What follows belongs to an exercise in optimizing a design on an open flow for small area, a short achievable clock period and few clock cycles per item; a production flow would make more cautious choices.
At most, simulation tests tie the RTL to the original design; equivalence was not proved.
The series may have gaps, and a smaller design here may also do less where the tests do not look.
For runs 6 and 8 to 11, only the layout was checked, not whether the RTL still works.

## constraint.sdc

```tcl
create_clock -name core_clock -period 4.0 [get_ports {clk}]
set_input_delay 0.8000 -clock core_clock [delete_from_list [all_inputs] [get_ports {clk}]]
set_output_delay 0.8000 -clock core_clock [all_outputs]
set_load 0.01 [all_outputs]
```

## config.mk

```make
export PLATFORM = sky130hd
export DESIGN_NAME = multiplier
export DESIGN_NICKNAME = multiplier
export VERILOG_FILES = /design/flow/design.v
export SDC_FILE = /design/flow/constraint.sdc
export NUM_CORES = 4
export LEC_CHECK = 0
export CAP_MARGIN = 20
export CORE_MARGIN = 2
export CORE_UTILIZATION = 40
export SLEW_MARGIN = 20
```

## run.sh

```bash
#!/bin/bash
# synth_recipe.tcl (not shown) runs the flow's synth.tcl, then flattens the netlist and writes it again
# the make line also repeats each setting of config.mk as NAME=value (left out here)
make -C /OpenROAD-flow-scripts/flow DESIGN_CONFIG=/design/flow/config.mk WORK_HOME=/design/flow/orfs CLKGATE_MAP_FILE= SYNTH_SCRIPT=/design/flow/synth_recipe.tcl finish
```

## design.v

```verilog
module multiplier(
  output [63:0] prod,
  output busy,
  input [31:0] mc,
  input [31:0] mp,
  input clk,
  input rst,
  input start);
reg [31:0] M, Q, S, C;
reg [7:0] Ls, Lc;
reg t, cl, busy_r;
reg [1:0] cnt;
reg [3:0] d_one, d_two, d_neg;
wire fin = busy_r & (cnt == 2'd3);
wire it = start | (busy_r & ~fin);
function [11:0] dec;
  input [8:0] b;
  integer k;
  reg [3:0] o, w, n;
  begin
    for (k = 0; k < 4; k = k + 1) begin
      o[k] = b[2*k+1] ^ b[2*k];
      w[k] = (b[2*k+2] & ~b[2*k+1] & ~b[2*k]) | (~b[2*k+2] & b[2*k+1] & b[2*k]);
      n[k] = b[2*k+2] & ~(b[2*k+1] & b[2*k]);
    end
    dec = {n, w, o};
  end
endfunction
wire [11:0] dec0 = dec({mp[7:0], 1'b0});
wire [11:0] decn = dec(start ? mp[15:7] : Q[15:7]);
wire [31:0] Me = start ? mc : M;
wire [3:0] oe = start ? dec0[3:0] : d_one;
wire [3:0] we = start ? dec0[7:4] : d_two;
wire [3:0] ne = start ? dec0[11:8] : d_neg;
wire [31:0] Se = start ? 32'd0 : S;
wire [31:0] Ce = start ? 32'd0 : C;
wire te = start | t;
wire [32:0] Mx = {Me[31], Me};
wire [33:0] Mx2 = {Mx, 1'b0};
wire [32:0] x0 = ({33{oe[0]}} & Mx) | ({33{we[0]}} & Mx2[32:0]);
wire [32:0] p0 = x0 ^ {33{ne[0]}};
wire [33:0] pp0 = {~p0[32], p0};
wire [32:0] x1 = ({33{oe[1]}} & Mx) | ({33{we[1]}} & Mx2[32:0]);
wire [32:0] p1 = x1 ^ {33{ne[1]}};
wire [33:0] pp1 = {~p1[32], p1};
wire [32:0] x2 = ({33{oe[2]}} & Mx) | ({33{we[2]}} & Mx2[32:0]);
wire [32:0] p2 = x2 ^ {33{ne[2]}};
wire [33:0] pp2 = {~p2[32], p2};
wire [32:0] x3 = ({33{oe[3]}} & Mx) | ({33{we[3]}} & Mx2[32:0]);
wire [32:0] p3 = x3 ^ {33{ne[3]}};
wire [33:0] pp3 = {~p3[32], p3};
wire fs1 = Se[0] ^ Ce[0] ^ ne[0];
wire fc2 = (Se[0] & Ce[0]) | (ne[0] & (Se[0] ^ Ce[0]));
wire fs3 = Se[1] ^ Ce[1] ^ pp0[1];
wire fc4 = (Se[1] & Ce[1]) | (pp0[1] & (Se[1] ^ Ce[1]));
wire fs5 = Se[2] ^ Ce[2] ^ ne[1];
wire fc6 = (Se[2] & Ce[2]) | (ne[1] & (Se[2] ^ Ce[2]));
wire fs7 = pp0[2] ^ pp1[0] ^ fs5;
wire fc8 = (pp0[2] & pp1[0]) | (fs5 & (pp0[2] ^ pp1[0]));
wire fs9 = Se[3] ^ Ce[3] ^ pp0[3];
wire fc10 = (Se[3] & Ce[3]) | (pp0[3] & (Se[3] ^ Ce[3]));
wire fs11 = pp1[1] ^ fc6 ^ fs9;
wire fc12 = (pp1[1] & fc6) | (fs9 & (pp1[1] ^ fc6));
wire fs13 = Se[4] ^ Ce[4] ^ ne[2];
wire fc14 = (Se[4] & Ce[4]) | (ne[2] & (Se[4] ^ Ce[4]));
wire fs15 = pp0[4] ^ pp1[2] ^ pp2[0];
wire fc16 = (pp0[4] & pp1[2]) | (pp2[0] & (pp0[4] ^ pp1[2]));
wire fs17 = fs13 ^ fc10 ^ fs15;
wire fc18 = (fs13 & fc10) | (fs15 & (fs13 ^ fc10));
wire fs19 = Se[5] ^ Ce[5] ^ pp0[5];
wire fc20 = (Se[5] & Ce[5]) | (pp0[5] & (Se[5] ^ Ce[5]));
wire fs21 = pp1[3] ^ pp2[1] ^ fc14;
wire fc22 = (pp1[3] & pp2[1]) | (fc14 & (pp1[3] ^ pp2[1]));
wire fs23 = fc16 ^ fs19 ^ fs21;
wire fc24 = (fc16 & fs19) | (fs21 & (fc16 ^ fs19));
wire fs25 = Se[6] ^ Ce[6] ^ ne[3];
wire fc26 = (Se[6] & Ce[6]) | (ne[3] & (Se[6] ^ Ce[6]));
wire fs27 = pp0[6] ^ pp1[4] ^ pp2[2];
wire fc28 = (pp0[6] & pp1[4]) | (pp2[2] & (pp0[6] ^ pp1[4]));
wire fs29 = pp3[0] ^ fs25 ^ fc20;
wire fc30 = (pp3[0] & fs25) | (fc20 & (pp3[0] ^ fs25));
wire fs31 = fc22 ^ fs27 ^ fs29;
wire fc32 = (fc22 & fs27) | (fs29 & (fc22 ^ fs27));
wire fs33 = Se[7] ^ Ce[7] ^ pp0[7];
wire fc34 = (Se[7] & Ce[7]) | (pp0[7] & (Se[7] ^ Ce[7]));
wire fs35 = pp1[5] ^ pp2[3] ^ pp3[1];
wire fc36 = (pp1[5] & pp2[3]) | (pp3[1] & (pp1[5] ^ pp2[3]));
wire fs37 = fc26 ^ fc28 ^ fs33;
wire fc38 = (fc26 & fc28) | (fs33 & (fc26 ^ fc28));
wire fs39 = fs35 ^ fc30 ^ fs37;
wire fc40 = (fs35 & fc30) | (fs37 & (fs35 ^ fc30));
wire fs41 = Se[8] ^ Ce[8] ^ pp0[8];
wire fc42 = (Se[8] & Ce[8]) | (pp0[8] & (Se[8] ^ Ce[8]));
wire fs43 = pp1[6] ^ pp2[4] ^ pp3[2];
wire fc44 = (pp1[6] & pp2[4]) | (pp3[2] & (pp1[6] ^ pp2[4]));
wire fs45 = fc34 ^ fc36 ^ fs41;
wire fc46 = (fc34 & fc36) | (fs41 & (fc34 ^ fc36));
wire fs47 = fs43 ^ fc38 ^ fs45;
wire fc48 = (fs43 & fc38) | (fs45 & (fs43 ^ fc38));
wire fs49 = Se[9] ^ Ce[9] ^ pp0[9];
wire fc50 = (Se[9] & Ce[9]) | (pp0[9] & (Se[9] ^ Ce[9]));
wire fs51 = pp1[7] ^ pp2[5] ^ pp3[3];
wire fc52 = (pp1[7] & pp2[5]) | (pp3[3] & (pp1[7] ^ pp2[5]));
wire fs53 = fc42 ^ fc44 ^ fs49;
wire fc54 = (fc42 & fc44) | (fs49 & (fc42 ^ fc44));
wire fs55 = fs51 ^ fc46 ^ fs53;
wire fc56 = (fs51 & fc46) | (fs53 & (fs51 ^ fc46));
wire fs57 = Se[10] ^ Ce[10] ^ pp0[10];
wire fc58 = (Se[10] & Ce[10]) | (pp0[10] & (Se[10] ^ Ce[10]));
wire fs59 = pp1[8] ^ pp2[6] ^ pp3[4];
wire fc60 = (pp1[8] & pp2[6]) | (pp3[4] & (pp1[8] ^ pp2[6]));
wire fs61 = fc50 ^ fc52 ^ fs57;
wire fc62 = (fc50 & fc52) | (fs57 & (fc50 ^ fc52));
wire fs63 = fs59 ^ fc54 ^ fs61;
wire fc64 = (fs59 & fc54) | (fs61 & (fs59 ^ fc54));
wire fs65 = Se[11] ^ Ce[11] ^ pp0[11];
wire fc66 = (Se[11] & Ce[11]) | (pp0[11] & (Se[11] ^ Ce[11]));
wire fs67 = pp1[9] ^ pp2[7] ^ pp3[5];
wire fc68 = (pp1[9] & pp2[7]) | (pp3[5] & (pp1[9] ^ pp2[7]));
wire fs69 = fc58 ^ fc60 ^ fs65;
wire fc70 = (fc58 & fc60) | (fs65 & (fc58 ^ fc60));
wire fs71 = fs67 ^ fc62 ^ fs69;
wire fc72 = (fs67 & fc62) | (fs69 & (fs67 ^ fc62));
wire fs73 = Se[12] ^ Ce[12] ^ pp0[12];
wire fc74 = (Se[12] & Ce[12]) | (pp0[12] & (Se[12] ^ Ce[12]));
wire fs75 = pp1[10] ^ pp2[8] ^ pp3[6];
wire fc76 = (pp1[10] & pp2[8]) | (pp3[6] & (pp1[10] ^ pp2[8]));
wire fs77 = fc66 ^ fc68 ^ fs73;
wire fc78 = (fc66 & fc68) | (fs73 & (fc66 ^ fc68));
wire fs79 = fs75 ^ fc70 ^ fs77;
wire fc80 = (fs75 & fc70) | (fs77 & (fs75 ^ fc70));
wire fs81 = Se[13] ^ Ce[13] ^ pp0[13];
wire fc82 = (Se[13] & Ce[13]) | (pp0[13] & (Se[13] ^ Ce[13]));
wire fs83 = pp1[11] ^ pp2[9] ^ pp3[7];
wire fc84 = (pp1[11] & pp2[9]) | (pp3[7] & (pp1[11] ^ pp2[9]));
wire fs85 = fc74 ^ fc76 ^ fs81;
wire fc86 = (fc74 & fc76) | (fs81 & (fc74 ^ fc76));
wire fs87 = fs83 ^ fc78 ^ fs85;
wire fc88 = (fs83 & fc78) | (fs85 & (fs83 ^ fc78));
wire fs89 = Se[14] ^ Ce[14] ^ pp0[14];
wire fc90 = (Se[14] & Ce[14]) | (pp0[14] & (Se[14] ^ Ce[14]));
wire fs91 = pp1[12] ^ pp2[10] ^ pp3[8];
wire fc92 = (pp1[12] & pp2[10]) | (pp3[8] & (pp1[12] ^ pp2[10]));
wire fs93 = fc82 ^ fc84 ^ fs89;
wire fc94 = (fc82 & fc84) | (fs89 & (fc82 ^ fc84));
wire fs95 = fs91 ^ fc86 ^ fs93;
wire fc96 = (fs91 & fc86) | (fs93 & (fs91 ^ fc86));
wire fs97 = Se[15] ^ Ce[15] ^ pp0[15];
wire fc98 = (Se[15] & Ce[15]) | (pp0[15] & (Se[15] ^ Ce[15]));
wire fs99 = pp1[13] ^ pp2[11] ^ pp3[9];
wire fc100 = (pp1[13] & pp2[11]) | (pp3[9] & (pp1[13] ^ pp2[11]));
wire fs101 = fc90 ^ fc92 ^ fs97;
wire fc102 = (fc90 & fc92) | (fs97 & (fc90 ^ fc92));
wire fs103 = fs99 ^ fc94 ^ fs101;
wire fc104 = (fs99 & fc94) | (fs101 & (fs99 ^ fc94));
wire fs105 = Se[16] ^ Ce[16] ^ pp0[16];
wire fc106 = (Se[16] & Ce[16]) | (pp0[16] & (Se[16] ^ Ce[16]));
wire fs107 = pp1[14] ^ pp2[12] ^ pp3[10];
wire fc108 = (pp1[14] & pp2[12]) | (pp3[10] & (pp1[14] ^ pp2[12]));
wire fs109 = fc98 ^ fc100 ^ fs105;
wire fc110 = (fc98 & fc100) | (fs105 & (fc98 ^ fc100));
wire fs111 = fs107 ^ fc102 ^ fs109;
wire fc112 = (fs107 & fc102) | (fs109 & (fs107 ^ fc102));
wire fs113 = Se[17] ^ Ce[17] ^ pp0[17];
wire fc114 = (Se[17] & Ce[17]) | (pp0[17] & (Se[17] ^ Ce[17]));
wire fs115 = pp1[15] ^ pp2[13] ^ pp3[11];
wire fc116 = (pp1[15] & pp2[13]) | (pp3[11] & (pp1[15] ^ pp2[13]));
wire fs117 = fc106 ^ fc108 ^ fs113;
wire fc118 = (fc106 & fc108) | (fs113 & (fc106 ^ fc108));
wire fs119 = fs115 ^ fc110 ^ fs117;
wire fc120 = (fs115 & fc110) | (fs117 & (fs115 ^ fc110));
wire fs121 = Se[18] ^ Ce[18] ^ pp0[18];
wire fc122 = (Se[18] & Ce[18]) | (pp0[18] & (Se[18] ^ Ce[18]));
wire fs123 = pp1[16] ^ pp2[14] ^ pp3[12];
wire fc124 = (pp1[16] & pp2[14]) | (pp3[12] & (pp1[16] ^ pp2[14]));
wire fs125 = fc114 ^ fc116 ^ fs121;
wire fc126 = (fc114 & fc116) | (fs121 & (fc114 ^ fc116));
wire fs127 = fs123 ^ fc118 ^ fs125;
wire fc128 = (fs123 & fc118) | (fs125 & (fs123 ^ fc118));
wire fs129 = Se[19] ^ Ce[19] ^ pp0[19];
wire fc130 = (Se[19] & Ce[19]) | (pp0[19] & (Se[19] ^ Ce[19]));
wire fs131 = pp1[17] ^ pp2[15] ^ pp3[13];
wire fc132 = (pp1[17] & pp2[15]) | (pp3[13] & (pp1[17] ^ pp2[15]));
wire fs133 = fc122 ^ fc124 ^ fs129;
wire fc134 = (fc122 & fc124) | (fs129 & (fc122 ^ fc124));
wire fs135 = fs131 ^ fc126 ^ fs133;
wire fc136 = (fs131 & fc126) | (fs133 & (fs131 ^ fc126));
wire fs137 = Se[20] ^ Ce[20] ^ pp0[20];
wire fc138 = (Se[20] & Ce[20]) | (pp0[20] & (Se[20] ^ Ce[20]));
wire fs139 = pp1[18] ^ pp2[16] ^ pp3[14];
wire fc140 = (pp1[18] & pp2[16]) | (pp3[14] & (pp1[18] ^ pp2[16]));
wire fs141 = fc130 ^ fc132 ^ fs137;
wire fc142 = (fc130 & fc132) | (fs137 & (fc130 ^ fc132));
wire fs143 = fs139 ^ fc134 ^ fs141;
wire fc144 = (fs139 & fc134) | (fs141 & (fs139 ^ fc134));
wire fs145 = Se[21] ^ Ce[21] ^ pp0[21];
wire fc146 = (Se[21] & Ce[21]) | (pp0[21] & (Se[21] ^ Ce[21]));
wire fs147 = pp1[19] ^ pp2[17] ^ pp3[15];
wire fc148 = (pp1[19] & pp2[17]) | (pp3[15] & (pp1[19] ^ pp2[17]));
wire fs149 = fc138 ^ fc140 ^ fs145;
wire fc150 = (fc138 & fc140) | (fs145 & (fc138 ^ fc140));
wire fs151 = fs147 ^ fc142 ^ fs149;
wire fc152 = (fs147 & fc142) | (fs149 & (fs147 ^ fc142));
wire fs153 = Se[22] ^ Ce[22] ^ pp0[22];
wire fc154 = (Se[22] & Ce[22]) | (pp0[22] & (Se[22] ^ Ce[22]));
wire fs155 = pp1[20] ^ pp2[18] ^ pp3[16];
wire fc156 = (pp1[20] & pp2[18]) | (pp3[16] & (pp1[20] ^ pp2[18]));
wire fs157 = fc146 ^ fc148 ^ fs153;
wire fc158 = (fc146 & fc148) | (fs153 & (fc146 ^ fc148));
wire fs159 = fs155 ^ fc150 ^ fs157;
wire fc160 = (fs155 & fc150) | (fs157 & (fs155 ^ fc150));
wire fs161 = Se[23] ^ Ce[23] ^ pp0[23];
wire fc162 = (Se[23] & Ce[23]) | (pp0[23] & (Se[23] ^ Ce[23]));
wire fs163 = pp1[21] ^ pp2[19] ^ pp3[17];
wire fc164 = (pp1[21] & pp2[19]) | (pp3[17] & (pp1[21] ^ pp2[19]));
wire fs165 = fc154 ^ fc156 ^ fs161;
wire fc166 = (fc154 & fc156) | (fs161 & (fc154 ^ fc156));
wire fs167 = fs163 ^ fc158 ^ fs165;
wire fc168 = (fs163 & fc158) | (fs165 & (fs163 ^ fc158));
wire fs169 = Se[24] ^ Ce[24] ^ pp0[24];
wire fc170 = (Se[24] & Ce[24]) | (pp0[24] & (Se[24] ^ Ce[24]));
wire fs171 = pp1[22] ^ pp2[20] ^ pp3[18];
wire fc172 = (pp1[22] & pp2[20]) | (pp3[18] & (pp1[22] ^ pp2[20]));
wire fs173 = fc162 ^ fc164 ^ fs169;
wire fc174 = (fc162 & fc164) | (fs169 & (fc162 ^ fc164));
wire fs175 = fs171 ^ fc166 ^ fs173;
wire fc176 = (fs171 & fc166) | (fs173 & (fs171 ^ fc166));
wire fs177 = Se[25] ^ Ce[25] ^ pp0[25];
wire fc178 = (Se[25] & Ce[25]) | (pp0[25] & (Se[25] ^ Ce[25]));
wire fs179 = pp1[23] ^ pp2[21] ^ pp3[19];
wire fc180 = (pp1[23] & pp2[21]) | (pp3[19] & (pp1[23] ^ pp2[21]));
wire fs181 = fc170 ^ fc172 ^ fs177;
wire fc182 = (fc170 & fc172) | (fs177 & (fc170 ^ fc172));
wire fs183 = fs179 ^ fc174 ^ fs181;
wire fc184 = (fs179 & fc174) | (fs181 & (fs179 ^ fc174));
wire fs185 = Se[26] ^ Ce[26] ^ pp0[26];
wire fc186 = (Se[26] & Ce[26]) | (pp0[26] & (Se[26] ^ Ce[26]));
wire fs187 = pp1[24] ^ pp2[22] ^ pp3[20];
wire fc188 = (pp1[24] & pp2[22]) | (pp3[20] & (pp1[24] ^ pp2[22]));
wire fs189 = fc178 ^ fc180 ^ fs185;
wire fc190 = (fc178 & fc180) | (fs185 & (fc178 ^ fc180));
wire fs191 = fs187 ^ fc182 ^ fs189;
wire fc192 = (fs187 & fc182) | (fs189 & (fs187 ^ fc182));
wire fs193 = Se[27] ^ Ce[27] ^ pp0[27];
wire fc194 = (Se[27] & Ce[27]) | (pp0[27] & (Se[27] ^ Ce[27]));
wire fs195 = pp1[25] ^ pp2[23] ^ pp3[21];
wire fc196 = (pp1[25] & pp2[23]) | (pp3[21] & (pp1[25] ^ pp2[23]));
wire fs197 = fc186 ^ fc188 ^ fs193;
wire fc198 = (fc186 & fc188) | (fs193 & (fc186 ^ fc188));
wire fs199 = fs195 ^ fc190 ^ fs197;
wire fc200 = (fs195 & fc190) | (fs197 & (fs195 ^ fc190));
wire fs201 = Se[28] ^ Ce[28] ^ pp0[28];
wire fc202 = (Se[28] & Ce[28]) | (pp0[28] & (Se[28] ^ Ce[28]));
wire fs203 = pp1[26] ^ pp2[24] ^ pp3[22];
wire fc204 = (pp1[26] & pp2[24]) | (pp3[22] & (pp1[26] ^ pp2[24]));
wire fs205 = fc194 ^ fc196 ^ fs201;
wire fc206 = (fc194 & fc196) | (fs201 & (fc194 ^ fc196));
wire fs207 = fs203 ^ fc198 ^ fs205;
wire fc208 = (fs203 & fc198) | (fs205 & (fs203 ^ fc198));
wire fs209 = Se[29] ^ Ce[29] ^ pp0[29];
wire fc210 = (Se[29] & Ce[29]) | (pp0[29] & (Se[29] ^ Ce[29]));
wire fs211 = pp1[27] ^ pp2[25] ^ pp3[23];
wire fc212 = (pp1[27] & pp2[25]) | (pp3[23] & (pp1[27] ^ pp2[25]));
wire fs213 = fc202 ^ fc204 ^ fs209;
wire fc214 = (fc202 & fc204) | (fs209 & (fc202 ^ fc204));
wire fs215 = fs211 ^ fc206 ^ fs213;
wire fc216 = (fs211 & fc206) | (fs213 & (fs211 ^ fc206));
wire fs217 = Se[30] ^ Ce[30] ^ pp0[30];
wire fc218 = (Se[30] & Ce[30]) | (pp0[30] & (Se[30] ^ Ce[30]));
wire fs219 = pp1[28] ^ pp2[26] ^ pp3[24];
wire fc220 = (pp1[28] & pp2[26]) | (pp3[24] & (pp1[28] ^ pp2[26]));
wire fs221 = fc210 ^ fc212 ^ fs217;
wire fc222 = (fc210 & fc212) | (fs217 & (fc210 ^ fc212));
wire fs223 = fs219 ^ fc214 ^ fs221;
wire fc224 = (fs219 & fc214) | (fs221 & (fs219 ^ fc214));
wire fs225 = Se[31] ^ Ce[31] ^ pp0[31];
wire fc226 = (Se[31] & Ce[31]) | (pp0[31] & (Se[31] ^ Ce[31]));
wire fs227 = pp1[29] ^ pp2[27] ^ pp3[25];
wire fc228 = (pp1[29] & pp2[27]) | (pp3[25] & (pp1[29] ^ pp2[27]));
wire fs229 = fc218 ^ fc220 ^ fs225;
wire fc230 = (fc218 & fc220) | (fs225 & (fc218 ^ fc220));
wire fs231 = fs227 ^ fc222 ^ fs229;
wire fc232 = (fs227 & fc222) | (fs229 & (fs227 ^ fc222));
wire fs233 = ~te ^ pp0[32] ^ pp1[30];
wire fc234 = (~te & pp0[32]) | (pp1[30] & (~te ^ pp0[32]));
wire fs235 = pp2[28] ^ pp3[26] ^ fc226;
wire fc236 = (pp2[28] & pp3[26]) | (fc226 & (pp2[28] ^ pp3[26]));
wire fs237 = fc228 ^ fs233 ^ fc230;
wire fc238 = (fc228 & fs233) | (fc230 & (fc228 ^ fs233));
wire hs239 = fs235 ^ fc232;
wire hc240 = fs235 & fc232;
wire fs241 = te ^ pp0[33] ^ pp1[31];
wire fc242 = (te & pp0[33]) | (pp1[31] & (te ^ pp0[33]));
wire fs243 = pp2[29] ^ pp3[27] ^ fc234;
wire fc244 = (pp2[29] & pp3[27]) | (fc234 & (pp2[29] ^ pp3[27]));
wire fs245 = fs241 ^ fc236 ^ fs243;
wire fc246 = (fs241 & fc236) | (fs243 & (fs241 ^ fc236));
wire hs247 = fc238 ^ fs245;
wire hc248 = fc238 & fs245;
wire fs249 = 1'b1 ^ pp1[32] ^ pp2[30];
wire fc250 = (1'b1 & pp1[32]) | (pp2[30] & (1'b1 ^ pp1[32]));
wire fs251 = pp3[28] ^ fc242 ^ fs249;
wire fc252 = (pp3[28] & fc242) | (fs249 & (pp3[28] ^ fc242));
wire fs253 = fc244 ^ fs251 ^ fc246;
wire fc254 = (fc244 & fs251) | (fc246 & (fc244 ^ fs251));
wire fs255 = pp1[33] ^ pp2[31] ^ pp3[29];
wire fc256 = (pp1[33] & pp2[31]) | (pp3[29] & (pp1[33] ^ pp2[31]));
wire fs257 = fc250 ^ fs255 ^ fc252;
wire fc258 = (fc250 & fs255) | (fc252 & (fc250 ^ fs255));
wire fs259 = 1'b1 ^ pp2[32] ^ pp3[30];
wire fc260 = (1'b1 & pp2[32]) | (pp3[30] & (1'b1 ^ pp2[32]));
wire hs261 = fc256 ^ fs259;
wire hc262 = fc256 & fs259;
wire fs263 = pp2[33] ^ pp3[31] ^ fc260;
wire fc264 = (pp2[33] & pp3[31]) | (fc260 & (pp2[33] ^ pp3[31]));
wire hs265 = 1'b1 ^ pp3[32];
wire hc266 = 1'b1 & pp3[32];
wire [40:0] R0 = {1'b0, pp3[33], hs265, hc262, hs261, fs257, hc248, hc240, fs237, fc224, fc216, fc208, fc200, fc192, fc184, fc176, fc168, fc160, fc152, fc144, fc136, fc128, fc120, fc112, fc104, fc96, fc88, fc80, fc72, fc64, fc56, fc48, fc40, fc32, fc24, fc18, fc12, fc8, fc4, fc2, pp0[0]};
wire [40:0] R1 = {1'b0, hc266, fc264, fs263, fc258, fc254, fs253, hs247, hs239, fs231, fs223, fs215, fs207, fs199, fs191, fs183, fs175, fs167, fs159, fs151, fs143, fs135, fs127, fs119, fs111, fs103, fs95, fs87, fs79, fs71, fs63, fs55, fs47, fs39, fs31, fs23, fs17, fs11, fs7, fs3, fs1};
wire [40:0] Fx = {S, Ls, 1'b1} + {C, Lc, cl};
wire [39:0] F = Fx[40:1];
wire c8 = F[8] ^ S[0] ^ C[0];
always @(posedge clk) begin
  if (rst) busy_r <= 1'b0;
  else if (start) busy_r <= 1'b1;
  else if (fin) busy_r <= 1'b0;
  cnt <= start ? 2'd0 : cnt + 2'd1;
  M <= Me;
  if (start) Q <= {8'd0, mp[31:8]};
  else if (busy_r) Q <= {F[7:0], Q[31:8]};
  d_one <= decn[3:0];
  d_two <= decn[7:4];
  d_neg <= decn[11:8];
  S <= it ? R0[39:8] : F[39:8];
  C <= it ? R1[39:8] : 32'd0;
  t <= R0[40] | R1[40];
  Ls <= R0[7:0];
  Lc <= it ? R1[7:0] : 8'd0;
  cl <= busy_r & ~fin & c8;
end
assign busy = busy_r;
assign prod = {S, Q};
endmodule
```

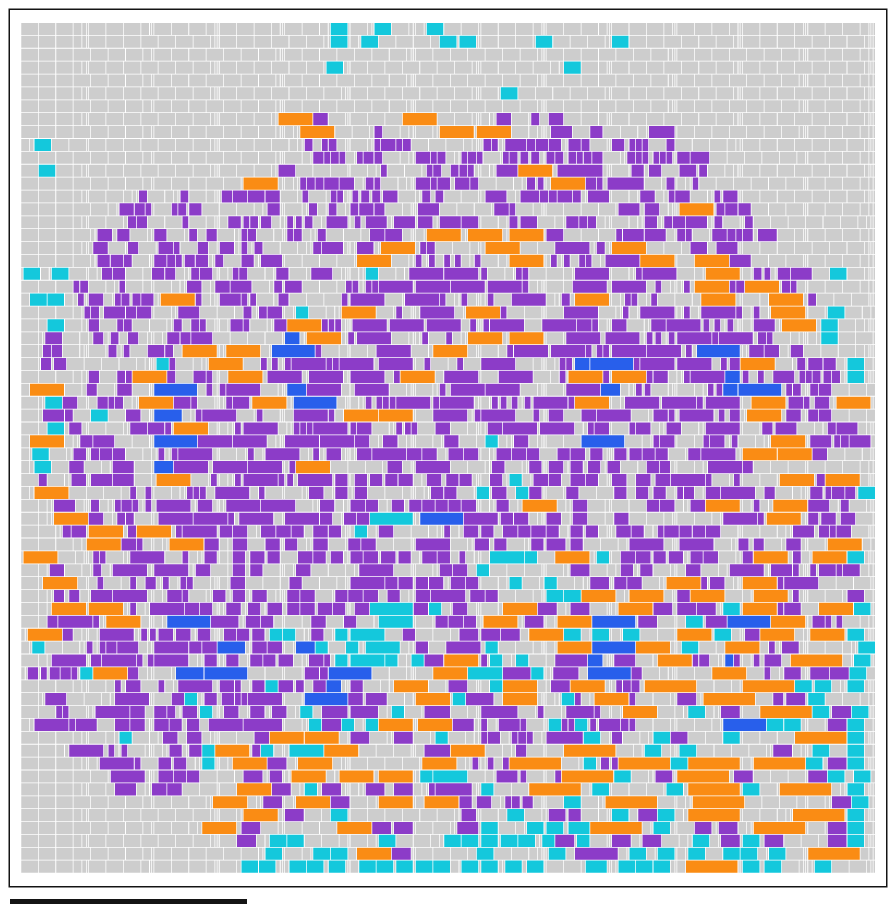
*Cell classes on the final placement, run 1*
Bar = 50 um. Fill, decap, tap and diode cells in gray.
clock drivers and dummy loads: marked blue, cells 32, share of their area 3.9%. remaining buffers and delay cells: marked cyan, cells 192, share of their area 12%. remaining logic cells: marked purple, cells 1113, share of their area 61%. registers: marked orange, cells 160, share of their area 22%.

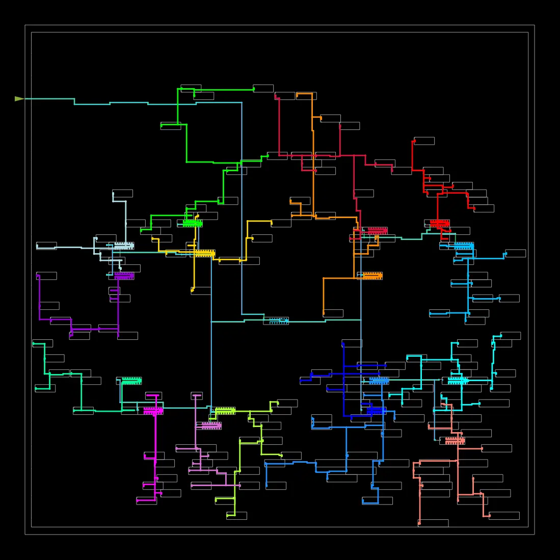
*Clock tree after CTS, run 1*
number of sequential cells: 160
CTS root buffer: clkbuf_16
Num CTS Buffers: 17
htree depth: 4
clk sinks: 160

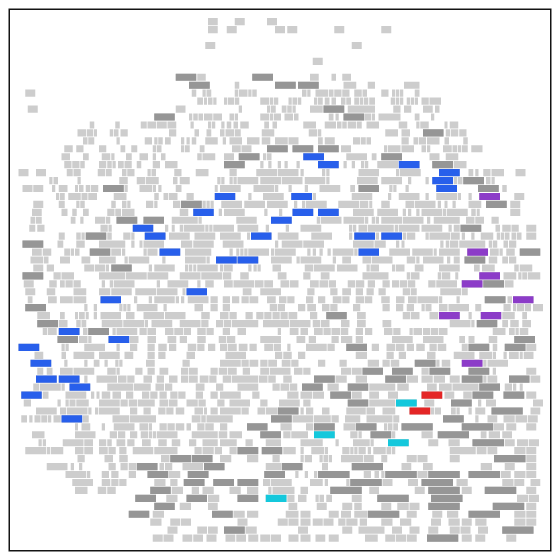
*Register map, names as in the netlist, run 1*
d_two: marked cyan, placed flops 4. Ls: marked purple, placed flops 8, where right middle. C: marked blue, placed flops 32. cnt: marked red, placed flops 2.

==> run summary, run 1 <==
NumNets Final 1731; # rows 66; crit-path max FO 8; clkbuf count 18; Post-CTS Setup Repair Bufs 0; FFs w/ async S/R, synth 0%; Final Skew 0.0148 ns; multi-input combinational area share 56.9%; Post-CTS Resized 0; Avg Cell Area, Syn 9.69 um^2; total track usage 23.3%; setup violation total in the final timing report 0; Clock buf/inv share 3.77%; Worst-Skew Late Latency 0.45 ns; non-clk buf share 12.0%; routed vias 10300; Fmax 255 MHz; Yosys cell types 70; Synth Area in Simple Gates 10.1%; Inverters 98; fin crit share 98.2%; DRC viols 0; Slew @ Worst Pin 0.971 ns; top-area cell type share of the netlist area 20.8%; status complete, no violations; post-synthesis xor/xnor area fraction 11.0%; io pins 132; GP Congestion 0.887; Biggest Area Class multi-input gates; DP Worst Slack -0.499 ns; slowest stage delay, CP 0.55 ns; Layout area overhead 21.9%; commonest non-fill, non-tap cell in the layout dfxtp_1; HP Class reg -> reg; most frequent cells in the layout dfxtp_1 (136), clkdlybuf4s50_1 (128), fa_1 (127), a22oi_1 (123), nand2_1 (105); Final TNS setup 0 ns; IO buf count 131; Rel. slew slack 35.3%; cell with the most instances after synthesis dfxtp_1; multi-input logic area 9080 um^2; slowest CP cell fa_1
Testbench counts for the RTL of run 1, summed over its fixed seeds: cycles 16,000, items 3,200.
==> run 1: path summary, 6_finish.rpt <==
kind                  from     end  slack (ns)  cells after the start
setup / recovery     mp[3]   C[10]        0.07                     13
hold / removal      cnt[0]  cnt[0]        0.42                      1
setup reg to reg  d_one[0]   S[22]        0.86                     10
hold reg to reg     cnt[0]  cnt[0]        0.42                      1
==> run 1: metal layers <==
metal  share of wire (%)  up-vias  global-route usage (%)
met5                   0        -                       0
met2                  52      269                    42.4
li1                    -     4898                       -
met3                 4.1       60                    3.07
met1                  41     5047                    28.4
met4                 2.7        0                    7.71
==> run 1: cell families after synthesis <==
family	count (synthesis)
AOI/OAI and AO/OA	301
and+or+nand+nor	287
adders and majority gates	180
buffers and inverters	176
xor gates and xnor gates	165
DFF	160
muxes	81
==> run 1: sequential cells by signal (all words and copies together), names as in the netlist <==
signal  cells
Q          32
cl          1
Lc          8
cnt         2
busy_r      1
d_two       4
C          32
d_one       4
M          32
Ls          8
S          32
d_neg       4
--- run 2 (diff from run 1) ---
--- a/config.mk
+++ b/config.mk
@@ -8,4 +8,5 @@
 export CAP_MARGIN = 20
 export CORE_MARGIN = 2
 export CORE_UTILIZATION = 40
+export SETUP_SLACK_MARGIN = 1.8
 export SLEW_MARGIN = 20
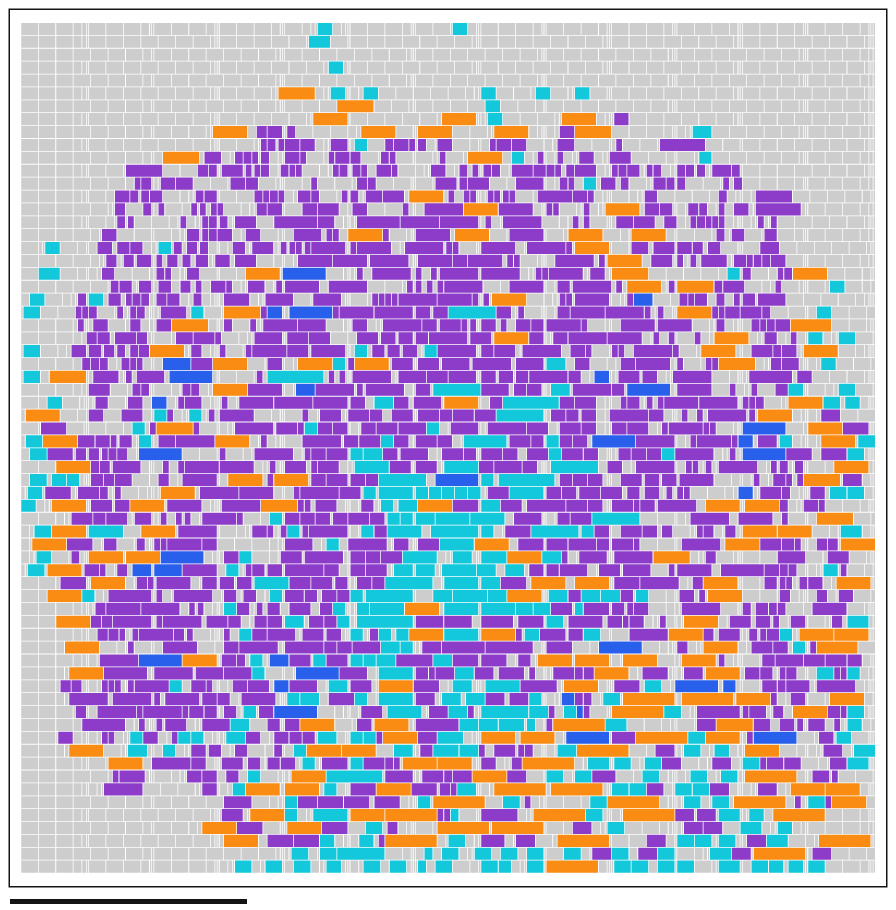
*Cell classes on the final placement, run 2*
Bar = 50 um. Fill, decap, tap and diode cells in gray.
registers: marked orange, cells 160, share of their area 19%. remaining buffers and delay cells: marked cyan, cells 298, share of their area 19%. clock drivers and dummy loads: marked blue, cells 32, share of their area 3.2%. remaining logic cells: marked purple, cells 1114, share of their area 59%.
fin area: 18600 um^2
# rows: 66

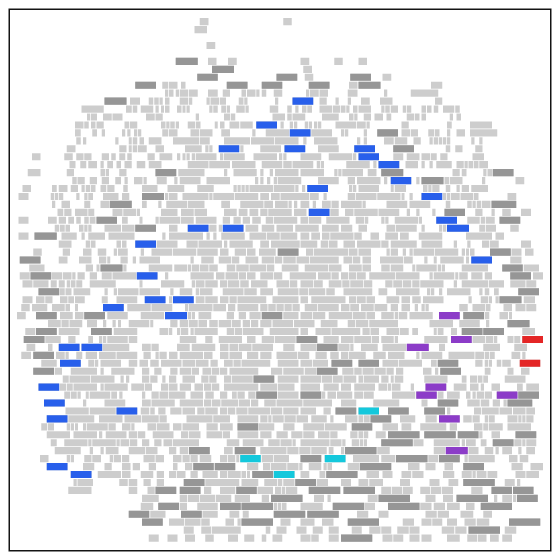
*Register map, names as in the netlist, run 2*
d_two: marked cyan, placed flops 4, where bottom middle. cnt: marked red, placed flops 2. Ls: marked purple, placed flops 8. C: marked blue, placed flops 32.

==> run summary, run 2 <==
crit-path max FO 6; CTS root buffer clkbuf_16; multi-input logic area 10300 um^2; clk sinks 160; setup violation total in the final timing report 0; io pins 132; routed vias 11300; non-clk buf share 18.1%; routing usage on met3 3.83%; multi-input combinational area share 55.2%; status complete, no violations; most frequent cells in the layout dfxtp_1 (118), nand2_1 (100), nor2_1 (84), buf_4 (84), xor2_1 (81); clkbuf count 18; Seq/Total Area, Yosys 26.3%; Final Skew 0.0182 ns; Worst Setup SP mp[5]; Met1 Wirelength 18100 um; FFs w/ async S/R, synth 0%; Avg Cell Area, Syn 9.69 um^2; final cell count without fillers 2046; Hold Crit Depth 1; Slew @ Worst Pin 0.739 ns; cells on worst reg2reg path 11; DP Worst Slack -0.321 ns; CP Depth 16; number of sequential cells 160; Num CTS Buffers 17; DRC viols 0; Highest Signal Layer met4; M2 GR Usage 45.4%; slowest CP cell fa_2; NumNets Final 1838; IO buf count 131; Fmax 290 MHz; Clock buf/inv share 3.08%; Hold Startpoint cnt[0]; Inverters 98; HP Class reg -> reg; Yosys cell types 70; top-area cell type share of the netlist area 20.8%; GP Congestion 0.869; WL met2 22200 um; htree depth 4; Layout area overhead 42.4%; Worst-Skew Late Latency 0.47 ns; fin crit share 86.4%; DR WL met3 2250 um; Biggest Area Class multi-input gates; cell with the most instances after synthesis dfxtp_1; FF-to-FF Start d_one[0]; Final TNS setup 0 ns
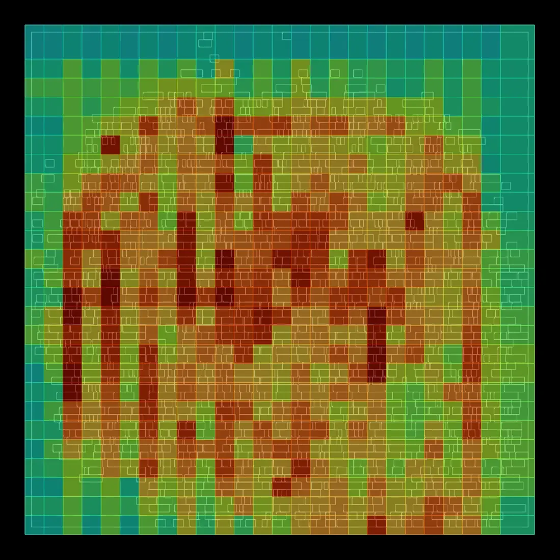
*Routing congestion map, run 2*
final core utilization: 57.6%
met1 usage: 32.8%
total track usage: 25.9%
GRT Max-Usage Layer: met2

## run 2: timing repair
action / in CTS / in global routing
buffers inserted: 63 / 20
pin swaps: 173 / 55
cloned: 18 / 1
endpoints found under the setup margin: 119 / 93
resized for setup: 377 / 79
## run 2: cell families (layout without fill, tap and decap cells)
kind of cell	after synthesis	count (layout)	share of synthesized area, %
buffers and inverters	176	428	5.46
adder cells (fa/ha/maj)	180	180	24.6
AND/OR/NAND/NOR	287	287	10.1
AO/OA/AOI/OAI	301	302	15.8
XOR/XNOR	165	165	11.0
flip-flops	160	160	26.3
multiplexers	81	82	6.73
## run 2: path summary, 6_finish.rpt
| kind | to | slack [ns] |
|---|---|---|
| worst max register to register | C[24] | 0.91 |
| worst max-delay path | C[24] | 0.55 |
| worst min register to register | cnt[0] | 0.42 |
| worst min-delay path | cnt[0] | 0.42 |
--- run 3 (diff from run 2) ---
--- a/design.v
+++ b/design.v
@@ -11,8 +11,8 @@
 reg t, cl, busy_r;
 reg [1:0] cnt;
 reg [3:0] d_one, d_two, d_neg;
-wire fin = busy_r & (cnt == 2'd3);
-wire it = start | (busy_r & ~fin);
+wire fin = busy_r & (cnt == 2'd2);
+wire it = start | busy_r;
 function [11:0] dec;
   input [8:0] b;
   integer k;
@@ -331,13 +331,15 @@
   d_one <= decn[3:0];
   d_two <= decn[7:4];
   d_neg <= decn[11:8];
-  S <= it ? R0[39:8] : F[39:8];
-  C <= it ? R1[39:8] : 32'd0;
-  t <= R0[40] | R1[40];
-  Ls <= R0[7:0];
-  Lc <= it ? R1[7:0] : 8'd0;
-  cl <= busy_r & ~fin & c8;
+  if (it) begin
+    S <= R0[39:8];
+    C <= R1[39:8];
+    t <= R0[40] | R1[40];
+    Ls <= R0[7:0];
+    Lc <= R1[7:0];
+    cl <= c8 & ~start;
+  end
 end
 assign busy = busy_r;
-assign prod = {S, Q};
+assign prod = {F, Q[31:8]};
 endmodule
--- a/config.mk
+++ b/config.mk
@@ -8,5 +8,4 @@
 export CAP_MARGIN = 20
 export CORE_MARGIN = 2
 export CORE_UTILIZATION = 40
-export SETUP_SLACK_MARGIN = 1.8
 export SLEW_MARGIN = 20
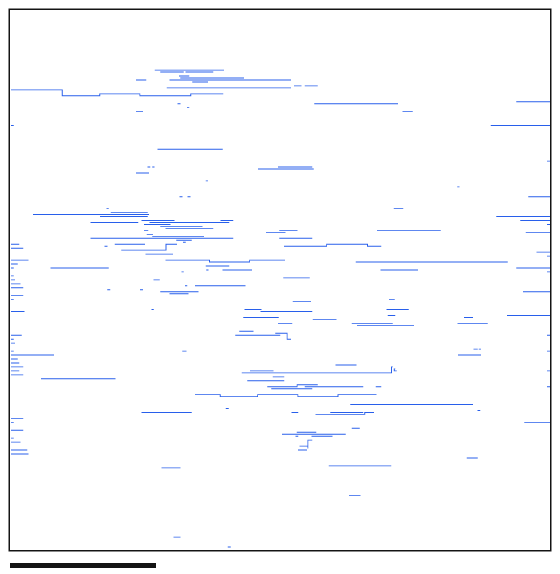
*Signal wires on met3, run 3*
Bar = 50 um.
The layer holds 4.6% of the routed length. The longest straight run is 52.0 um.
WL final: 36200 um
routed vias: 10200
routing usage on met3: 3.27%

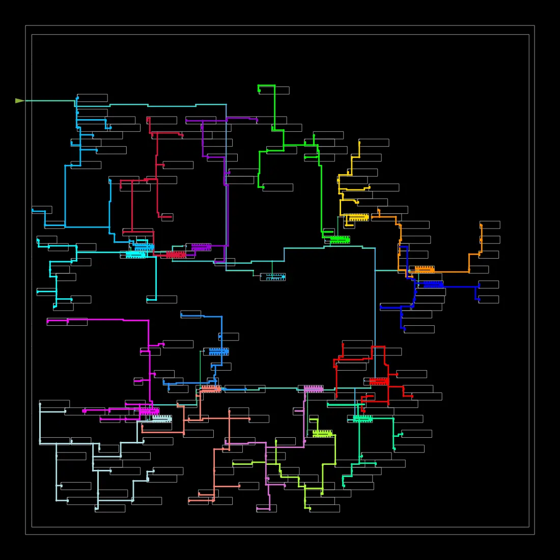
*Clock tree after CTS, run 3*
clk sinks: 152
number of sequential cells: 152

==> run summary, run 3 <==
multi-input logic area 8650 um^2; final worst slack -0.0249 ns; setup violation total in the final timing report 1; slowest stage delay, CP 0.44 ns; DP Worst Slack -0.321 ns; CP Depth 12; Slew @ Worst Pin 0.596 ns; Final TNS setup -0.0249 ns; total track usage 21.7%; status finished with violations; Hold Startpoint cnt[0]; Post-CTS Setup Repair Bufs 4; HP Class reg -> reg; htree depth 4; cells on worst reg2reg path 9; Worst-Skew Late Latency 0.44 ns; fin crit share 101%; # rows 66; FFs w/ async S/R, synth 0%; NumNets Final 1751; Num CTS Buffers 17; Hold Crit Depth 1; flop2flop setup slack 0.92 ns; Fmax 248 MHz; Worst Setup SP S[0]; Post-CTS Resized 74; CTS root buffer clkbuf_16; final core utilization 52.4%; Yosys cell types 60; Fail Reasons setup timing; IO buf count 131; io pins 132; final cell count without fillers 1959
Testbench counts for the RTL of run 3, summed over its fixed seeds: cycles 12,800, items 3,200.
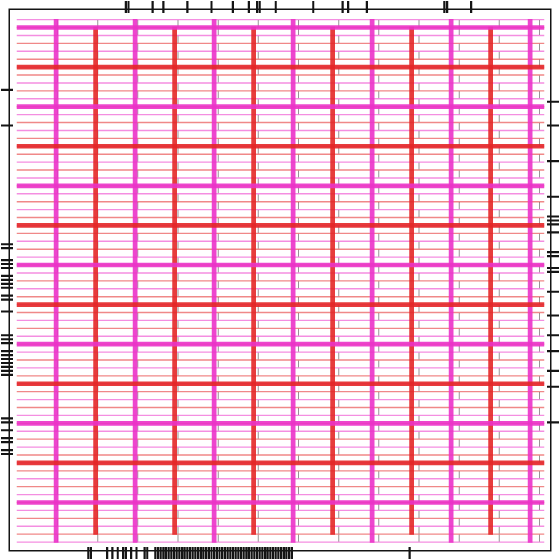
*Supply network, run 3*
Pins as bars on the die edge. Tap cells in gray.
VSS: marked magenta. VDD: marked red.
442 tap cells. 67 met1 rails follow the rows. 13 straps on met4. The core has 66 rows. 132 signal pins sit on the boundary.

[run 3: logic make-up after synthesis]
| group | synth area share, % |
|---|---|
| AO/OA/AOI/OAI | 14.3 |
| XOR/XNOR | 11.5 |
| adder cells (fa/ha/maj) | 24.4 |
| buffers and inverters | 6.96 |
| flip-flops | 30.4 |
| multiplexers | 5.67 |
| AND/OR/NAND/NOR | 6.75 |
[run 3: layout make-up]
class / count / area share, %
Clock buffer: 17 / 2.49
Clock inverter: 15 / 0.844
Inverter: 132 / 2.91
Multi-Input combinational cell: 894 / 50.7
Sequential cell: 152 / 23.5
Tap cell: 442 / 3.24
Timing Repair Buffer: 307 / 16.2
[run 3: routing by layer]
metal  part of all wire [%]  GRT usage (%)  vias to the layer above
met5                      0              0                        -
met4                    1.9           5.42                        0
met3                    4.6           3.27                       44
met2                     50           36.6                      282
met1                     44           29.2                     5069
li1                       -              -                     4795
[run 3: worst register-to-register path, stage by stage, from the launching register on]
cell and delay (ns):
dfxtp_1 0.30, mux2_2 0.30, buf_4 0.19, buf_4 0.15
a22oi_1 0.20, xnor2_1 0.19, fa_1 0.48, fa_1 0.50
inv_1 0.05, fa_1 0.44
--- run 4 (diff from run 3) ---
--- a/config.mk
+++ b/config.mk
@@ -8,4 +8,5 @@
 export CAP_MARGIN = 20
 export CORE_MARGIN = 2
 export CORE_UTILIZATION = 40
+export SETUP_SLACK_MARGIN = 0.4
 export SLEW_MARGIN = 20
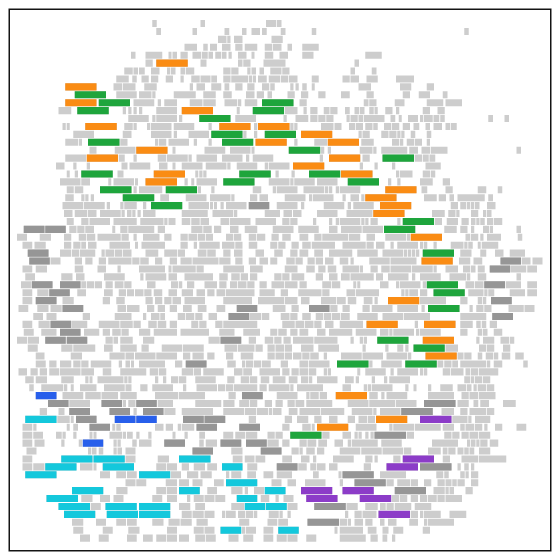
*Register map, names as in the netlist, run 4*
d_two: marked blue, placed flops 4, where bottom left. S: marked orange, placed flops 31. Ls: marked purple, placed flops 8. C: marked green, placed flops 32. Q: marked cyan, placed flops 25.

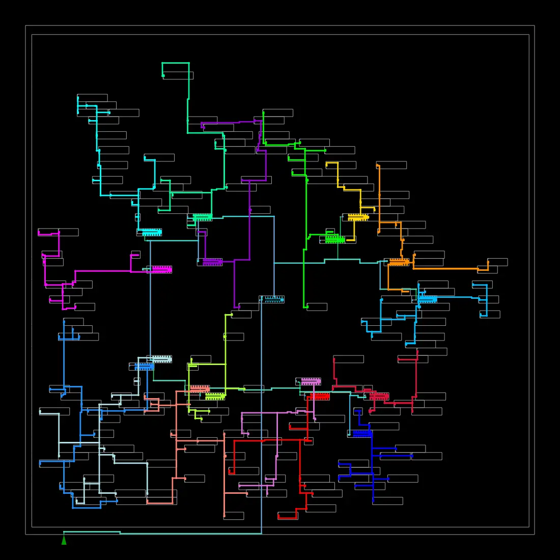
*Clock tree after CTS, run 4*

==> run summary, run 4 <==
non-clk buf share 16.3%; setup violation total in the final timing report 0; Layout area overhead 34.0%; Num CTS Buffers 17; Hold Startpoint cnt[0]; slowest CP cell edfxtp_1; clk sinks 152; Yosys cell types 60; io pins 132; Clock buf/inv share 3.39%; Fmax 254 MHz; multi-input gate count 895; CTS root buffer clkbuf_16; Seq/Total Area, Yosys 30.4%; status complete, no violations; commonest non-fill, non-tap cell in the layout buf_4; NumNets Final 1755; Final Skew 0.0188 ns; number of sequential cells 152; fin crit share 98.6%; cell with the most instances after synthesis inv_1; top-area cell type share of the netlist area 22.1%; Hold Crit Depth 1; Critical R2R Capture Lc[7]; clkbuf count 18; crit-path max FO 4; Rel. slew slack 59.7%; flop2flop setup slack 0.87 ns
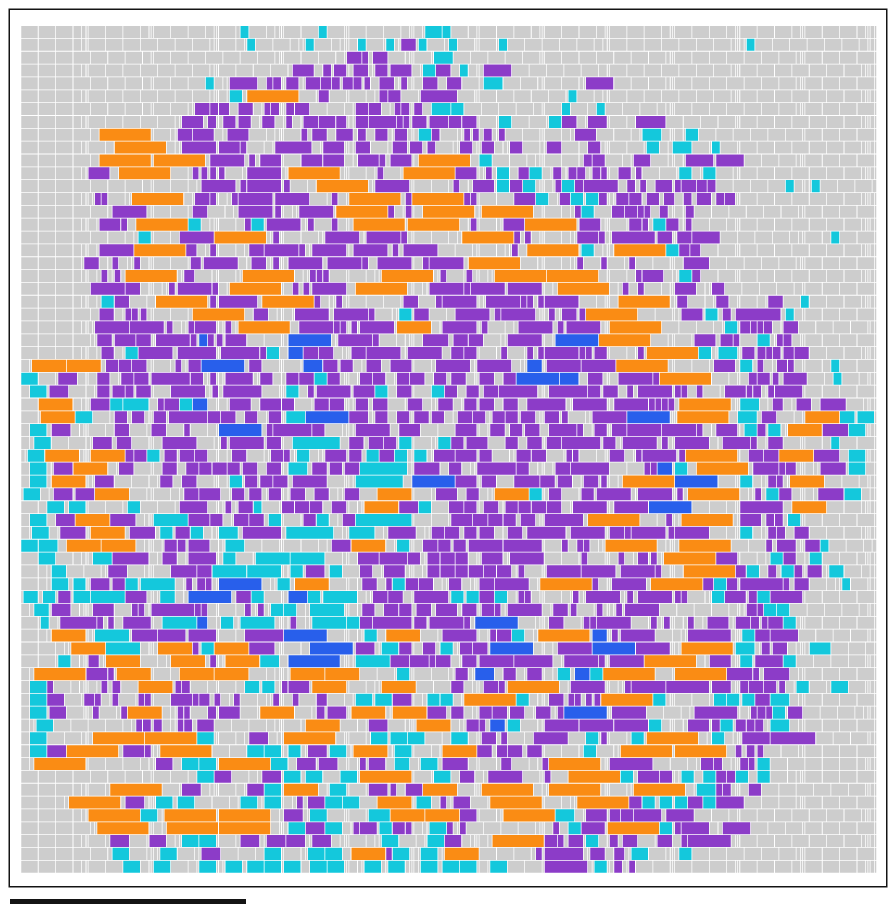
*Cell classes on the final placement, run 4*
Bar = 50 um. Fill, decap, tap and diode cells in gray.
remaining logic cells: marked purple, cells 1027, share of their area 56%. clock drivers and dummy loads: marked blue, cells 32, share of their area 3.5%. remaining buffers and delay cells: marked cyan, cells 310, share of their area 17%. registers: marked orange, cells 152, share of their area 23%.
Seq area share: 22.7%
fin area: 17700 um^2
core box area: 32500 um^2

==> run 4: routing by layer <==
layer  track usage, %  vias up
met5                0        -
met2             38.1      301
met1             30.5     5149
li1                 -     4799
met3             2.90       52
met4             5.92        0
==> run 4: cell families (layout without fill, tap and decap cells) <==
logic type | count (synthesis) | after routing | share of synthesized area [%]
compound gates | 275 | 275 | 14.3
xor+xnor | 173 | 173 | 11.5
fa+ha+maj | 180 | 180 | 24.4
buf+inv | 220 | 474 | 6.96
flops | 152 | 152 | 30.4
mux | 68 | 69 | 5.67
simple gates | 198 | 198 | 6.75
==> run 4: per-stage QoR <==
step                      instances  utilization (%)  hold WS, ns  setup WS [ns]
final                          1963             54.3        0.408         0.0572
after global routing           1963             54.3        0.428        -0.0759
after CTS                      1945             52.9        0.412         0.0390
after detailed placement       1889             49.2        0.401         -0.259
after global placement         1889             49.2        0.396         -0.226
after floorplan                1266                -        0.386          0.371
==> run 4: repair_timing <==
item | in CTS | in global routing
cloned | 6 | 1
resized for setup | 191 | 102
setup buffers | 18 | 17
pin swaps | 48 | 67
setup endpoints to repair | 83 | 61
--- run 5 (diff from run 4) ---
--- a/config.mk
+++ b/config.mk
@@ -7,6 +7,6 @@
 export LEC_CHECK = 0
 export CAP_MARGIN = 20
 export CORE_MARGIN = 2
-export CORE_UTILIZATION = 40
+export CORE_UTILIZATION = 65
 export SETUP_SLACK_MARGIN = 0.4
 export SLEW_MARGIN = 20
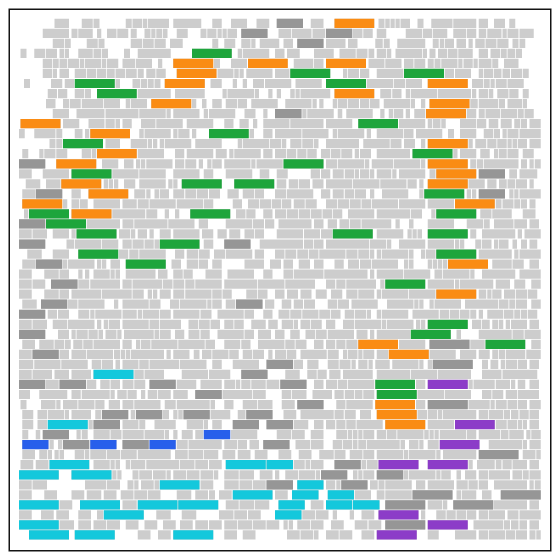
*Register map, names as in the netlist, run 5*
Q: marked cyan, placed flops 25. C: marked green, placed flops 32. Ls: marked purple, placed flops 8, where bottom right. d_two: marked blue, placed flops 4, where bottom left. S: marked orange, placed flops 31.
Another 52 sequential cells are not colored.
register area: 4010 um^2
Seq area share: 23.1%
final core utilization: 86.6%

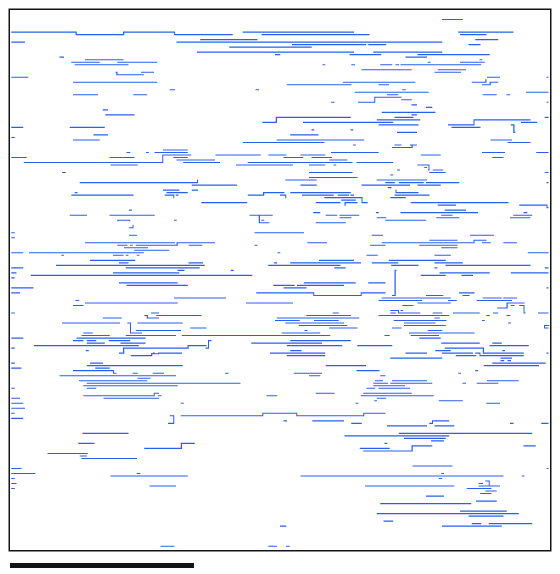
*Signal wires on met3, run 5*
Bar = 50 um.
The layer holds 9.1% of the routed length. The longest straight run is 71.8 um.
routed vias: 11200
WL final: 43000 um
routing usage on met3: 5.31%

==> run summary, run 5 <==
status finished with violations; Fail Reasons setup timing; FFs w/ async S/R, synth 0%; Slew @ Worst Pin 0.847 ns; IO buf count 131; fin crit share 106%; Yosys cell types 60; GP Congestion 0.916; Post-CTS Setup Repair Bufs 19; Fmax 235 MHz; Layout area overhead 31.7%; htree depth 4; Seq/Total Area, Yosys 30.4%; top-area cell type share of the netlist area 22.1%; slowest stage delay, CP 0.44 ns; post-synthesis xor/xnor area fraction 11.5%; main combinational cell family by area after synthesis adder cells; final cell count without fillers 1776; setup violation total in the final timing report 13; Synth Area in Compound Gates 14.3%; Worst-Skew Late Latency 0.45 ns; final worst slack -0.252 ns; HP Class reg -> reg
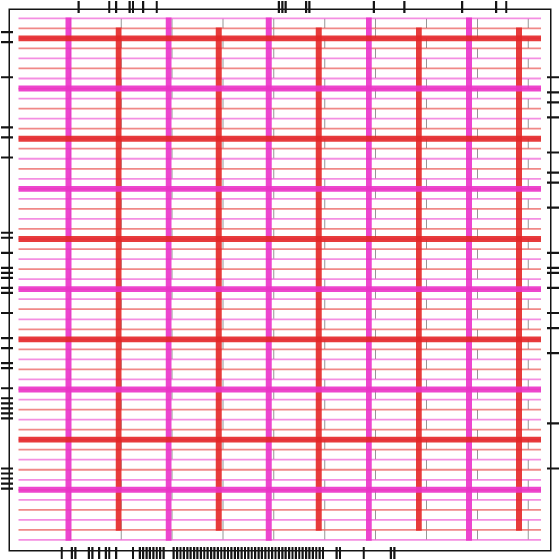
*Supply network, run 5*
Pins as bars on the die edge. Tap cells in gray.
VDD: marked red. VSS: marked magenta.
10 straps on met4. 270 tap cells. 132 signal pins sit on the boundary.
core box area: 20000 um^2
Die Ht: 146 um
Die Wd: 146 um

[run 5: cell types whose count changed in the layout (fill, tap and decap cells not counted), moves of 6 or more]
cell     previous run  this run
ha_1               42        36
xor2_1             92        98
a22oi_2            20        11
ha_4               10        16
xor2_2              6         0
buf_4             137       124
a22oi_1           104       113
[run 5: stage by stage]
stage	area (um^2)	setup TNS, ns	hold slack (ns)
after global routing	17400	-3.08	0.436
after global placement	15700	-7.49	0.394
after floorplan	13500	0	0.386
final	17400	-2.02	0.408
after detailed placement	15700	-10.26	0.398
after CTS	16900	-0.0181	0.407
[run 5: cell type report]
class	instances	area (um^2)	share of cell area, %
clock buffer	17	425	2.45
clock inverter	15	150	0.865
inverter	132	498	2.87
multi-input combinational	894	9120	52.5
sequential	152	4010	23.1
tap	270	338	1.95
timing repair buffer	296	2820	16.2
[run 5: metal layers]
| metal | up-vias | GRT usage [%] | share of wire [%] |
|---|---|---|---|
| met5 | - | 0 | 0 |
| met2 | 783 | 62.6 | 49 |
| met1 | 5507 | 49.2 | 37 |
| met4 | 0 | 15.2 | 4.9 |
| met3 | 179 | 5.31 | 9.1 |
| li1 | 4779 | - | - |
--- run 6 (diff from run 5) ---
--- a/design.v
+++ b/design.v
@@ -9,10 +9,10 @@
 reg [31:0] M, Q, S, C;
 reg [7:0] Ls, Lc;
 reg t, cl, busy_r;
-reg [1:0] cnt;
+reg [2:0] cnt;
 reg [3:0] d_one, d_two, d_neg;
-wire fin = busy_r & (cnt == 2'd2);
-wire it = start | busy_r;
+wire fin = busy_r & cnt[2];
+wire it = busy_r & ~cnt[2];
 function [11:0] dec;
   input [8:0] b;
   integer k;
@@ -26,15 +26,14 @@
     dec = {n, w, o};
   end
 endfunction
-wire [11:0] dec0 = dec({mp[7:0], 1'b0});
-wire [11:0] decn = dec(start ? mp[15:7] : Q[15:7]);
-wire [31:0] Me = start ? mc : M;
-wire [3:0] oe = start ? dec0[3:0] : d_one;
-wire [3:0] we = start ? dec0[7:4] : d_two;
-wire [3:0] ne = start ? dec0[11:8] : d_neg;
-wire [31:0] Se = start ? 32'd0 : S;
-wire [31:0] Ce = start ? 32'd0 : C;
-wire te = start | t;
+wire [11:0] decn = dec(start ? {mp[7:0], 1'b0} : Q[15:7]);
+wire [31:0] Me = M;
+wire [3:0] oe = d_one;
+wire [3:0] we = d_two;
+wire [3:0] ne = d_neg;
+wire [31:0] Se = S;
+wire [31:0] Ce = C;
+wire te = t;
 wire [32:0] Mx = {Me[31], Me};
 wire [33:0] Mx2 = {Mx, 1'b0};
 wire [32:0] x0 = ({33{oe[0]}} & Mx) | ({33{we[0]}} & Mx2[32:0]);
@@ -324,22 +323,20 @@
   if (rst) busy_r <= 1'b0;
   else if (start) busy_r <= 1'b1;
   else if (fin) busy_r <= 1'b0;
-  cnt <= start ? 2'd0 : cnt + 2'd1;
-  M <= Me;
-  if (start) Q <= {8'd0, mp[31:8]};
+  cnt <= start ? 3'd0 : cnt + 3'd1;
+  if (start) M <= mc;
+  if (start) Q <= mp;
   else if (busy_r) Q <= {F[7:0], Q[31:8]};
   d_one <= decn[3:0];
   d_two <= decn[7:4];
   d_neg <= decn[11:8];
-  if (it) begin
-    S <= R0[39:8];
-    C <= R1[39:8];
-    t <= R0[40] | R1[40];
-    Ls <= R0[7:0];
-    Lc <= R1[7:0];
-    cl <= c8 & ~start;
-  end
+  S <= it ? R0[39:8] : (F[39:8] & {32{~start}});
+  C <= it ? R1[39:8] : 32'd0;
+  t <= it ? (R0[40] | R1[40]) : 1'b1;
+  Ls <= it ? R0[7:0] : 8'd0;
+  Lc <= it ? R1[7:0] : 8'd0;
+  cl <= it & c8;
 end
 assign busy = busy_r;
-assign prod = {F, Q[31:8]};
+assign prod = {S, Q};
 endmodule
--- a/config.mk
+++ b/config.mk
@@ -7,6 +7,5 @@
 export LEC_CHECK = 0
 export CAP_MARGIN = 20
 export CORE_MARGIN = 2
-export CORE_UTILIZATION = 65
-export SETUP_SLACK_MARGIN = 0.4
+export CORE_UTILIZATION = 40
 export SLEW_MARGIN = 20
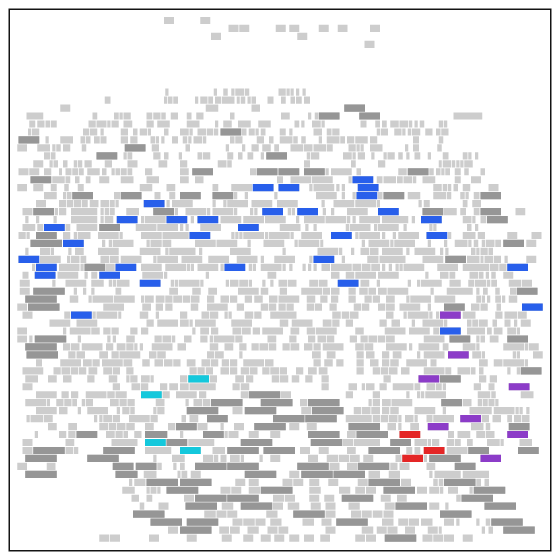
*Register map, names as in the netlist, run 6*
cnt: marked red, placed flops 3. C: marked blue, placed flops 32, where a horizontal strip, middle. Ls: marked purple, placed flops 8, where bottom right. d_two: marked cyan, placed flops 4.
Another 115 sequential cells are not colored.

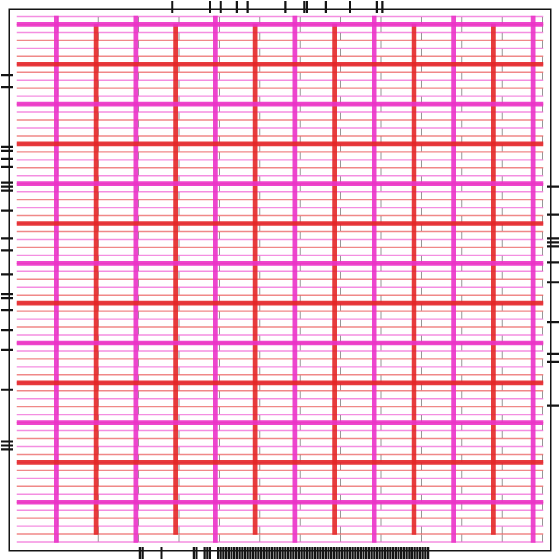
*Supply network, run 6*
Pins as bars on the die edge. Tap cells in gray.
VSS: marked magenta. VDD: marked red.
The core has 66 rows. 13 straps on met4.

==> run summary, run 6 <==
GP Congestion 0.921; cells on worst reg2reg path 8; status complete, no violations; Critical R2R Capture C[1]; WL met2 19900 um; Post-CTS Setup Repair Bufs 0; Num CTS Buffers 17; io pins 132; top-area cell type share of the netlist area 19.7%; Post-DP Area 14600 um^2; WL final 38300 um; FF-to-FF Start d_one[2]; setup violation total in the final timing report 0; Layout area overhead 16.6%; final worst slack 0.925 ns; HP Class reg -> reg; total track usage 23.4%; fin area 15200 um^2; Final TNS setup 0 ns; GRT Max-Usage Layer met2; Avg Cell Area, Syn 9.84 um^2; DP Worst Slack 0.965 ns; Synth Area in Compound Gates 17.0%; DR WL met3 1620 um; Rel. slew slack 36.2%; post-synthesis xor/xnor area fraction 10.8%; # rows 66; slowest CP cell dfxtp_1; core box area 32300 um^2; Post-CTS Resized 0; Yosys cell types 62; met1 usage 29.9%; routed vias 10000; most frequent cells in the layout inv_1 (158), xnor2_1 (141), clkdlybuf4s50_1 (130), fa_1 (128), a22oi_1 (125)
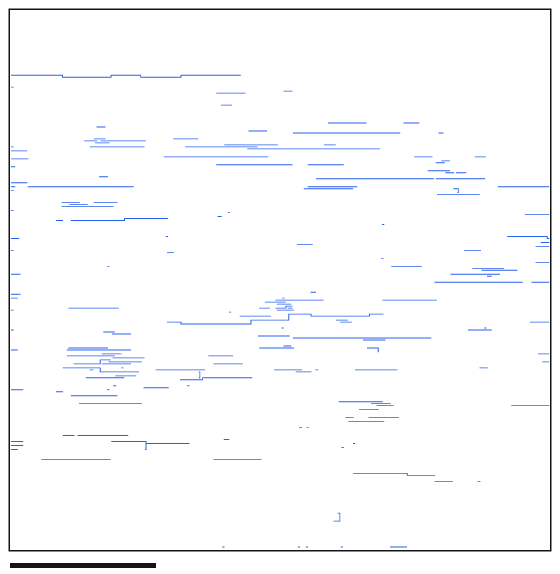
*Signal wires on met3, run 6*
Bar = 50 um.
The layer holds 4.2% of the routed length. The longest straight run is 46.9 um.

[run 6: cell types whose count changed in the layout (fill, tap and decap cells not counted), sizes merged, moves of 31 or more]
cell           before  now
buf               186   24
edfxtp             97   64
xor2               98   20
mux2               53   20
xnor2              75  141
nor2               45   76
dfxtp              55   98
clkdlybuf4s50      89  130
nand2              97   52
[run 6: final cells by class]
cell class	instances	area, um^2	share of cell area, %
Sequential cell	162	3890	25.6
Clock inverter	15	136	0.898
Timing Repair Buffer	154	1480	9.75
Clock buffer	17	425	2.80
Inverter	162	608	4.00
Multi-Input combinational cell	895	8100	53.3
Tap cell	442	553	3.64
[run 6: worst min path at each step]
stage	startpoint	cells after the start	endpoint	slack, ns
final	cnt[0]	1	cnt[0]	0.42
after global routing	cnt[0]	1	cnt[0]	0.42
after CTS	cnt[0]	1	cnt[0]	0.42
after detailed placement	cnt[0]	1	cnt[0]	0.41
after global placement	cnt[0]	1	cnt[0]	0.40
after floorplan	cnt[0]	1	cnt[0]	0.39
[run 6: through the flow]
step | util [%]
floorplan | -
global placement | 45.3
detailed placement | 45.3
CTS | 47.0
global route | 47.0
finish | 47.0
--- run 7 (diff from run 6) ---
--- a/design.v
+++ b/design.v
@@ -9,10 +9,10 @@
 reg [31:0] M, Q, S, C;
 reg [7:0] Ls, Lc;
 reg t, cl, busy_r;
-reg [2:0] cnt;
+reg [1:0] cnt;
 reg [3:0] d_one, d_two, d_neg;
-wire fin = busy_r & cnt[2];
-wire it = busy_r & ~cnt[2];
+wire fin = busy_r & (cnt == 2'd3);
+wire it = busy_r;
 function [11:0] dec;
   input [8:0] b;
   integer k;
@@ -323,20 +323,22 @@
   if (rst) busy_r <= 1'b0;
   else if (start) busy_r <= 1'b1;
   else if (fin) busy_r <= 1'b0;
-  cnt <= start ? 3'd0 : cnt + 3'd1;
+  cnt <= start ? 2'd0 : cnt + 2'd1;
   if (start) M <= mc;
   if (start) Q <= mp;
-  else if (busy_r) Q <= {F[7:0], Q[31:8]};
+  else if (it) Q <= {F[7:0], Q[31:8]};
   d_one <= decn[3:0];
   d_two <= decn[7:4];
   d_neg <= decn[11:8];
-  S <= it ? R0[39:8] : (F[39:8] & {32{~start}});
-  C <= it ? R1[39:8] : 32'd0;
-  t <= it ? (R0[40] | R1[40]) : 1'b1;
-  Ls <= it ? R0[7:0] : 8'd0;
-  Lc <= it ? R1[7:0] : 8'd0;
-  cl <= it & c8;
+  if (start | it) begin
+    S <= R0[39:8] & {32{~start}};
+    C <= R1[39:8] & {32{~start}};
+    t <= R0[40] | R1[40] | start;
+    Ls <= R0[7:0] & {8{~start}};
+    Lc <= R1[7:0] & {8{~start}};
+    cl <= c8 & ~start;
+  end
 end
 assign busy = busy_r;
-assign prod = {S, Q};
+assign prod = {F, Q[31:8]};
 endmodule
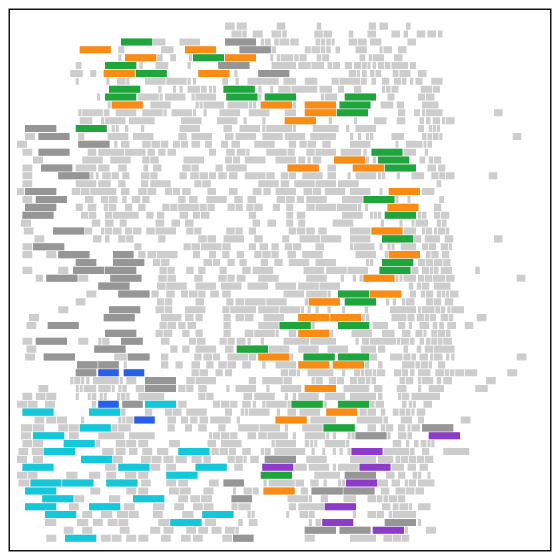
*Register map, names as in the netlist, run 7*
Ls: marked purple, placed flops 8. d_two: marked blue, placed flops 4. S: marked orange, placed flops 31. C: marked green, placed flops 32. Q: marked cyan, placed flops 25, where bottom left.
Another 53 sequential cells are not colored.

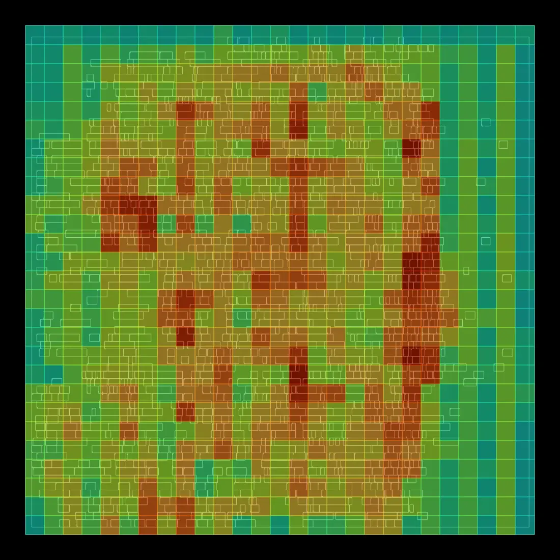
*Routing congestion map, run 7*
M2 GR Usage: 30.7%
routing usage on met3: 3.82%

==> run summary, run 7 <==
Slew @ Worst Pin 0.650 ns; Post-CTS Setup Repair Bufs 24; crit-path max FO 5; Final Skew 0.00973 ns; status finished with violations; cell with the most instances after synthesis edfxtp_1; routed vias 9533; DR WL met3 1800 um; Fmax 248 MHz; fin area 16000 um^2; Final TNS setup -0.0650 ns; IO buf count 131; NumNets Final 1567; HP Class reg -> reg; Yosys cell types 66; Avg Cell Area, Syn 10.9 um^2; final worst slack -0.0268 ns; DP Worst Slack 0.0619 ns; met1 usage 30.1%; Seq/Total Area, Yosys 33.4%; htree depth 4; top-area cell type share of the netlist area 31.1%; Rel. slew slack 56.6%; CTS root buffer clkbuf_16; # rows 66; GP Congestion 0.840; Num CTS Buffers 17; setup violation total in the final timing report 3; GRT Max-Usage Layer met2; final cell count without fillers 1777; Post-CTS Resized 58; core box area 32700 um^2; register area 4450 um^2; Highest Signal Layer met4; total track usage 20.4%; final core utilization 48.8%; Fail Reasons setup timing
Testbench counts for the RTL of run 7, summed over its fixed seeds: cycles 16,000, items 3,200.
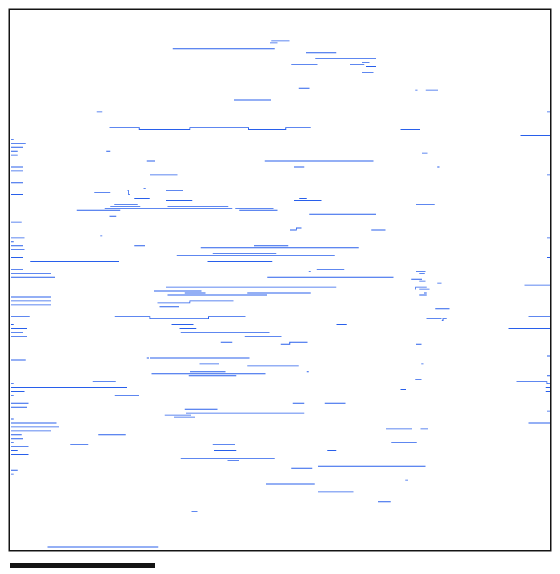
*Signal wires on met3, run 7*
Bar = 50 um.
The wires run mostly horizontal. The layer carries 1800 um of wire. 141 nets have wire on it. The longest straight run is 58.4 um.

run 7: layout make-up:
cell class	count	area share [%]
Clock buffer	17	2.66
Sequential cell	153	27.8
Clock inverter	15	1.03
Timing Repair Buffer	200	11.3
Tap cell	442	3.46
Inverter	104	2.44
Multi-Input combinational cell	846	51.3
run 7: critical path, cell delays in order, from the launching register on:
cell	delay [ns]
edfxtp_1	0.41
ha_2	0.42
nand4_1	0.21
nor4_2	0.37
a22oi_1	0.15
a31oi_2	0.21
buf_4	0.17
o21ai_4	0.07
a21oi_4	0.18
buf_6	0.13
nor4b_4	0.04
a311o_1	0.27
buf_2	0.14
run 7: path summary, 6_finish.rpt:
path             from       end  slack [ns]  cells past startpoint
min reg2reg    cnt[0]    cnt[0]        0.42                      1
max             S[13]  prod[63]       -0.03                     12
min            cnt[0]    cnt[0]        0.42                      1
max reg2reg  d_neg[3]     C[24]        0.70                      9
run 7: cells by family after synthesis:
kind of cell | after synthesis | synth area share, %
mux | 33 | 2.71
xor+xnor | 171 | 11.2
simple gates | 191 | 6.61
buf+inv | 227 | 7.40
fa+ha+maj | 178 | 23.9
compound gates | 273 | 14.7
flops | 153 | 33.4
--- run 8 (changed files replaced; the others as in run 7) ---
==> design.v <==
module multiplier(
							output [63:0] prod,
							output busy,
							input [31:0] mc, 
							input [31:0] mp,
							input clk,
							input rst,
							input start);
reg [31:0] A, Q, M;
reg Q_1;
reg [5:0] count;
wire [32:0] sum, difference;
always @(posedge clk)
begin
   if (rst) begin
      count <= 6'd32;
   end
   else if (start) begin
      A <= 32'b0;      
      M <= mc;
      Q <= mp;
      Q_1 <= 1'b0;      
      count <= 6'b0;
   end
   else if(busy) begin
      case ({Q[0], Q_1})
         2'b0_1 : {A, Q, Q_1} <= {sum, Q};
         2'b1_0 : {A, Q, Q_1} <= {difference, Q};
         default: {A, Q, Q_1} <= {A[31], A, Q};
      endcase
      count <= count + 1;
   end
end
alu adder (sum, {A[31], A}, {M[31], M}, 1'b0);
alu subtracter (difference, {A[31], A}, ~{M[31], M}, 1'b1);
assign busy = (count <32);
assign prod = {A, Q};
endmodule
module alu(out, a, b, cin);
output [32:0] out;
input [32:0] a;
input [32:0] b;
input cin;
assign out = a + b + cin;
endmodule
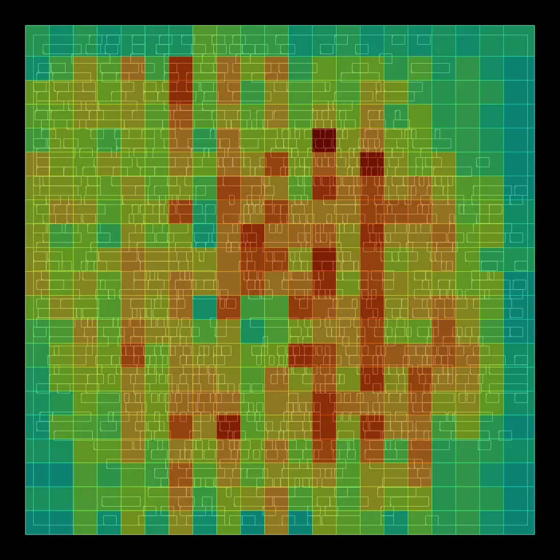
*Routing congestion map, run 8*
routing usage on met3: 4.44%
routed length per placed instance: 18.1 um
final core utilization: 49.6%
met1 usage: 28.7%

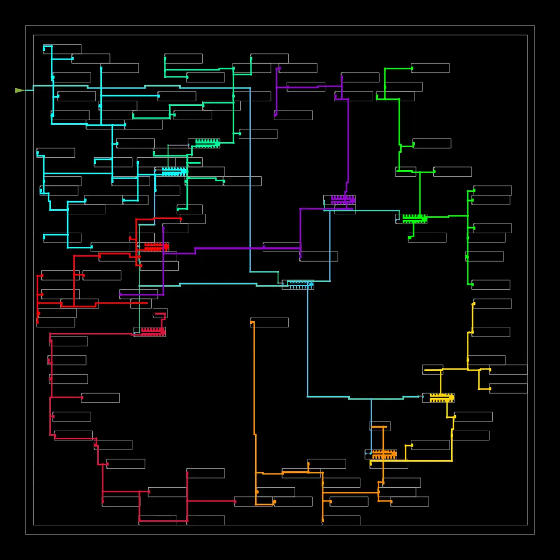
*Clock tree after CTS, run 8*
htree depth: 3
clk sinks: 103
Num CTS Buffers: 9
number of sequential cells: 103

==> run summary, run 8 <==
status complete, no violations; Crit path max-delay family compound AO/OA/AOI/OAI gates; GP Congestion 0.897; IO buf count 131; Synth Area in Simple Gates 15.5%; Die Ht 147 um; Seq/Total Area, Yosys 37.1%; Adder-Cell Fraction of Synth Area 10.8%; Cell Chain, Critical Path ha_1 > nor2b_1 > o311ai_0 > a21oi_1 > a21oi_2 > o311ai_4 > a211oi_4 > o31a_1 > o41ai_1 > nand3_1; FFs w/ async S/R, synth 0%; Die Wd 147 um; placed cells 1227; CP Depth 10; Post-CTS Resized 0; io pins 132; fin area 10000 um^2; DRC viols 0; final cell count without fillers 1243; FF-to-FF Start A[9]; mux contribution to synthesized area 5.08%; Post-DP Area 9680 um^2; main combinational cell family by area after synthesis compound AO/OA/AOI/OAI gates; Largest regs A x32, M x32, Q x32; Final Skew 0.0142 ns; Critical R2R Capture A[27]; register area 3030 um^2; flop2flop setup slack 0.66 ns; post-synthesis xor/xnor area fraction 5.15%; Yosys cell types 85; core box area 20200 um^2; hold slack 0.504 ns; Avg Cell Area, Syn 9.45 um^2; WL final 22500 um; fin crit share 83.4%; Critical Path End A[27]; Worst-Skew Late Latency 0.38 ns; HP Class reg -> reg; top-area cell type share of the netlist area 35.7%; Crit path buffers/inverters 0; slowest stage delay, CP 0.47 ns; DP Worst Slack 0.691 ns; NumNets Final 1104
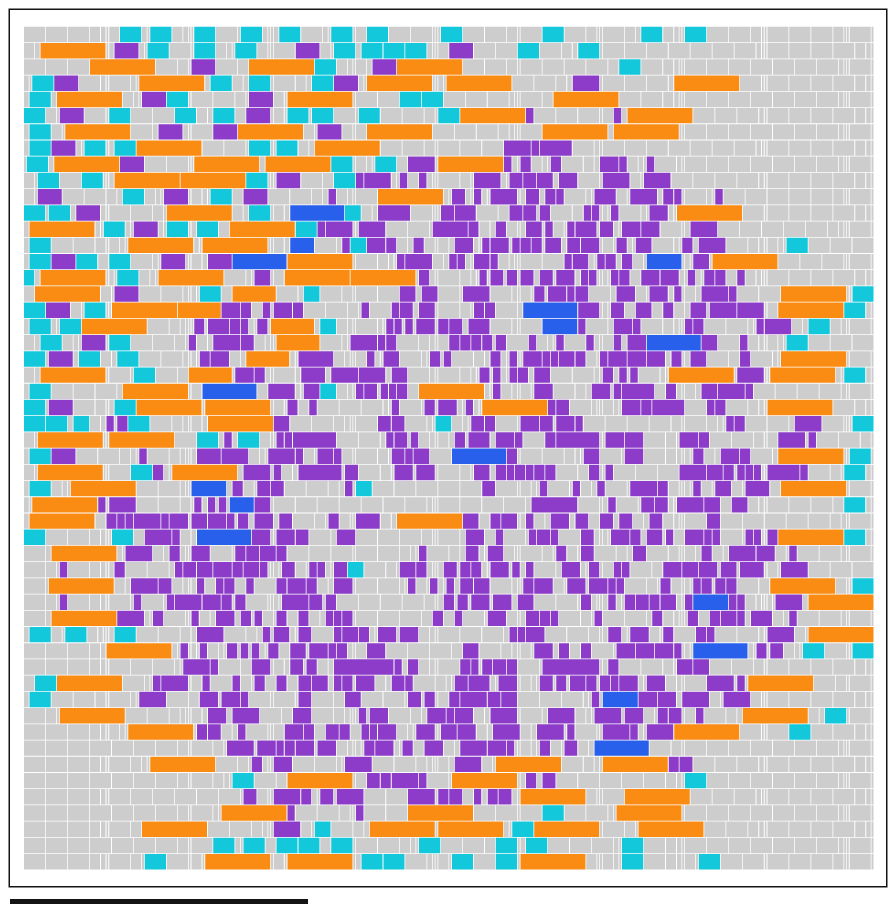
*Cell classes on the final placement, run 8*
Bar = 50 um. Fill, decap, tap and diode cells in gray.
registers: marked orange, cells 103, share of their area 31%. remaining buffers and delay cells: marked cyan, cells 141, share of their area 14%. clock drivers and dummy loads: marked blue, cells 16, share of their area 3.4%. remaining logic cells: marked purple, cells 713, share of their area 51%.

## run 8: final cells by class
type / instances / share of cell area [%]
multi-input cells: 636 / 46.4
flip-flops and latches: 103 / 30.3
repair buffers: 141 / 13.8
well taps: 270 / 3.38
inverters: 77 / 2.89
clock buffers: 9 / 2.25
clock inverters: 7 / 1.04
## run 8: worst min path at each step
stage / cells past startpoint / start / slack [ns] / end
after floorplan: 2 / count[4] / 0.45 / count[5]
after global placement: 2 / count[4] / 0.46 / count[5]
after detailed placement: 2 / count[4] / 0.48 / count[5]
after CTS: 2 / count[4] / 0.51 / count[5]
after global routing: 2 / count[4] / 0.53 / count[5]
final: 2 / count[4] / 0.50 / count[5]
## run 8: layer usage
metal | track usage [%] | vias to the layer above | wire [um]
met2 | 33.8 | 191 | 10400
met5 | 0 | - | 0
met3 | 4.44 | 20 | 1260
met4 | 5.19 | 0 | 272
met1 | 28.7 | 3366 | 10600
li1 | - | 3379 | -
==> run 9: too many edits to list; what changed since run 8 <==
design.v: 45 -> 912 lines; modules unchanged: 0
  multiplier: edited, 38 -> 912 lines
  removed: alu
--- a/config.mk
+++ b/config.mk
@@ -9,3 +9,4 @@
 export CORE_MARGIN = 2
 export CORE_UTILIZATION = 40
+export SETUP_SLACK_MARGIN = 0.4
 export SLEW_MARGIN = 20
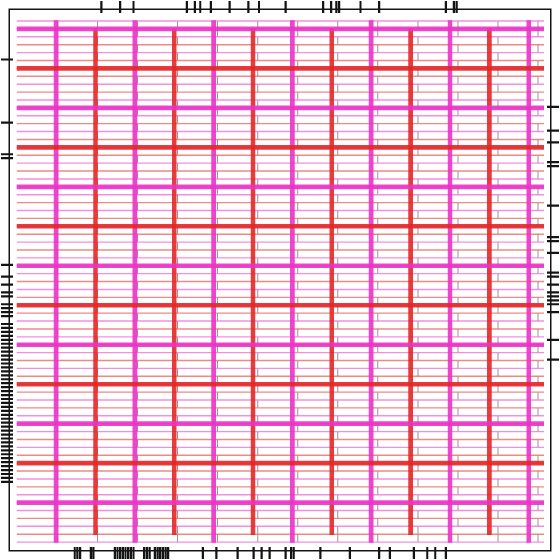
*Supply network, run 9*
Pins as bars on the die edge. Tap cells in gray.
VSS: marked magenta. VDD: marked red.
132 signal pins sit on the boundary. 13 straps on met4. The core has 66 rows. 13 straps on met5.

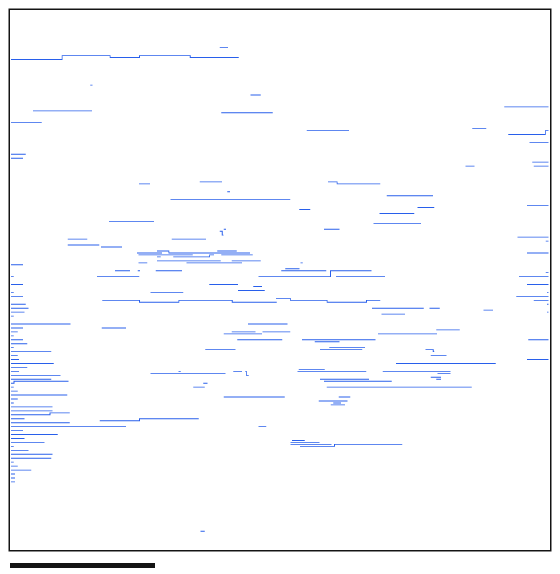
*Signal wires on met3, run 9*
Bar = 50 um.
140 nets have wire on it. The wires run mostly horizontal. The layer carries 1790 um of wire.

==> run summary, run 9 <==
Fmax 243 MHz; Critical R2R Capture C[26]; mux contribution to synthesized area 5.58%; crit-path max FO 3; Yosys cell types 66; HP Class reg -> reg; final worst slack -0.121 ns; routed vias 9994; Seq/Total Area, Yosys 30.1%; WL final 35300 um; FFs w/ async S/R, synth 0%; Cell Chain, Critical Path ha_1 > a21o_1 > a21bo_1 > a221o_2 > o211ai_1 > a41o_2 > buf_6 > mux2_4 > a211oi_2 > buf_2; Crit path max-delay family compound AO/OA/AOI/OAI gates; commonest non-fill, non-tap cell in the layout inv_1; total track usage 21.2%; Worst Setup SP S[0]; Adder-Cell Fraction of Synth Area 27.3%; NumNets Final 1768; most frequent cells in the layout inv_1 (158), a22oi_1 (123), buf_4 (119), xnor2_1 (115), fa_1 (111); Final Skew 0.0220 ns; Post-DP Area 16200 um^2; cells on worst reg2reg path 9; Fail Reasons setup timing; Final TNS setup -0.441 ns; post-synthesis xor/xnor area fraction 11.0%; Hold EP cnt[0]; DP Worst Slack -0.256 ns; flop2flop setup slack 0.84 ns; Largest regs C x32, M x32, S x31; slowest CP cell a221o_2; clk sinks 151; IO buf count 131; main combinational cell family by area after synthesis adder cells; Num CTS Buffers 17; Post-CTS Resized 246; Synth Area in Simple Gates 7.38%; setup violation total in the final timing report 7; io pins 132; routed length per placed instance 18.1 um; Rel. slew slack 63.7%; top-area cell type share of the netlist area 22.0%; Crit path buffers/inverters 2; GP Congestion 0.844; status finished with violations; CTS root buffer clkbuf_16; cell with the most instances after synthesis inv_1; Slew @ Worst Pin 0.544 ns
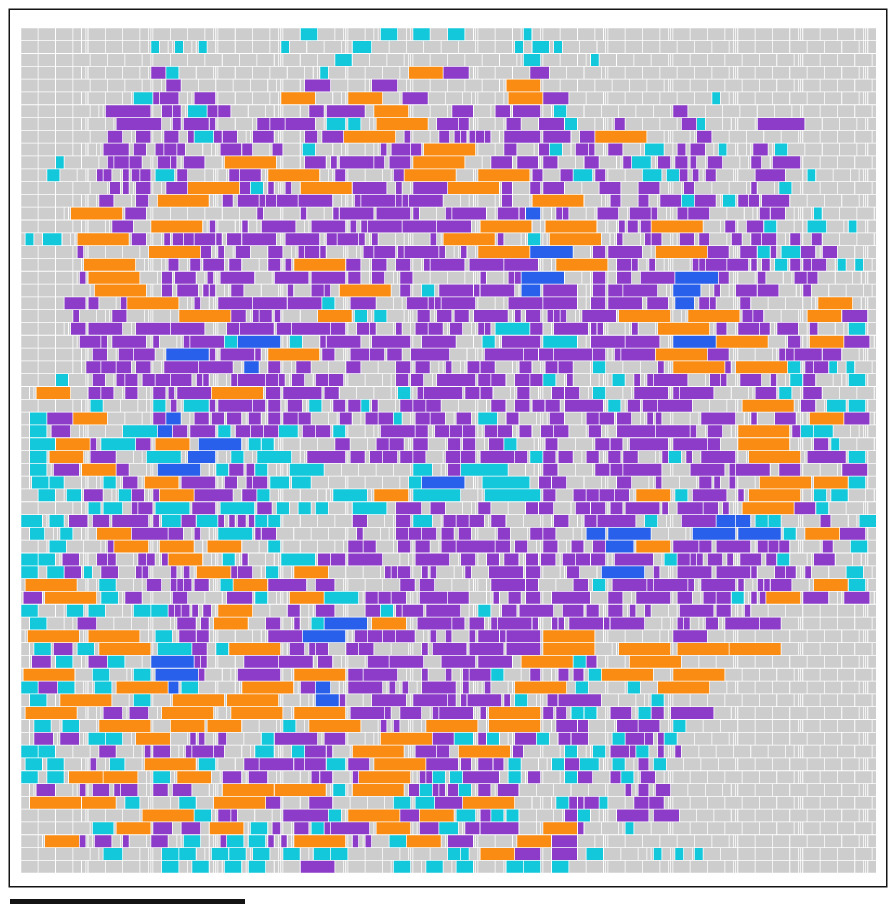
*Cell classes on the final placement, run 9*
Bar = 50 um. Fill, decap, tap and diode cells in gray.
remaining logic cells: marked purple, cells 1023, share of their area 57%. remaining buffers and delay cells: marked cyan, cells 299, share of their area 17%. clock drivers and dummy loads: marked blue, cells 32, share of their area 3.5%. registers: marked orange, cells 151, share of their area 23%.
final core utilization: 53.9%
fin area: 17600 um^2
Seq area share: 22.7%
core box area: 32600 um^2

==> run 9: cell types whose count changed after synthesis, moves of 18 or more <==
cell / change
xor2_1: +37
dfxtp_1: +48
nor2_1: -37
xnor2_1: +81
nor3_1: -31
nor2b_1: +39
a21oi_1: -44
fa_1: +131
a22oi_1: +122
a221oi_1: -18
inv_1: +101
mux2_2: +20
==> run 9: worst max-delay path by stage <==
stage | cells past startpoint | endpoint | slack [ns]
6_report | 10 | prod[58] | -0.12
5_1_grt | 10 | prod[58] | -0.24
4_1_cts | 11 | prod[57] | -0.15
3_5_place_dp | 12 | C[17] | -0.26
3_3_place_gp | 12 | C[17] | -0.21
2_1_floorplan | 10 | Lc[6] | 0.37
==> run 9: area by class of cell <==
cell class	instances	area [um^2]	share of cell area, %
clock buffers	18	439	2.50
clock inverters	14	153	0.868
inverters	178	672	3.82
multi-input cells	845	8970	51.0
flip-flops and latches	151	3990	22.7
well taps	442	553	3.14
repair buffers	299	2810	16.0
==> run 9: routing by layer <==
metal / part of all wire (%) / track usage (%) / vias to the layer above
met1: 45 / 28.4 / 4989
met5: 0.031 / 0 / -
met3: 5.1 / 3.95 / 31
met4: 1.7 / 5.20 / 2
met2: 49 / 35.3 / 268
li1: - / - / 4704
--- run 10 (diff from run 9) ---
==> flow/run.sh (new file) <==
#!/bin/bash
# Layout flow: the standard flow (standard synthesis and ORFS steps), except
# that the port buffers inserted before global placement are buf_2 cells
# instead of the delay-cell buffers ORFS picks by default. Every input and
# output port still gets its own buffer.
set -euo pipefail
export BUFFER_PORTS_ARGS="-buffer_cell sky130_fd_sc_hd__buf_2"
bash standard.sh finish > standard_flow.log 2>&1
==> standard.sh (new file) <==
#!/bin/bash
# synth_recipe.tcl (not shown) runs the flow's synth.tcl, then flattens the netlist and writes it again
# the make line also repeats each setting of config.mk as NAME=value (left out here)
make -C /OpenROAD-flow-scripts/flow DESIGN_CONFIG=/design/flow/config.mk WORK_HOME=/design/flow/orfs CLKGATE_MAP_FILE= SYNTH_SCRIPT=/design/flow/synth_recipe.tcl "${@:-finish}"
removed: run.sh
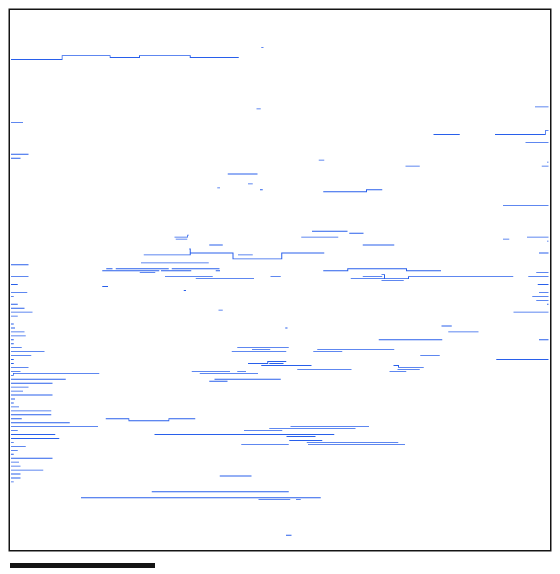
*Signal wires on met3, run 10*
Bar = 50 um.
The layer holds 5.0% of the routed length. The wires run mostly horizontal. 127 nets have wire on it. The layer carries 1650 um of wire. The longest straight run is 82.3 um.
routed vias: 9434
routing usage on met3: 3.64%
WL final: 33000 um

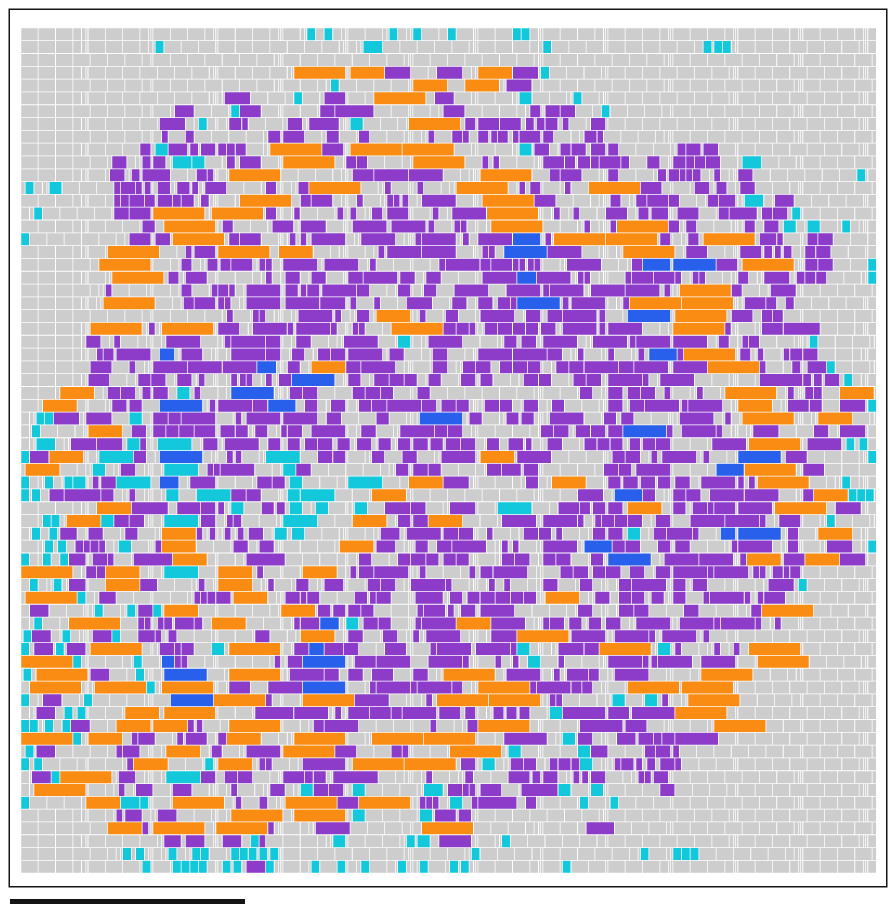
*Cell classes on the final placement, run 10*
Bar = 50 um. Fill, decap, tap and diode cells in gray.
remaining buffers and delay cells: marked cyan, cells 197, share of their area 8.7%. remaining logic cells: marked purple, cells 1022, share of their area 61%. clock drivers and dummy loads: marked blue, cells 32, share of their area 4.0%. registers: marked orange, cells 151, share of their area 26%.

==> run summary, run 10 <==
Layout area overhead 20.4%; status finished with violations; Die Ht 186 um; Final Skew 0.0189 ns; met1 usage 27.1%; final worst slack -0.116 ns; Slew @ Worst Pin 0.619 ns; GP Congestion 0.820; clk sinks 151; Num CTS Buffers 17; Inverters 178; Fail Reasons setup timing; Hold EP cnt[0]; Post-DP Area 14900 um^2; NumNets Final 1665; Worst-Skew Late Latency 0.44 ns; # rows 66; clkbuf count 17; Seq/Total Area, Yosys 30.1%; DP Worst Slack 0.111 ns; FF-to-FF Start d_one[0]; Critical Path End prod[58]; placed cells 1786; IO buf count 131; CP Depth 9; Crit path max-delay family compound AO/OA/AOI/OAI gates; Hold Crit Depth 1; WL met2 16100 um; fin area 16000 um^2; setup violation total in the final timing report 8; FFs w/ async S/R, synth 0%; flop2flop setup slack 0.90 ns; number of sequential cells 151; Largest regs C x32, M x32, S x31; top-area cell type share of the netlist area 22.0%; total track usage 20.0%; Yosys cell types 66; Worst Setup SP C[2]; multi-input combinational area share 55.0%; Biggest Area Class multi-input gates; final cell count without fillers 1844
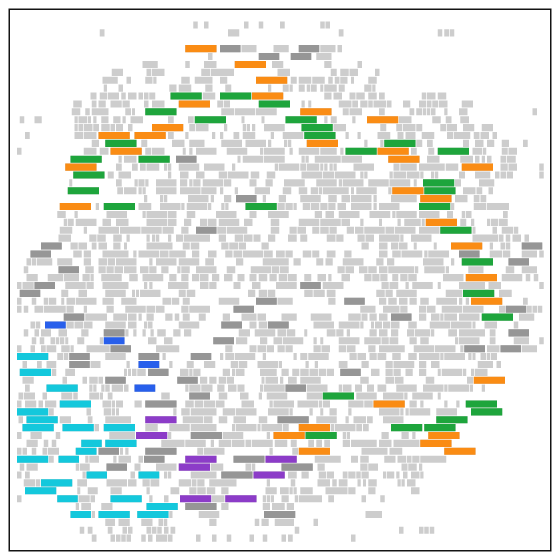
*Register map, names as in the netlist, run 10*
d_two: marked blue, placed flops 4. S: marked orange, placed flops 31, where all over the die. Q: marked cyan, placed flops 24, where bottom left. C: marked green, placed flops 32. Ls: marked purple, placed flops 8.
Another 52 sequential cells are not colored.
register area: 3990 um^2
Seq area share: 25.0%
final core utilization: 48.9%

run 10: changes by cell type in the layout (fill, tap and decap cells not counted), sizes merged, moves of 3 or more:
cell           before  now
clkbuf             20   17
clkdlybuf4s50      86    0
clkinv              6    9
dlygate4sd2         6    0
dlymetal6s2s        3    0
run 10: logic make-up after synthesis:
logic type | count (synthesis) | synth area share [%]
adder cells (fa/ha/maj) | 209 | 27.3
buffers and inverters | 233 | 6.73
flip-flops | 151 | 30.1
multiplexers | 67 | 5.58
XOR/XNOR | 166 | 11.0
AND/OR/NAND/NOR | 182 | 7.38
AO/OA/AOI/OAI | 220 | 12.0
run 10: what timing repair did:
item                       in CTS  in global routing
hold buffers                    0                  0
gates resized for setup        27                 22
cloned                          0                  0
buffers inserted               11                 15
pin swaps                      17                 20
setup endpoints to repair      29                 30
--- run 11: outline of the changes from run 10 ---
design.v: 912 -> 910 lines; modules unchanged: 0
  multiplier: edited, 912 -> 910 lines
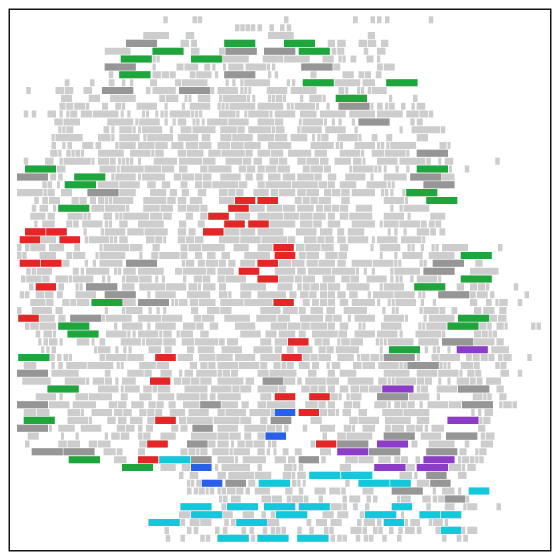
*Register map, names as in the netlist, run 11*
Q: marked cyan, placed flops 24. Ls: marked purple, placed flops 8, where bottom right. C: marked green, placed flops 31, where all over the die. M: marked red, placed flops 32. d_two: marked blue, placed flops 4, where bottom middle.
Another 51 sequential cells are not colored.
register area: 3960 um^2
final core utilization: 55.8%
Seq area share: 21.3%

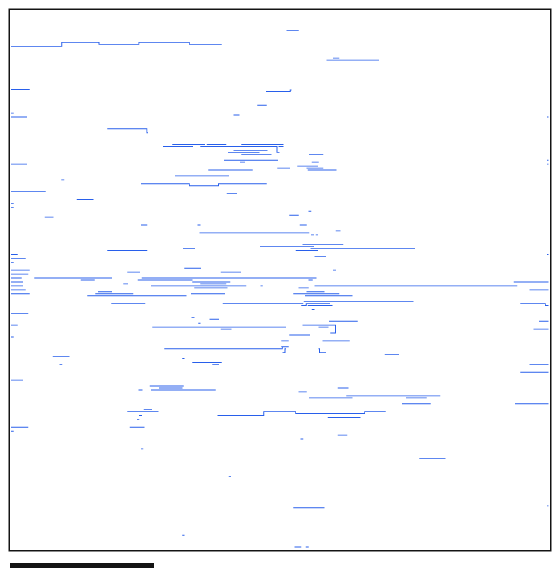
*Signal wires on met3, run 11*
Bar = 50 um.
The longest straight run is 69.9 um. The layer carries 1540 um of wire. The layer holds 4.1% of the routed length. The wires run mostly horizontal. 106 nets have wire on it.

==> run summary, run 11 <==
status complete, no violations; Reg with most FFs M; Highest Signal Layer met4; post-synthesis xor/xnor area fraction 11.2%; slowest CP cell edfxtp_1; Crit path max-delay family compound AO/OA/AOI/OAI gates; slowest stage delay, CP 0.40 ns; Synth Area in Compound Gates 11.5%; Synth Area in Simple Gates 6.37%; Adder-Cell Fraction of Synth Area 26.6%; total track usage 20.2%; main combinational cell family by area after synthesis adder cells; top-area cell type share of the netlist area 21.5%; Fmax 258 MHz; GRT Max-Usage Layer met2; core box area 33300 um^2; Cell Chain, Critical Path buf_6 > a211oi_4 > nor2_2 > a2111oi_4 > buf_4 > a2111oi_4 > buf_6 > o21ai_4 > o311ai_4 > buf_6 > a221oi_4 > xnor2_1 > buf_2; WL met2 18900 um; Seq/Total Area, Yosys 29.6%; routed vias 10200; Yosys cell types 47; Post-DP Area 15900 um^2; DR WL met3 1540 um; final cell count without fillers 2033
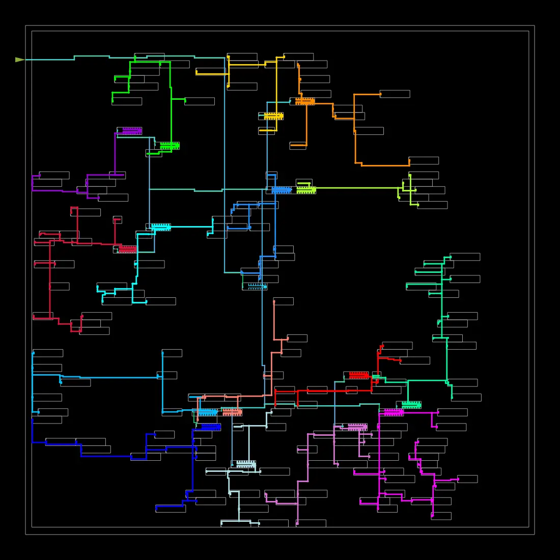
*Clock tree after CTS, run 11*
Num CTS Buffers: 17
clk sinks: 150
number of sequential cells: 150
htree depth: 4

==> run 11: cell types whose count changed after synthesis, moves of 11 or more <==
cell      before  now
buf_2         13    1
clkbuf_1      34   46
inv_1        174  273
nor2_1        40   52
nor2b_1       62   51
xnor2_1      121  101
xor2_1        45   70
==> run 11: final cells by class <==
class                   instances  area, um^2  share of cell area (%)
inverters                     275        1040                    5.59
clock buffers                  17         425                    2.29
repair buffers                298        2560                    13.8
flip-flops and latches        150        3960                    21.3
diodes                          2        5.00                  0.0269
well taps                     448         561                    3.02
multi-input cells             828        9830                    52.9
clock inverters                15         198                    1.06
==> run 11: cells by family after synthesis <==
family / Yosys count
AOI/OAI and AO/OA: 207
xor gates and xnor gates: 171
adders and majority gates: 209
buffers and inverters: 332
DFF: 150
muxes: 66
and+or+nand+nor: 172
==> run 11: final timing paths <==
kind            start        to  cells after the start
max reg2reg  d_one[0]     S[15]                     10
min reg2reg    cnt[0]    cnt[0]                      1
max              S[4]  prod[62]                     13
min            cnt[0]    cnt[0]                      1
--- run 12 (diff from run 11) ---
--- a/design.v
+++ b/design.v
@@ -29,14 +29,14 @@
   end
 endfunction
 wire [11:0] dec0 = dec({{mp[7:0]}, 1'b0});
-wire [11:0] decn = dec(start ? {mp[15:7]} : Q[8:0]);
-wire [31:0] Me = start ? mc : M;
-wire [3:0] oe = start ? dec0[3:0] : d_one;
-wire [3:0] we = start ? dec0[7:4] : d_two;
-wire [3:0] ne = start ? dec0[11:8] : d_neg;
-wire [31:0] Se = start ? 32'd0 : S;
-wire [30:0] Ce = start ? 31'd0 : C;
-wire te = start | t;
+wire [11:0] decn = dec(busy_r ? Q[8:0] : {mp[15:7]});
+wire [31:0] Me = busy_r ? M : mc;
+wire [3:0] oe = busy_r ? d_one : dec0[3:0];
+wire [3:0] we = busy_r ? d_two : dec0[7:4];
+wire [3:0] ne = busy_r ? d_neg : dec0[11:8];
+wire [31:0] Se = S & {32{busy_r}};
+wire [30:0] Ce = C & {31{busy_r}};
+wire te = t | ~busy_r;
 wire [32:0] Mx = {Me[31], Me};
 wire [33:0] Mx2 = {Mx, 1'b0};
 wire [32:0] x0 = ({33{oe[0]}} & Mx) | ({33{we[0]}} & Mx2[32:0]);
@@ -901,7 +901,7 @@
     t <= Tp[40] | Tg[39];
     Ls <= Tp[7:0];
     Lc <= Tg[7:0];
-    cl <= csh & ~start;
+    cl <= csh & busy_r;
   end
 end
 assign busy = busy_r;
--- a/config.mk
+++ b/config.mk
@@ -8,5 +8,5 @@
 export CAP_MARGIN = 20
 export CORE_MARGIN = 2
 export CORE_UTILIZATION = 40
-export SETUP_SLACK_MARGIN = 0.4
+export SETUP_SLACK_MARGIN = 0.2
 export SLEW_MARGIN = 20
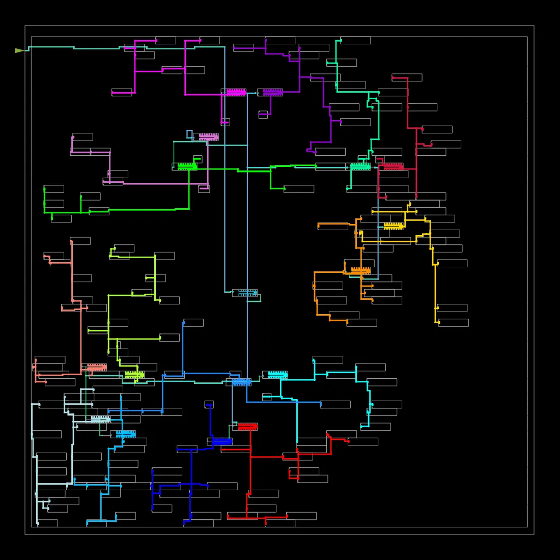
*Clock tree after CTS, run 12*

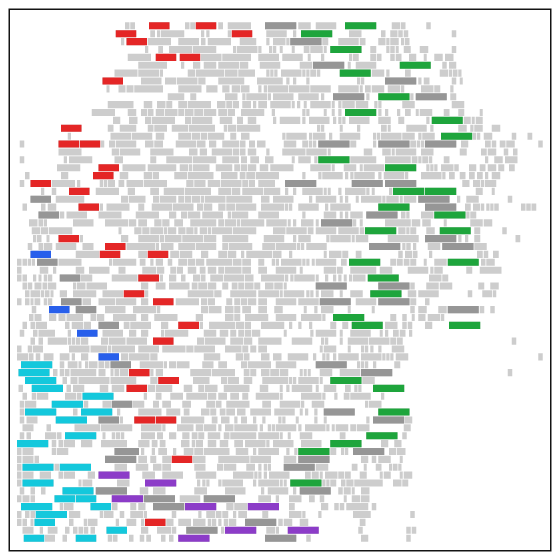
*Register map, names as in the netlist, run 12*
Ls: marked purple, placed flops 8. C: marked green, placed flops 31. Q: marked cyan, placed flops 24, where bottom left. d_two: marked blue, placed flops 4, where left middle. M: marked red, placed flops 32, where a column on the left.
final core utilization: 54.4%

==> run summary, run 12 <==
Fmax 261 MHz; Layout area overhead 33.5%; Crit path buffers/inverters 4; Largest regs M x32, C x31, S x31; # rows 66; cell with the most instances after synthesis inv_1; most frequent cells in the layout inv_1 (300), buf_2 (131), xnor2_1 (123), fa_1 (99), edfxtp_1 (96); io pins 132; # hold bufs at CTS 0; CTS root buffer clkbuf_16; IO buf count 131; DP Worst Slack -0.222 ns; Cell Chain, Critical Path buf_4 > a211oi_2 > nor2_2 > a2111oi_4 > buf_4 > a211oi_4 > buf_4 > o21a_1 > o21a_1 > or4_1 > o311ai_1 > buf_2; fin crit share 95.8%; Die Ht 186 um; core box area 32600 um^2; max reg flops 32; final cell count without fillers 2014; fin area 17700 um^2; GRT Max-Usage Layer met1; setup violation total in the final timing report 0; htree depth 4; DRC viols 0; crit-path max FO 6; flop2flop setup slack 0.24 ns; hold slack 0.414 ns; Final TNS setup 0 ns; Post-CTS Resized 10; total track usage 20.8%; met1 usage 31.4%; routing usage on met3 4.74%; Rel. slew slack 51.7%; GP Congestion 0.860; Yosys cell types 53; FFs w/ async S/R, synth 0%; WL final 38100 um; commonest non-fill, non-tap cell in the layout inv_1; M2 GR Usage 30.3%; HP Class reg -> reg; final worst slack 0.166 ns; status complete, no violations; Slew @ Worst Pin 0.719 ns; Die Wd 186 um
Testbench counts for the RTL of run 12, summed over its fixed seeds: cycles 12,800, items 3,200.
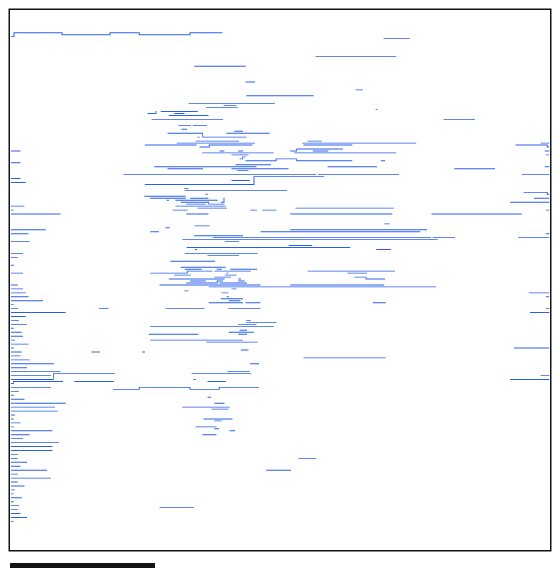
*Signal wires on met3, run 12*
Bar = 50 um.
The layer holds 7.5% of the routed length. 194 nets have wire on it.

-- run 12: worst paths after layout --
| path | startpoint | end | cells after the start |
|---|---|---|---|
| setup reg to reg | busy_r | S[5] | 13 |
| setup / recovery | S[4] | prod[50] | 12 |
| hold reg to reg | cnt[0] | cnt[0] | 1 |
| hold / removal | cnt[0] | cnt[0] | 1 |
-- run 12: cell type report --
cell class                      count  area [um^2]  share of cell area (%)
Clock inverter                     15          213                    1.20
Clock buffer                       17          425                    2.40
Timing Repair Buffer              259         2170                    12.2
Multi-Input combinational cell    824         9270                    52.2
Inverter                          307         1150                    6.51
Tap cell                          442          553                    3.12
Sequential cell                   150         3970                    22.4
-- run 12: layer usage --
metal,vias up,wire [um],share of wire (%)
met1,5003,18100,47
met2,391,16400,43
met3,47,2870,7.5
li1,4792,-,-
met4,2,721,1.9
met5,-,9,0.024
-- run 12: kinds of logic after synthesis --
logic type | synth area share, %
buf+inv | 10.4
compound gates | 10.1
xor+xnor | 10.8
mux | 5.38
flops | 29.8
simple gates | 6.76
fa+ha+maj | 26.8
--- run 13 (diff from run 12) ---
--- a/config.mk
+++ b/config.mk
@@ -8,5 +8,5 @@
 export CAP_MARGIN = 20
 export CORE_MARGIN = 2
 export CORE_UTILIZATION = 40
-export SETUP_SLACK_MARGIN = 0.2
+export SETUP_SLACK_MARGIN = 0.0
 export SLEW_MARGIN = 20
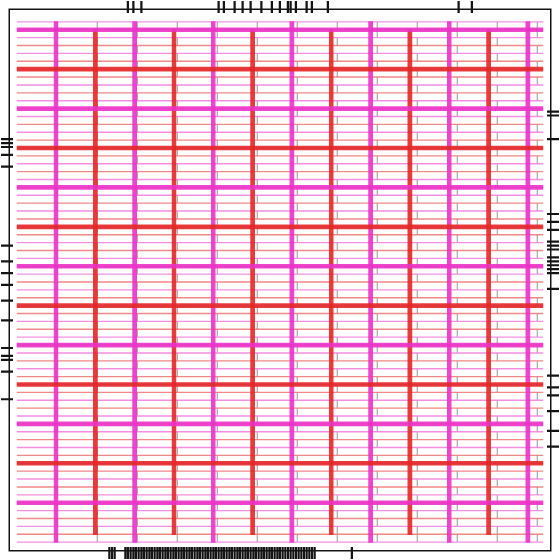
*Supply network, run 13*
Pins as bars on the die edge. Tap cells in gray.
VSS: marked magenta. VDD: marked red.
442 tap cells. The core has 66 rows. 13 straps on met4. 13 straps on met5. 67 met1 rails follow the rows.
Die Ht: 186 um
Die Wd: 186 um

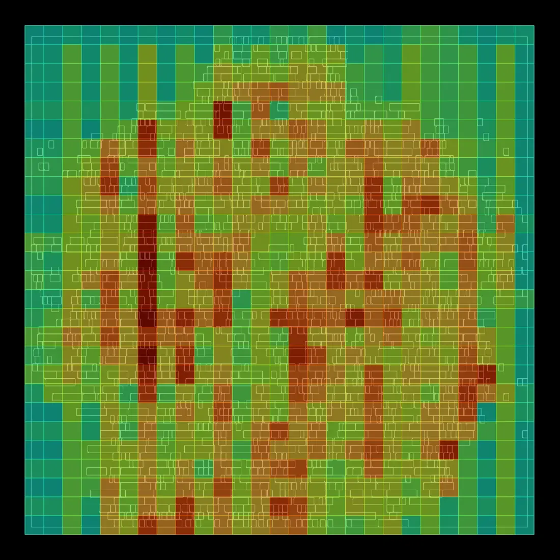
*Routing congestion map, run 13*
routing usage on met3: 2.63%
final core utilization: 49.8%
routed length per placed instance: 16.2 um
total track usage: 19.2%
M2 GR Usage: 32.7%

==> run summary, run 13 <==
status complete, no violations; IO buf count 131; number of sequential cells 150; NumNets Final 1816; Layout area overhead 22.1%; Worst-Skew Late Latency 0.45 ns; Num CTS Buffers 17; slowest stage delay, CP 0.43 ns; HP Class reg -> reg; crit-path max FO 3; # rows 66; Reg with most FFs M; Avg Cell Area, Syn 9.94 um^2; n_taps 442; Seq/Total Area, Yosys 29.8%; fin crit share 97.8%; slowest CP cell edfxtp_1; # hold bufs at CTS 0; flop2flop setup slack 0.20 ns; setup violation total in the final timing report 0; htree depth 4; GP Congestion 0.806; DRC viols 0; Largest regs M x32, C x31, S x31; Critical Path End prod[62]; Crit path max-delay family compound AO/OA/AOI/OAI gates; Biggest Area Class multi-input gates; Slew @ Worst Pin 0.661 ns; routed vias 9745; Highest Signal Layer met4; WL final 32300 um; core box area 32600 um^2; DR WL met3 1070 um; cells on worst reg2reg path 13; Fmax 256 MHz; # diodes 1; FF-to-FF Start busy_r; cell with the most instances after synthesis inv_1; clkbuf count 18; Clock buf/inv share 3.68%
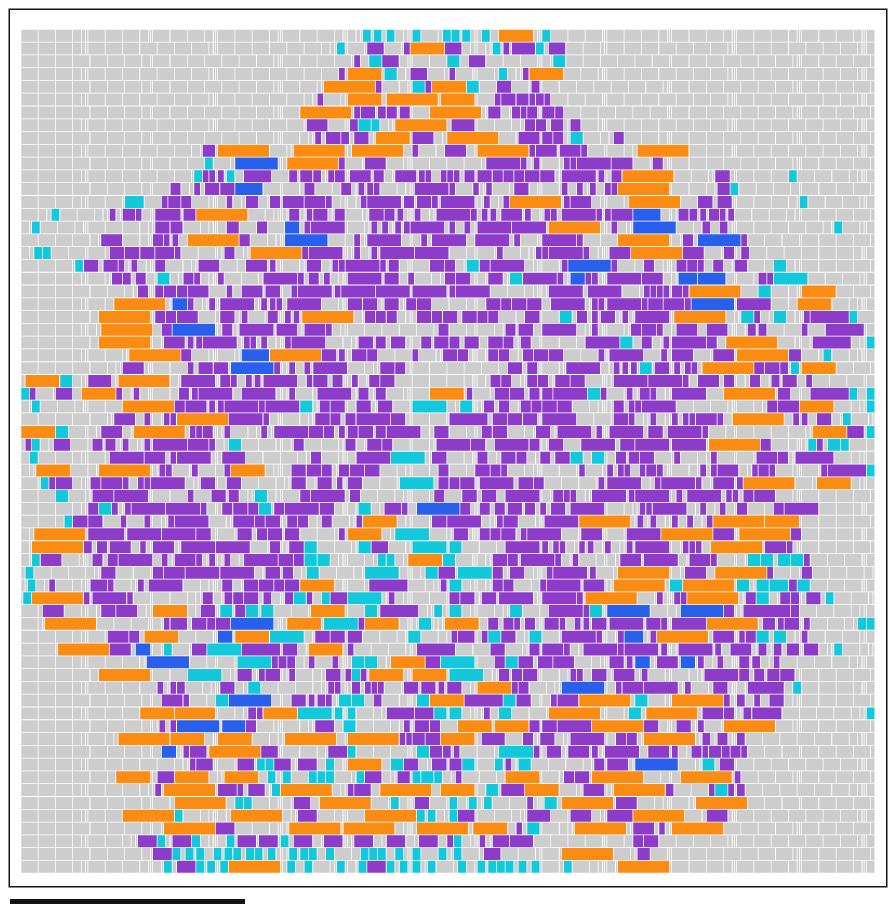
*Cell classes on the final placement, run 13*
Bar = 50 um. Fill, decap, tap and diode cells in gray.
clock drivers and dummy loads: marked blue, cells 32, share of their area 3.8%. remaining buffers and delay cells: marked cyan, cells 240, share of their area 11%. registers: marked orange, cells 150, share of their area 25%. remaining logic cells: marked purple, cells 1131, share of their area 60%.
fin area: 16200 um^2
Seq area share: 24.4%

run 13: cell counts after synthesis:
No cell type changed its count.
run 13: through the flow:
stage                     instances  setup WS (ns)  instance area, um^2
after CTS                      1983        -0.0692                16000
after detailed placement       1939         -0.521                15300
after floorplan                1338        -0.0170                13500
final                          1996         0.0862                16200
after global placement         1939         -0.494                15300
after global routing           1996         -0.119                16200
run 13: logic make-up after synthesis:
| family | Yosys count | synth area share (%) |
|---|---|---|
| and+or+nand+nor | 172 | 6.76 |
| muxes | 69 | 5.38 |
| AOI/OAI and AO/OA | 210 | 10.1 |
| adders and majority gates | 209 | 26.8 |
| DFF | 150 | 29.8 |
| buffers and inverters | 364 | 10.4 |
| xor gates and xnor gates | 164 | 10.8 |
run 13: timing repair:
action | CTS | global route
setup endpoints to repair | 10 | 41
setup buffers | 12 | 12
gates resized for setup | 8 | 18
pin swaps | 14 | 15
run 13: routing by layer:
metal / up-vias / track usage, %
li1: 4750 / -
met1: 4776 / 25.5
met2: 190 / 32.7
met3: 29 / 2.63
met4: 0 / 5.78
met5: - / 0

==> gallery <==
Register map, names as in the netlist.
picture 1
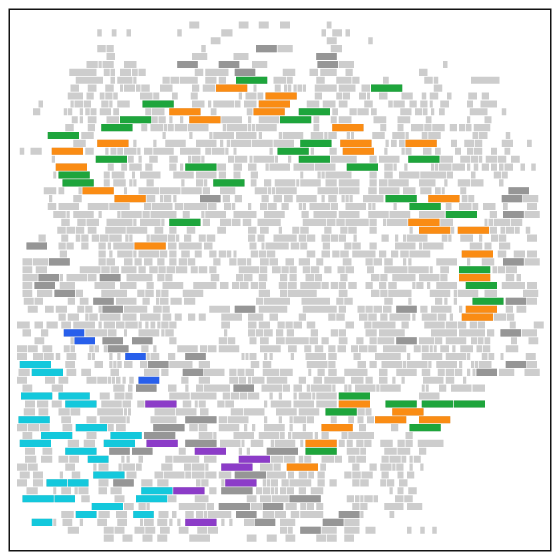
picture 2
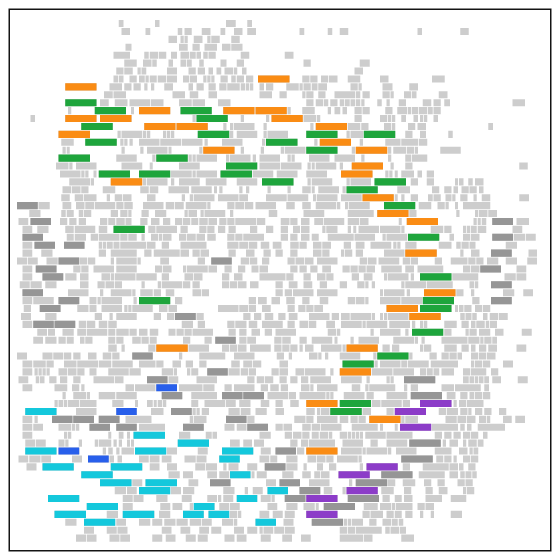
picture 3
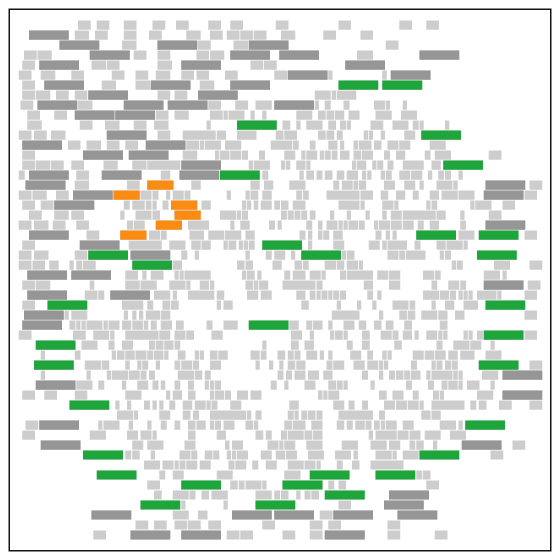
picture 4
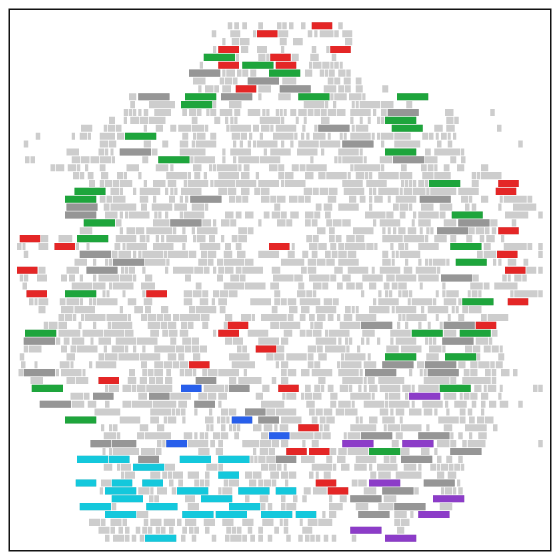
The one with the fewest sequential cells is picture 3.
For run 13, see picture 4.
For run 3, see picture 2.
For run 9, see picture 1.
For run 8, see picture 3.

static timing again, ports no longer ideal:
The flow's constraints put no driver on any port. The routed layouts listed below were extracted and timed again, unchanged, in two steps.
Step 1 sets driving cells, clkbuf_16 on the clock port and buf_2 on the other inputs (assumed; they add their load-dependent delay and slew).
Step 2 also shifts input and output timing later by t, the mid clock arrival at the registers, as if the neighbouring blocks saw the same clock.
a / b / c = ideal ports / drivers / drivers and shift; a / b = the first two.
| run | t, ns | setup WS [ns] | hold slack, ns | worst setup path at the end | slew at the worst register clock pin (ns) |
|---|---|---|---|---|---|
| run 1 | 0.496 | 0.073 / 0.103 / -0.393 | 0.424 / 0.424 / 0.424 | input to register | 0.08 / 0.08 |
| run 2 | 0.507 | 0.546 / 0.523 / 0.016 | 0.421 / 0.421 / 0.421 | input to register | 0.08 / 0.08 |
| run 3 | 0.480 | -0.025 / -0.074 / -0.330 | 0.405 / 0.405 / 0.405 | input to register | 0.08 / 0.08 |
| run 4 | 0.484 | 0.057 / 0.007 / -0.016 | 0.408 / 0.408 / 0.408 | input to register | 0.08 / 0.08 |
| run 5 | 0.492 | -0.252 / -0.302 / -0.076 | 0.408 / 0.408 / 0.408 | input to register | 0.08 / 0.08 |
| run 6 | 0.486 | 0.925 / 0.925 / 0.925 | 0.418 / 0.418 / 0.418 | register to register | 0.08 / 0.08 |
| run 7 | 0.482 | -0.027 / -0.076 / 0.407 | 0.425 / 0.425 / 0.425 | register to output | 0.07 / 0.07 |
| run 8 | 0.415 | 0.665 / 0.665 / 0.665 | 0.504 / 0.504 / 0.504 | register to register | 0.09 / 0.09 |
| run 9 | 0.489 | -0.121 / -0.171 / 0.035 | 0.406 / 0.406 / 0.406 | input to register | 0.08 / 0.08 |
| run 10 | 0.484 | -0.116 / -0.163 / 0.083 | 0.406 / 0.406 / 0.406 | input to register | 0.08 / 0.08 |
| run 11 | 0.492 | 0.124 / 0.073 / -0.229 | 0.413 / 0.413 / 0.413 | input to register | 0.08 / 0.08 |
| run 12 | 0.495 | 0.166 / 0.113 / -0.216 | 0.414 / 0.414 / 0.414 | input to register | 0.07 / 0.07 |
| run 13 | 0.501 | 0.086 / 0.034 / -0.370 | 0.406 / 0.406 / 0.406 | input to register | 0.08 / 0.08 |
Met with ideal ports but missed after step 2: setup timing in 5 of these runs. For run 2, which loses most, drivers alone change the setup slack by -0.023 ns; drivers and shift together by -0.530 ns.
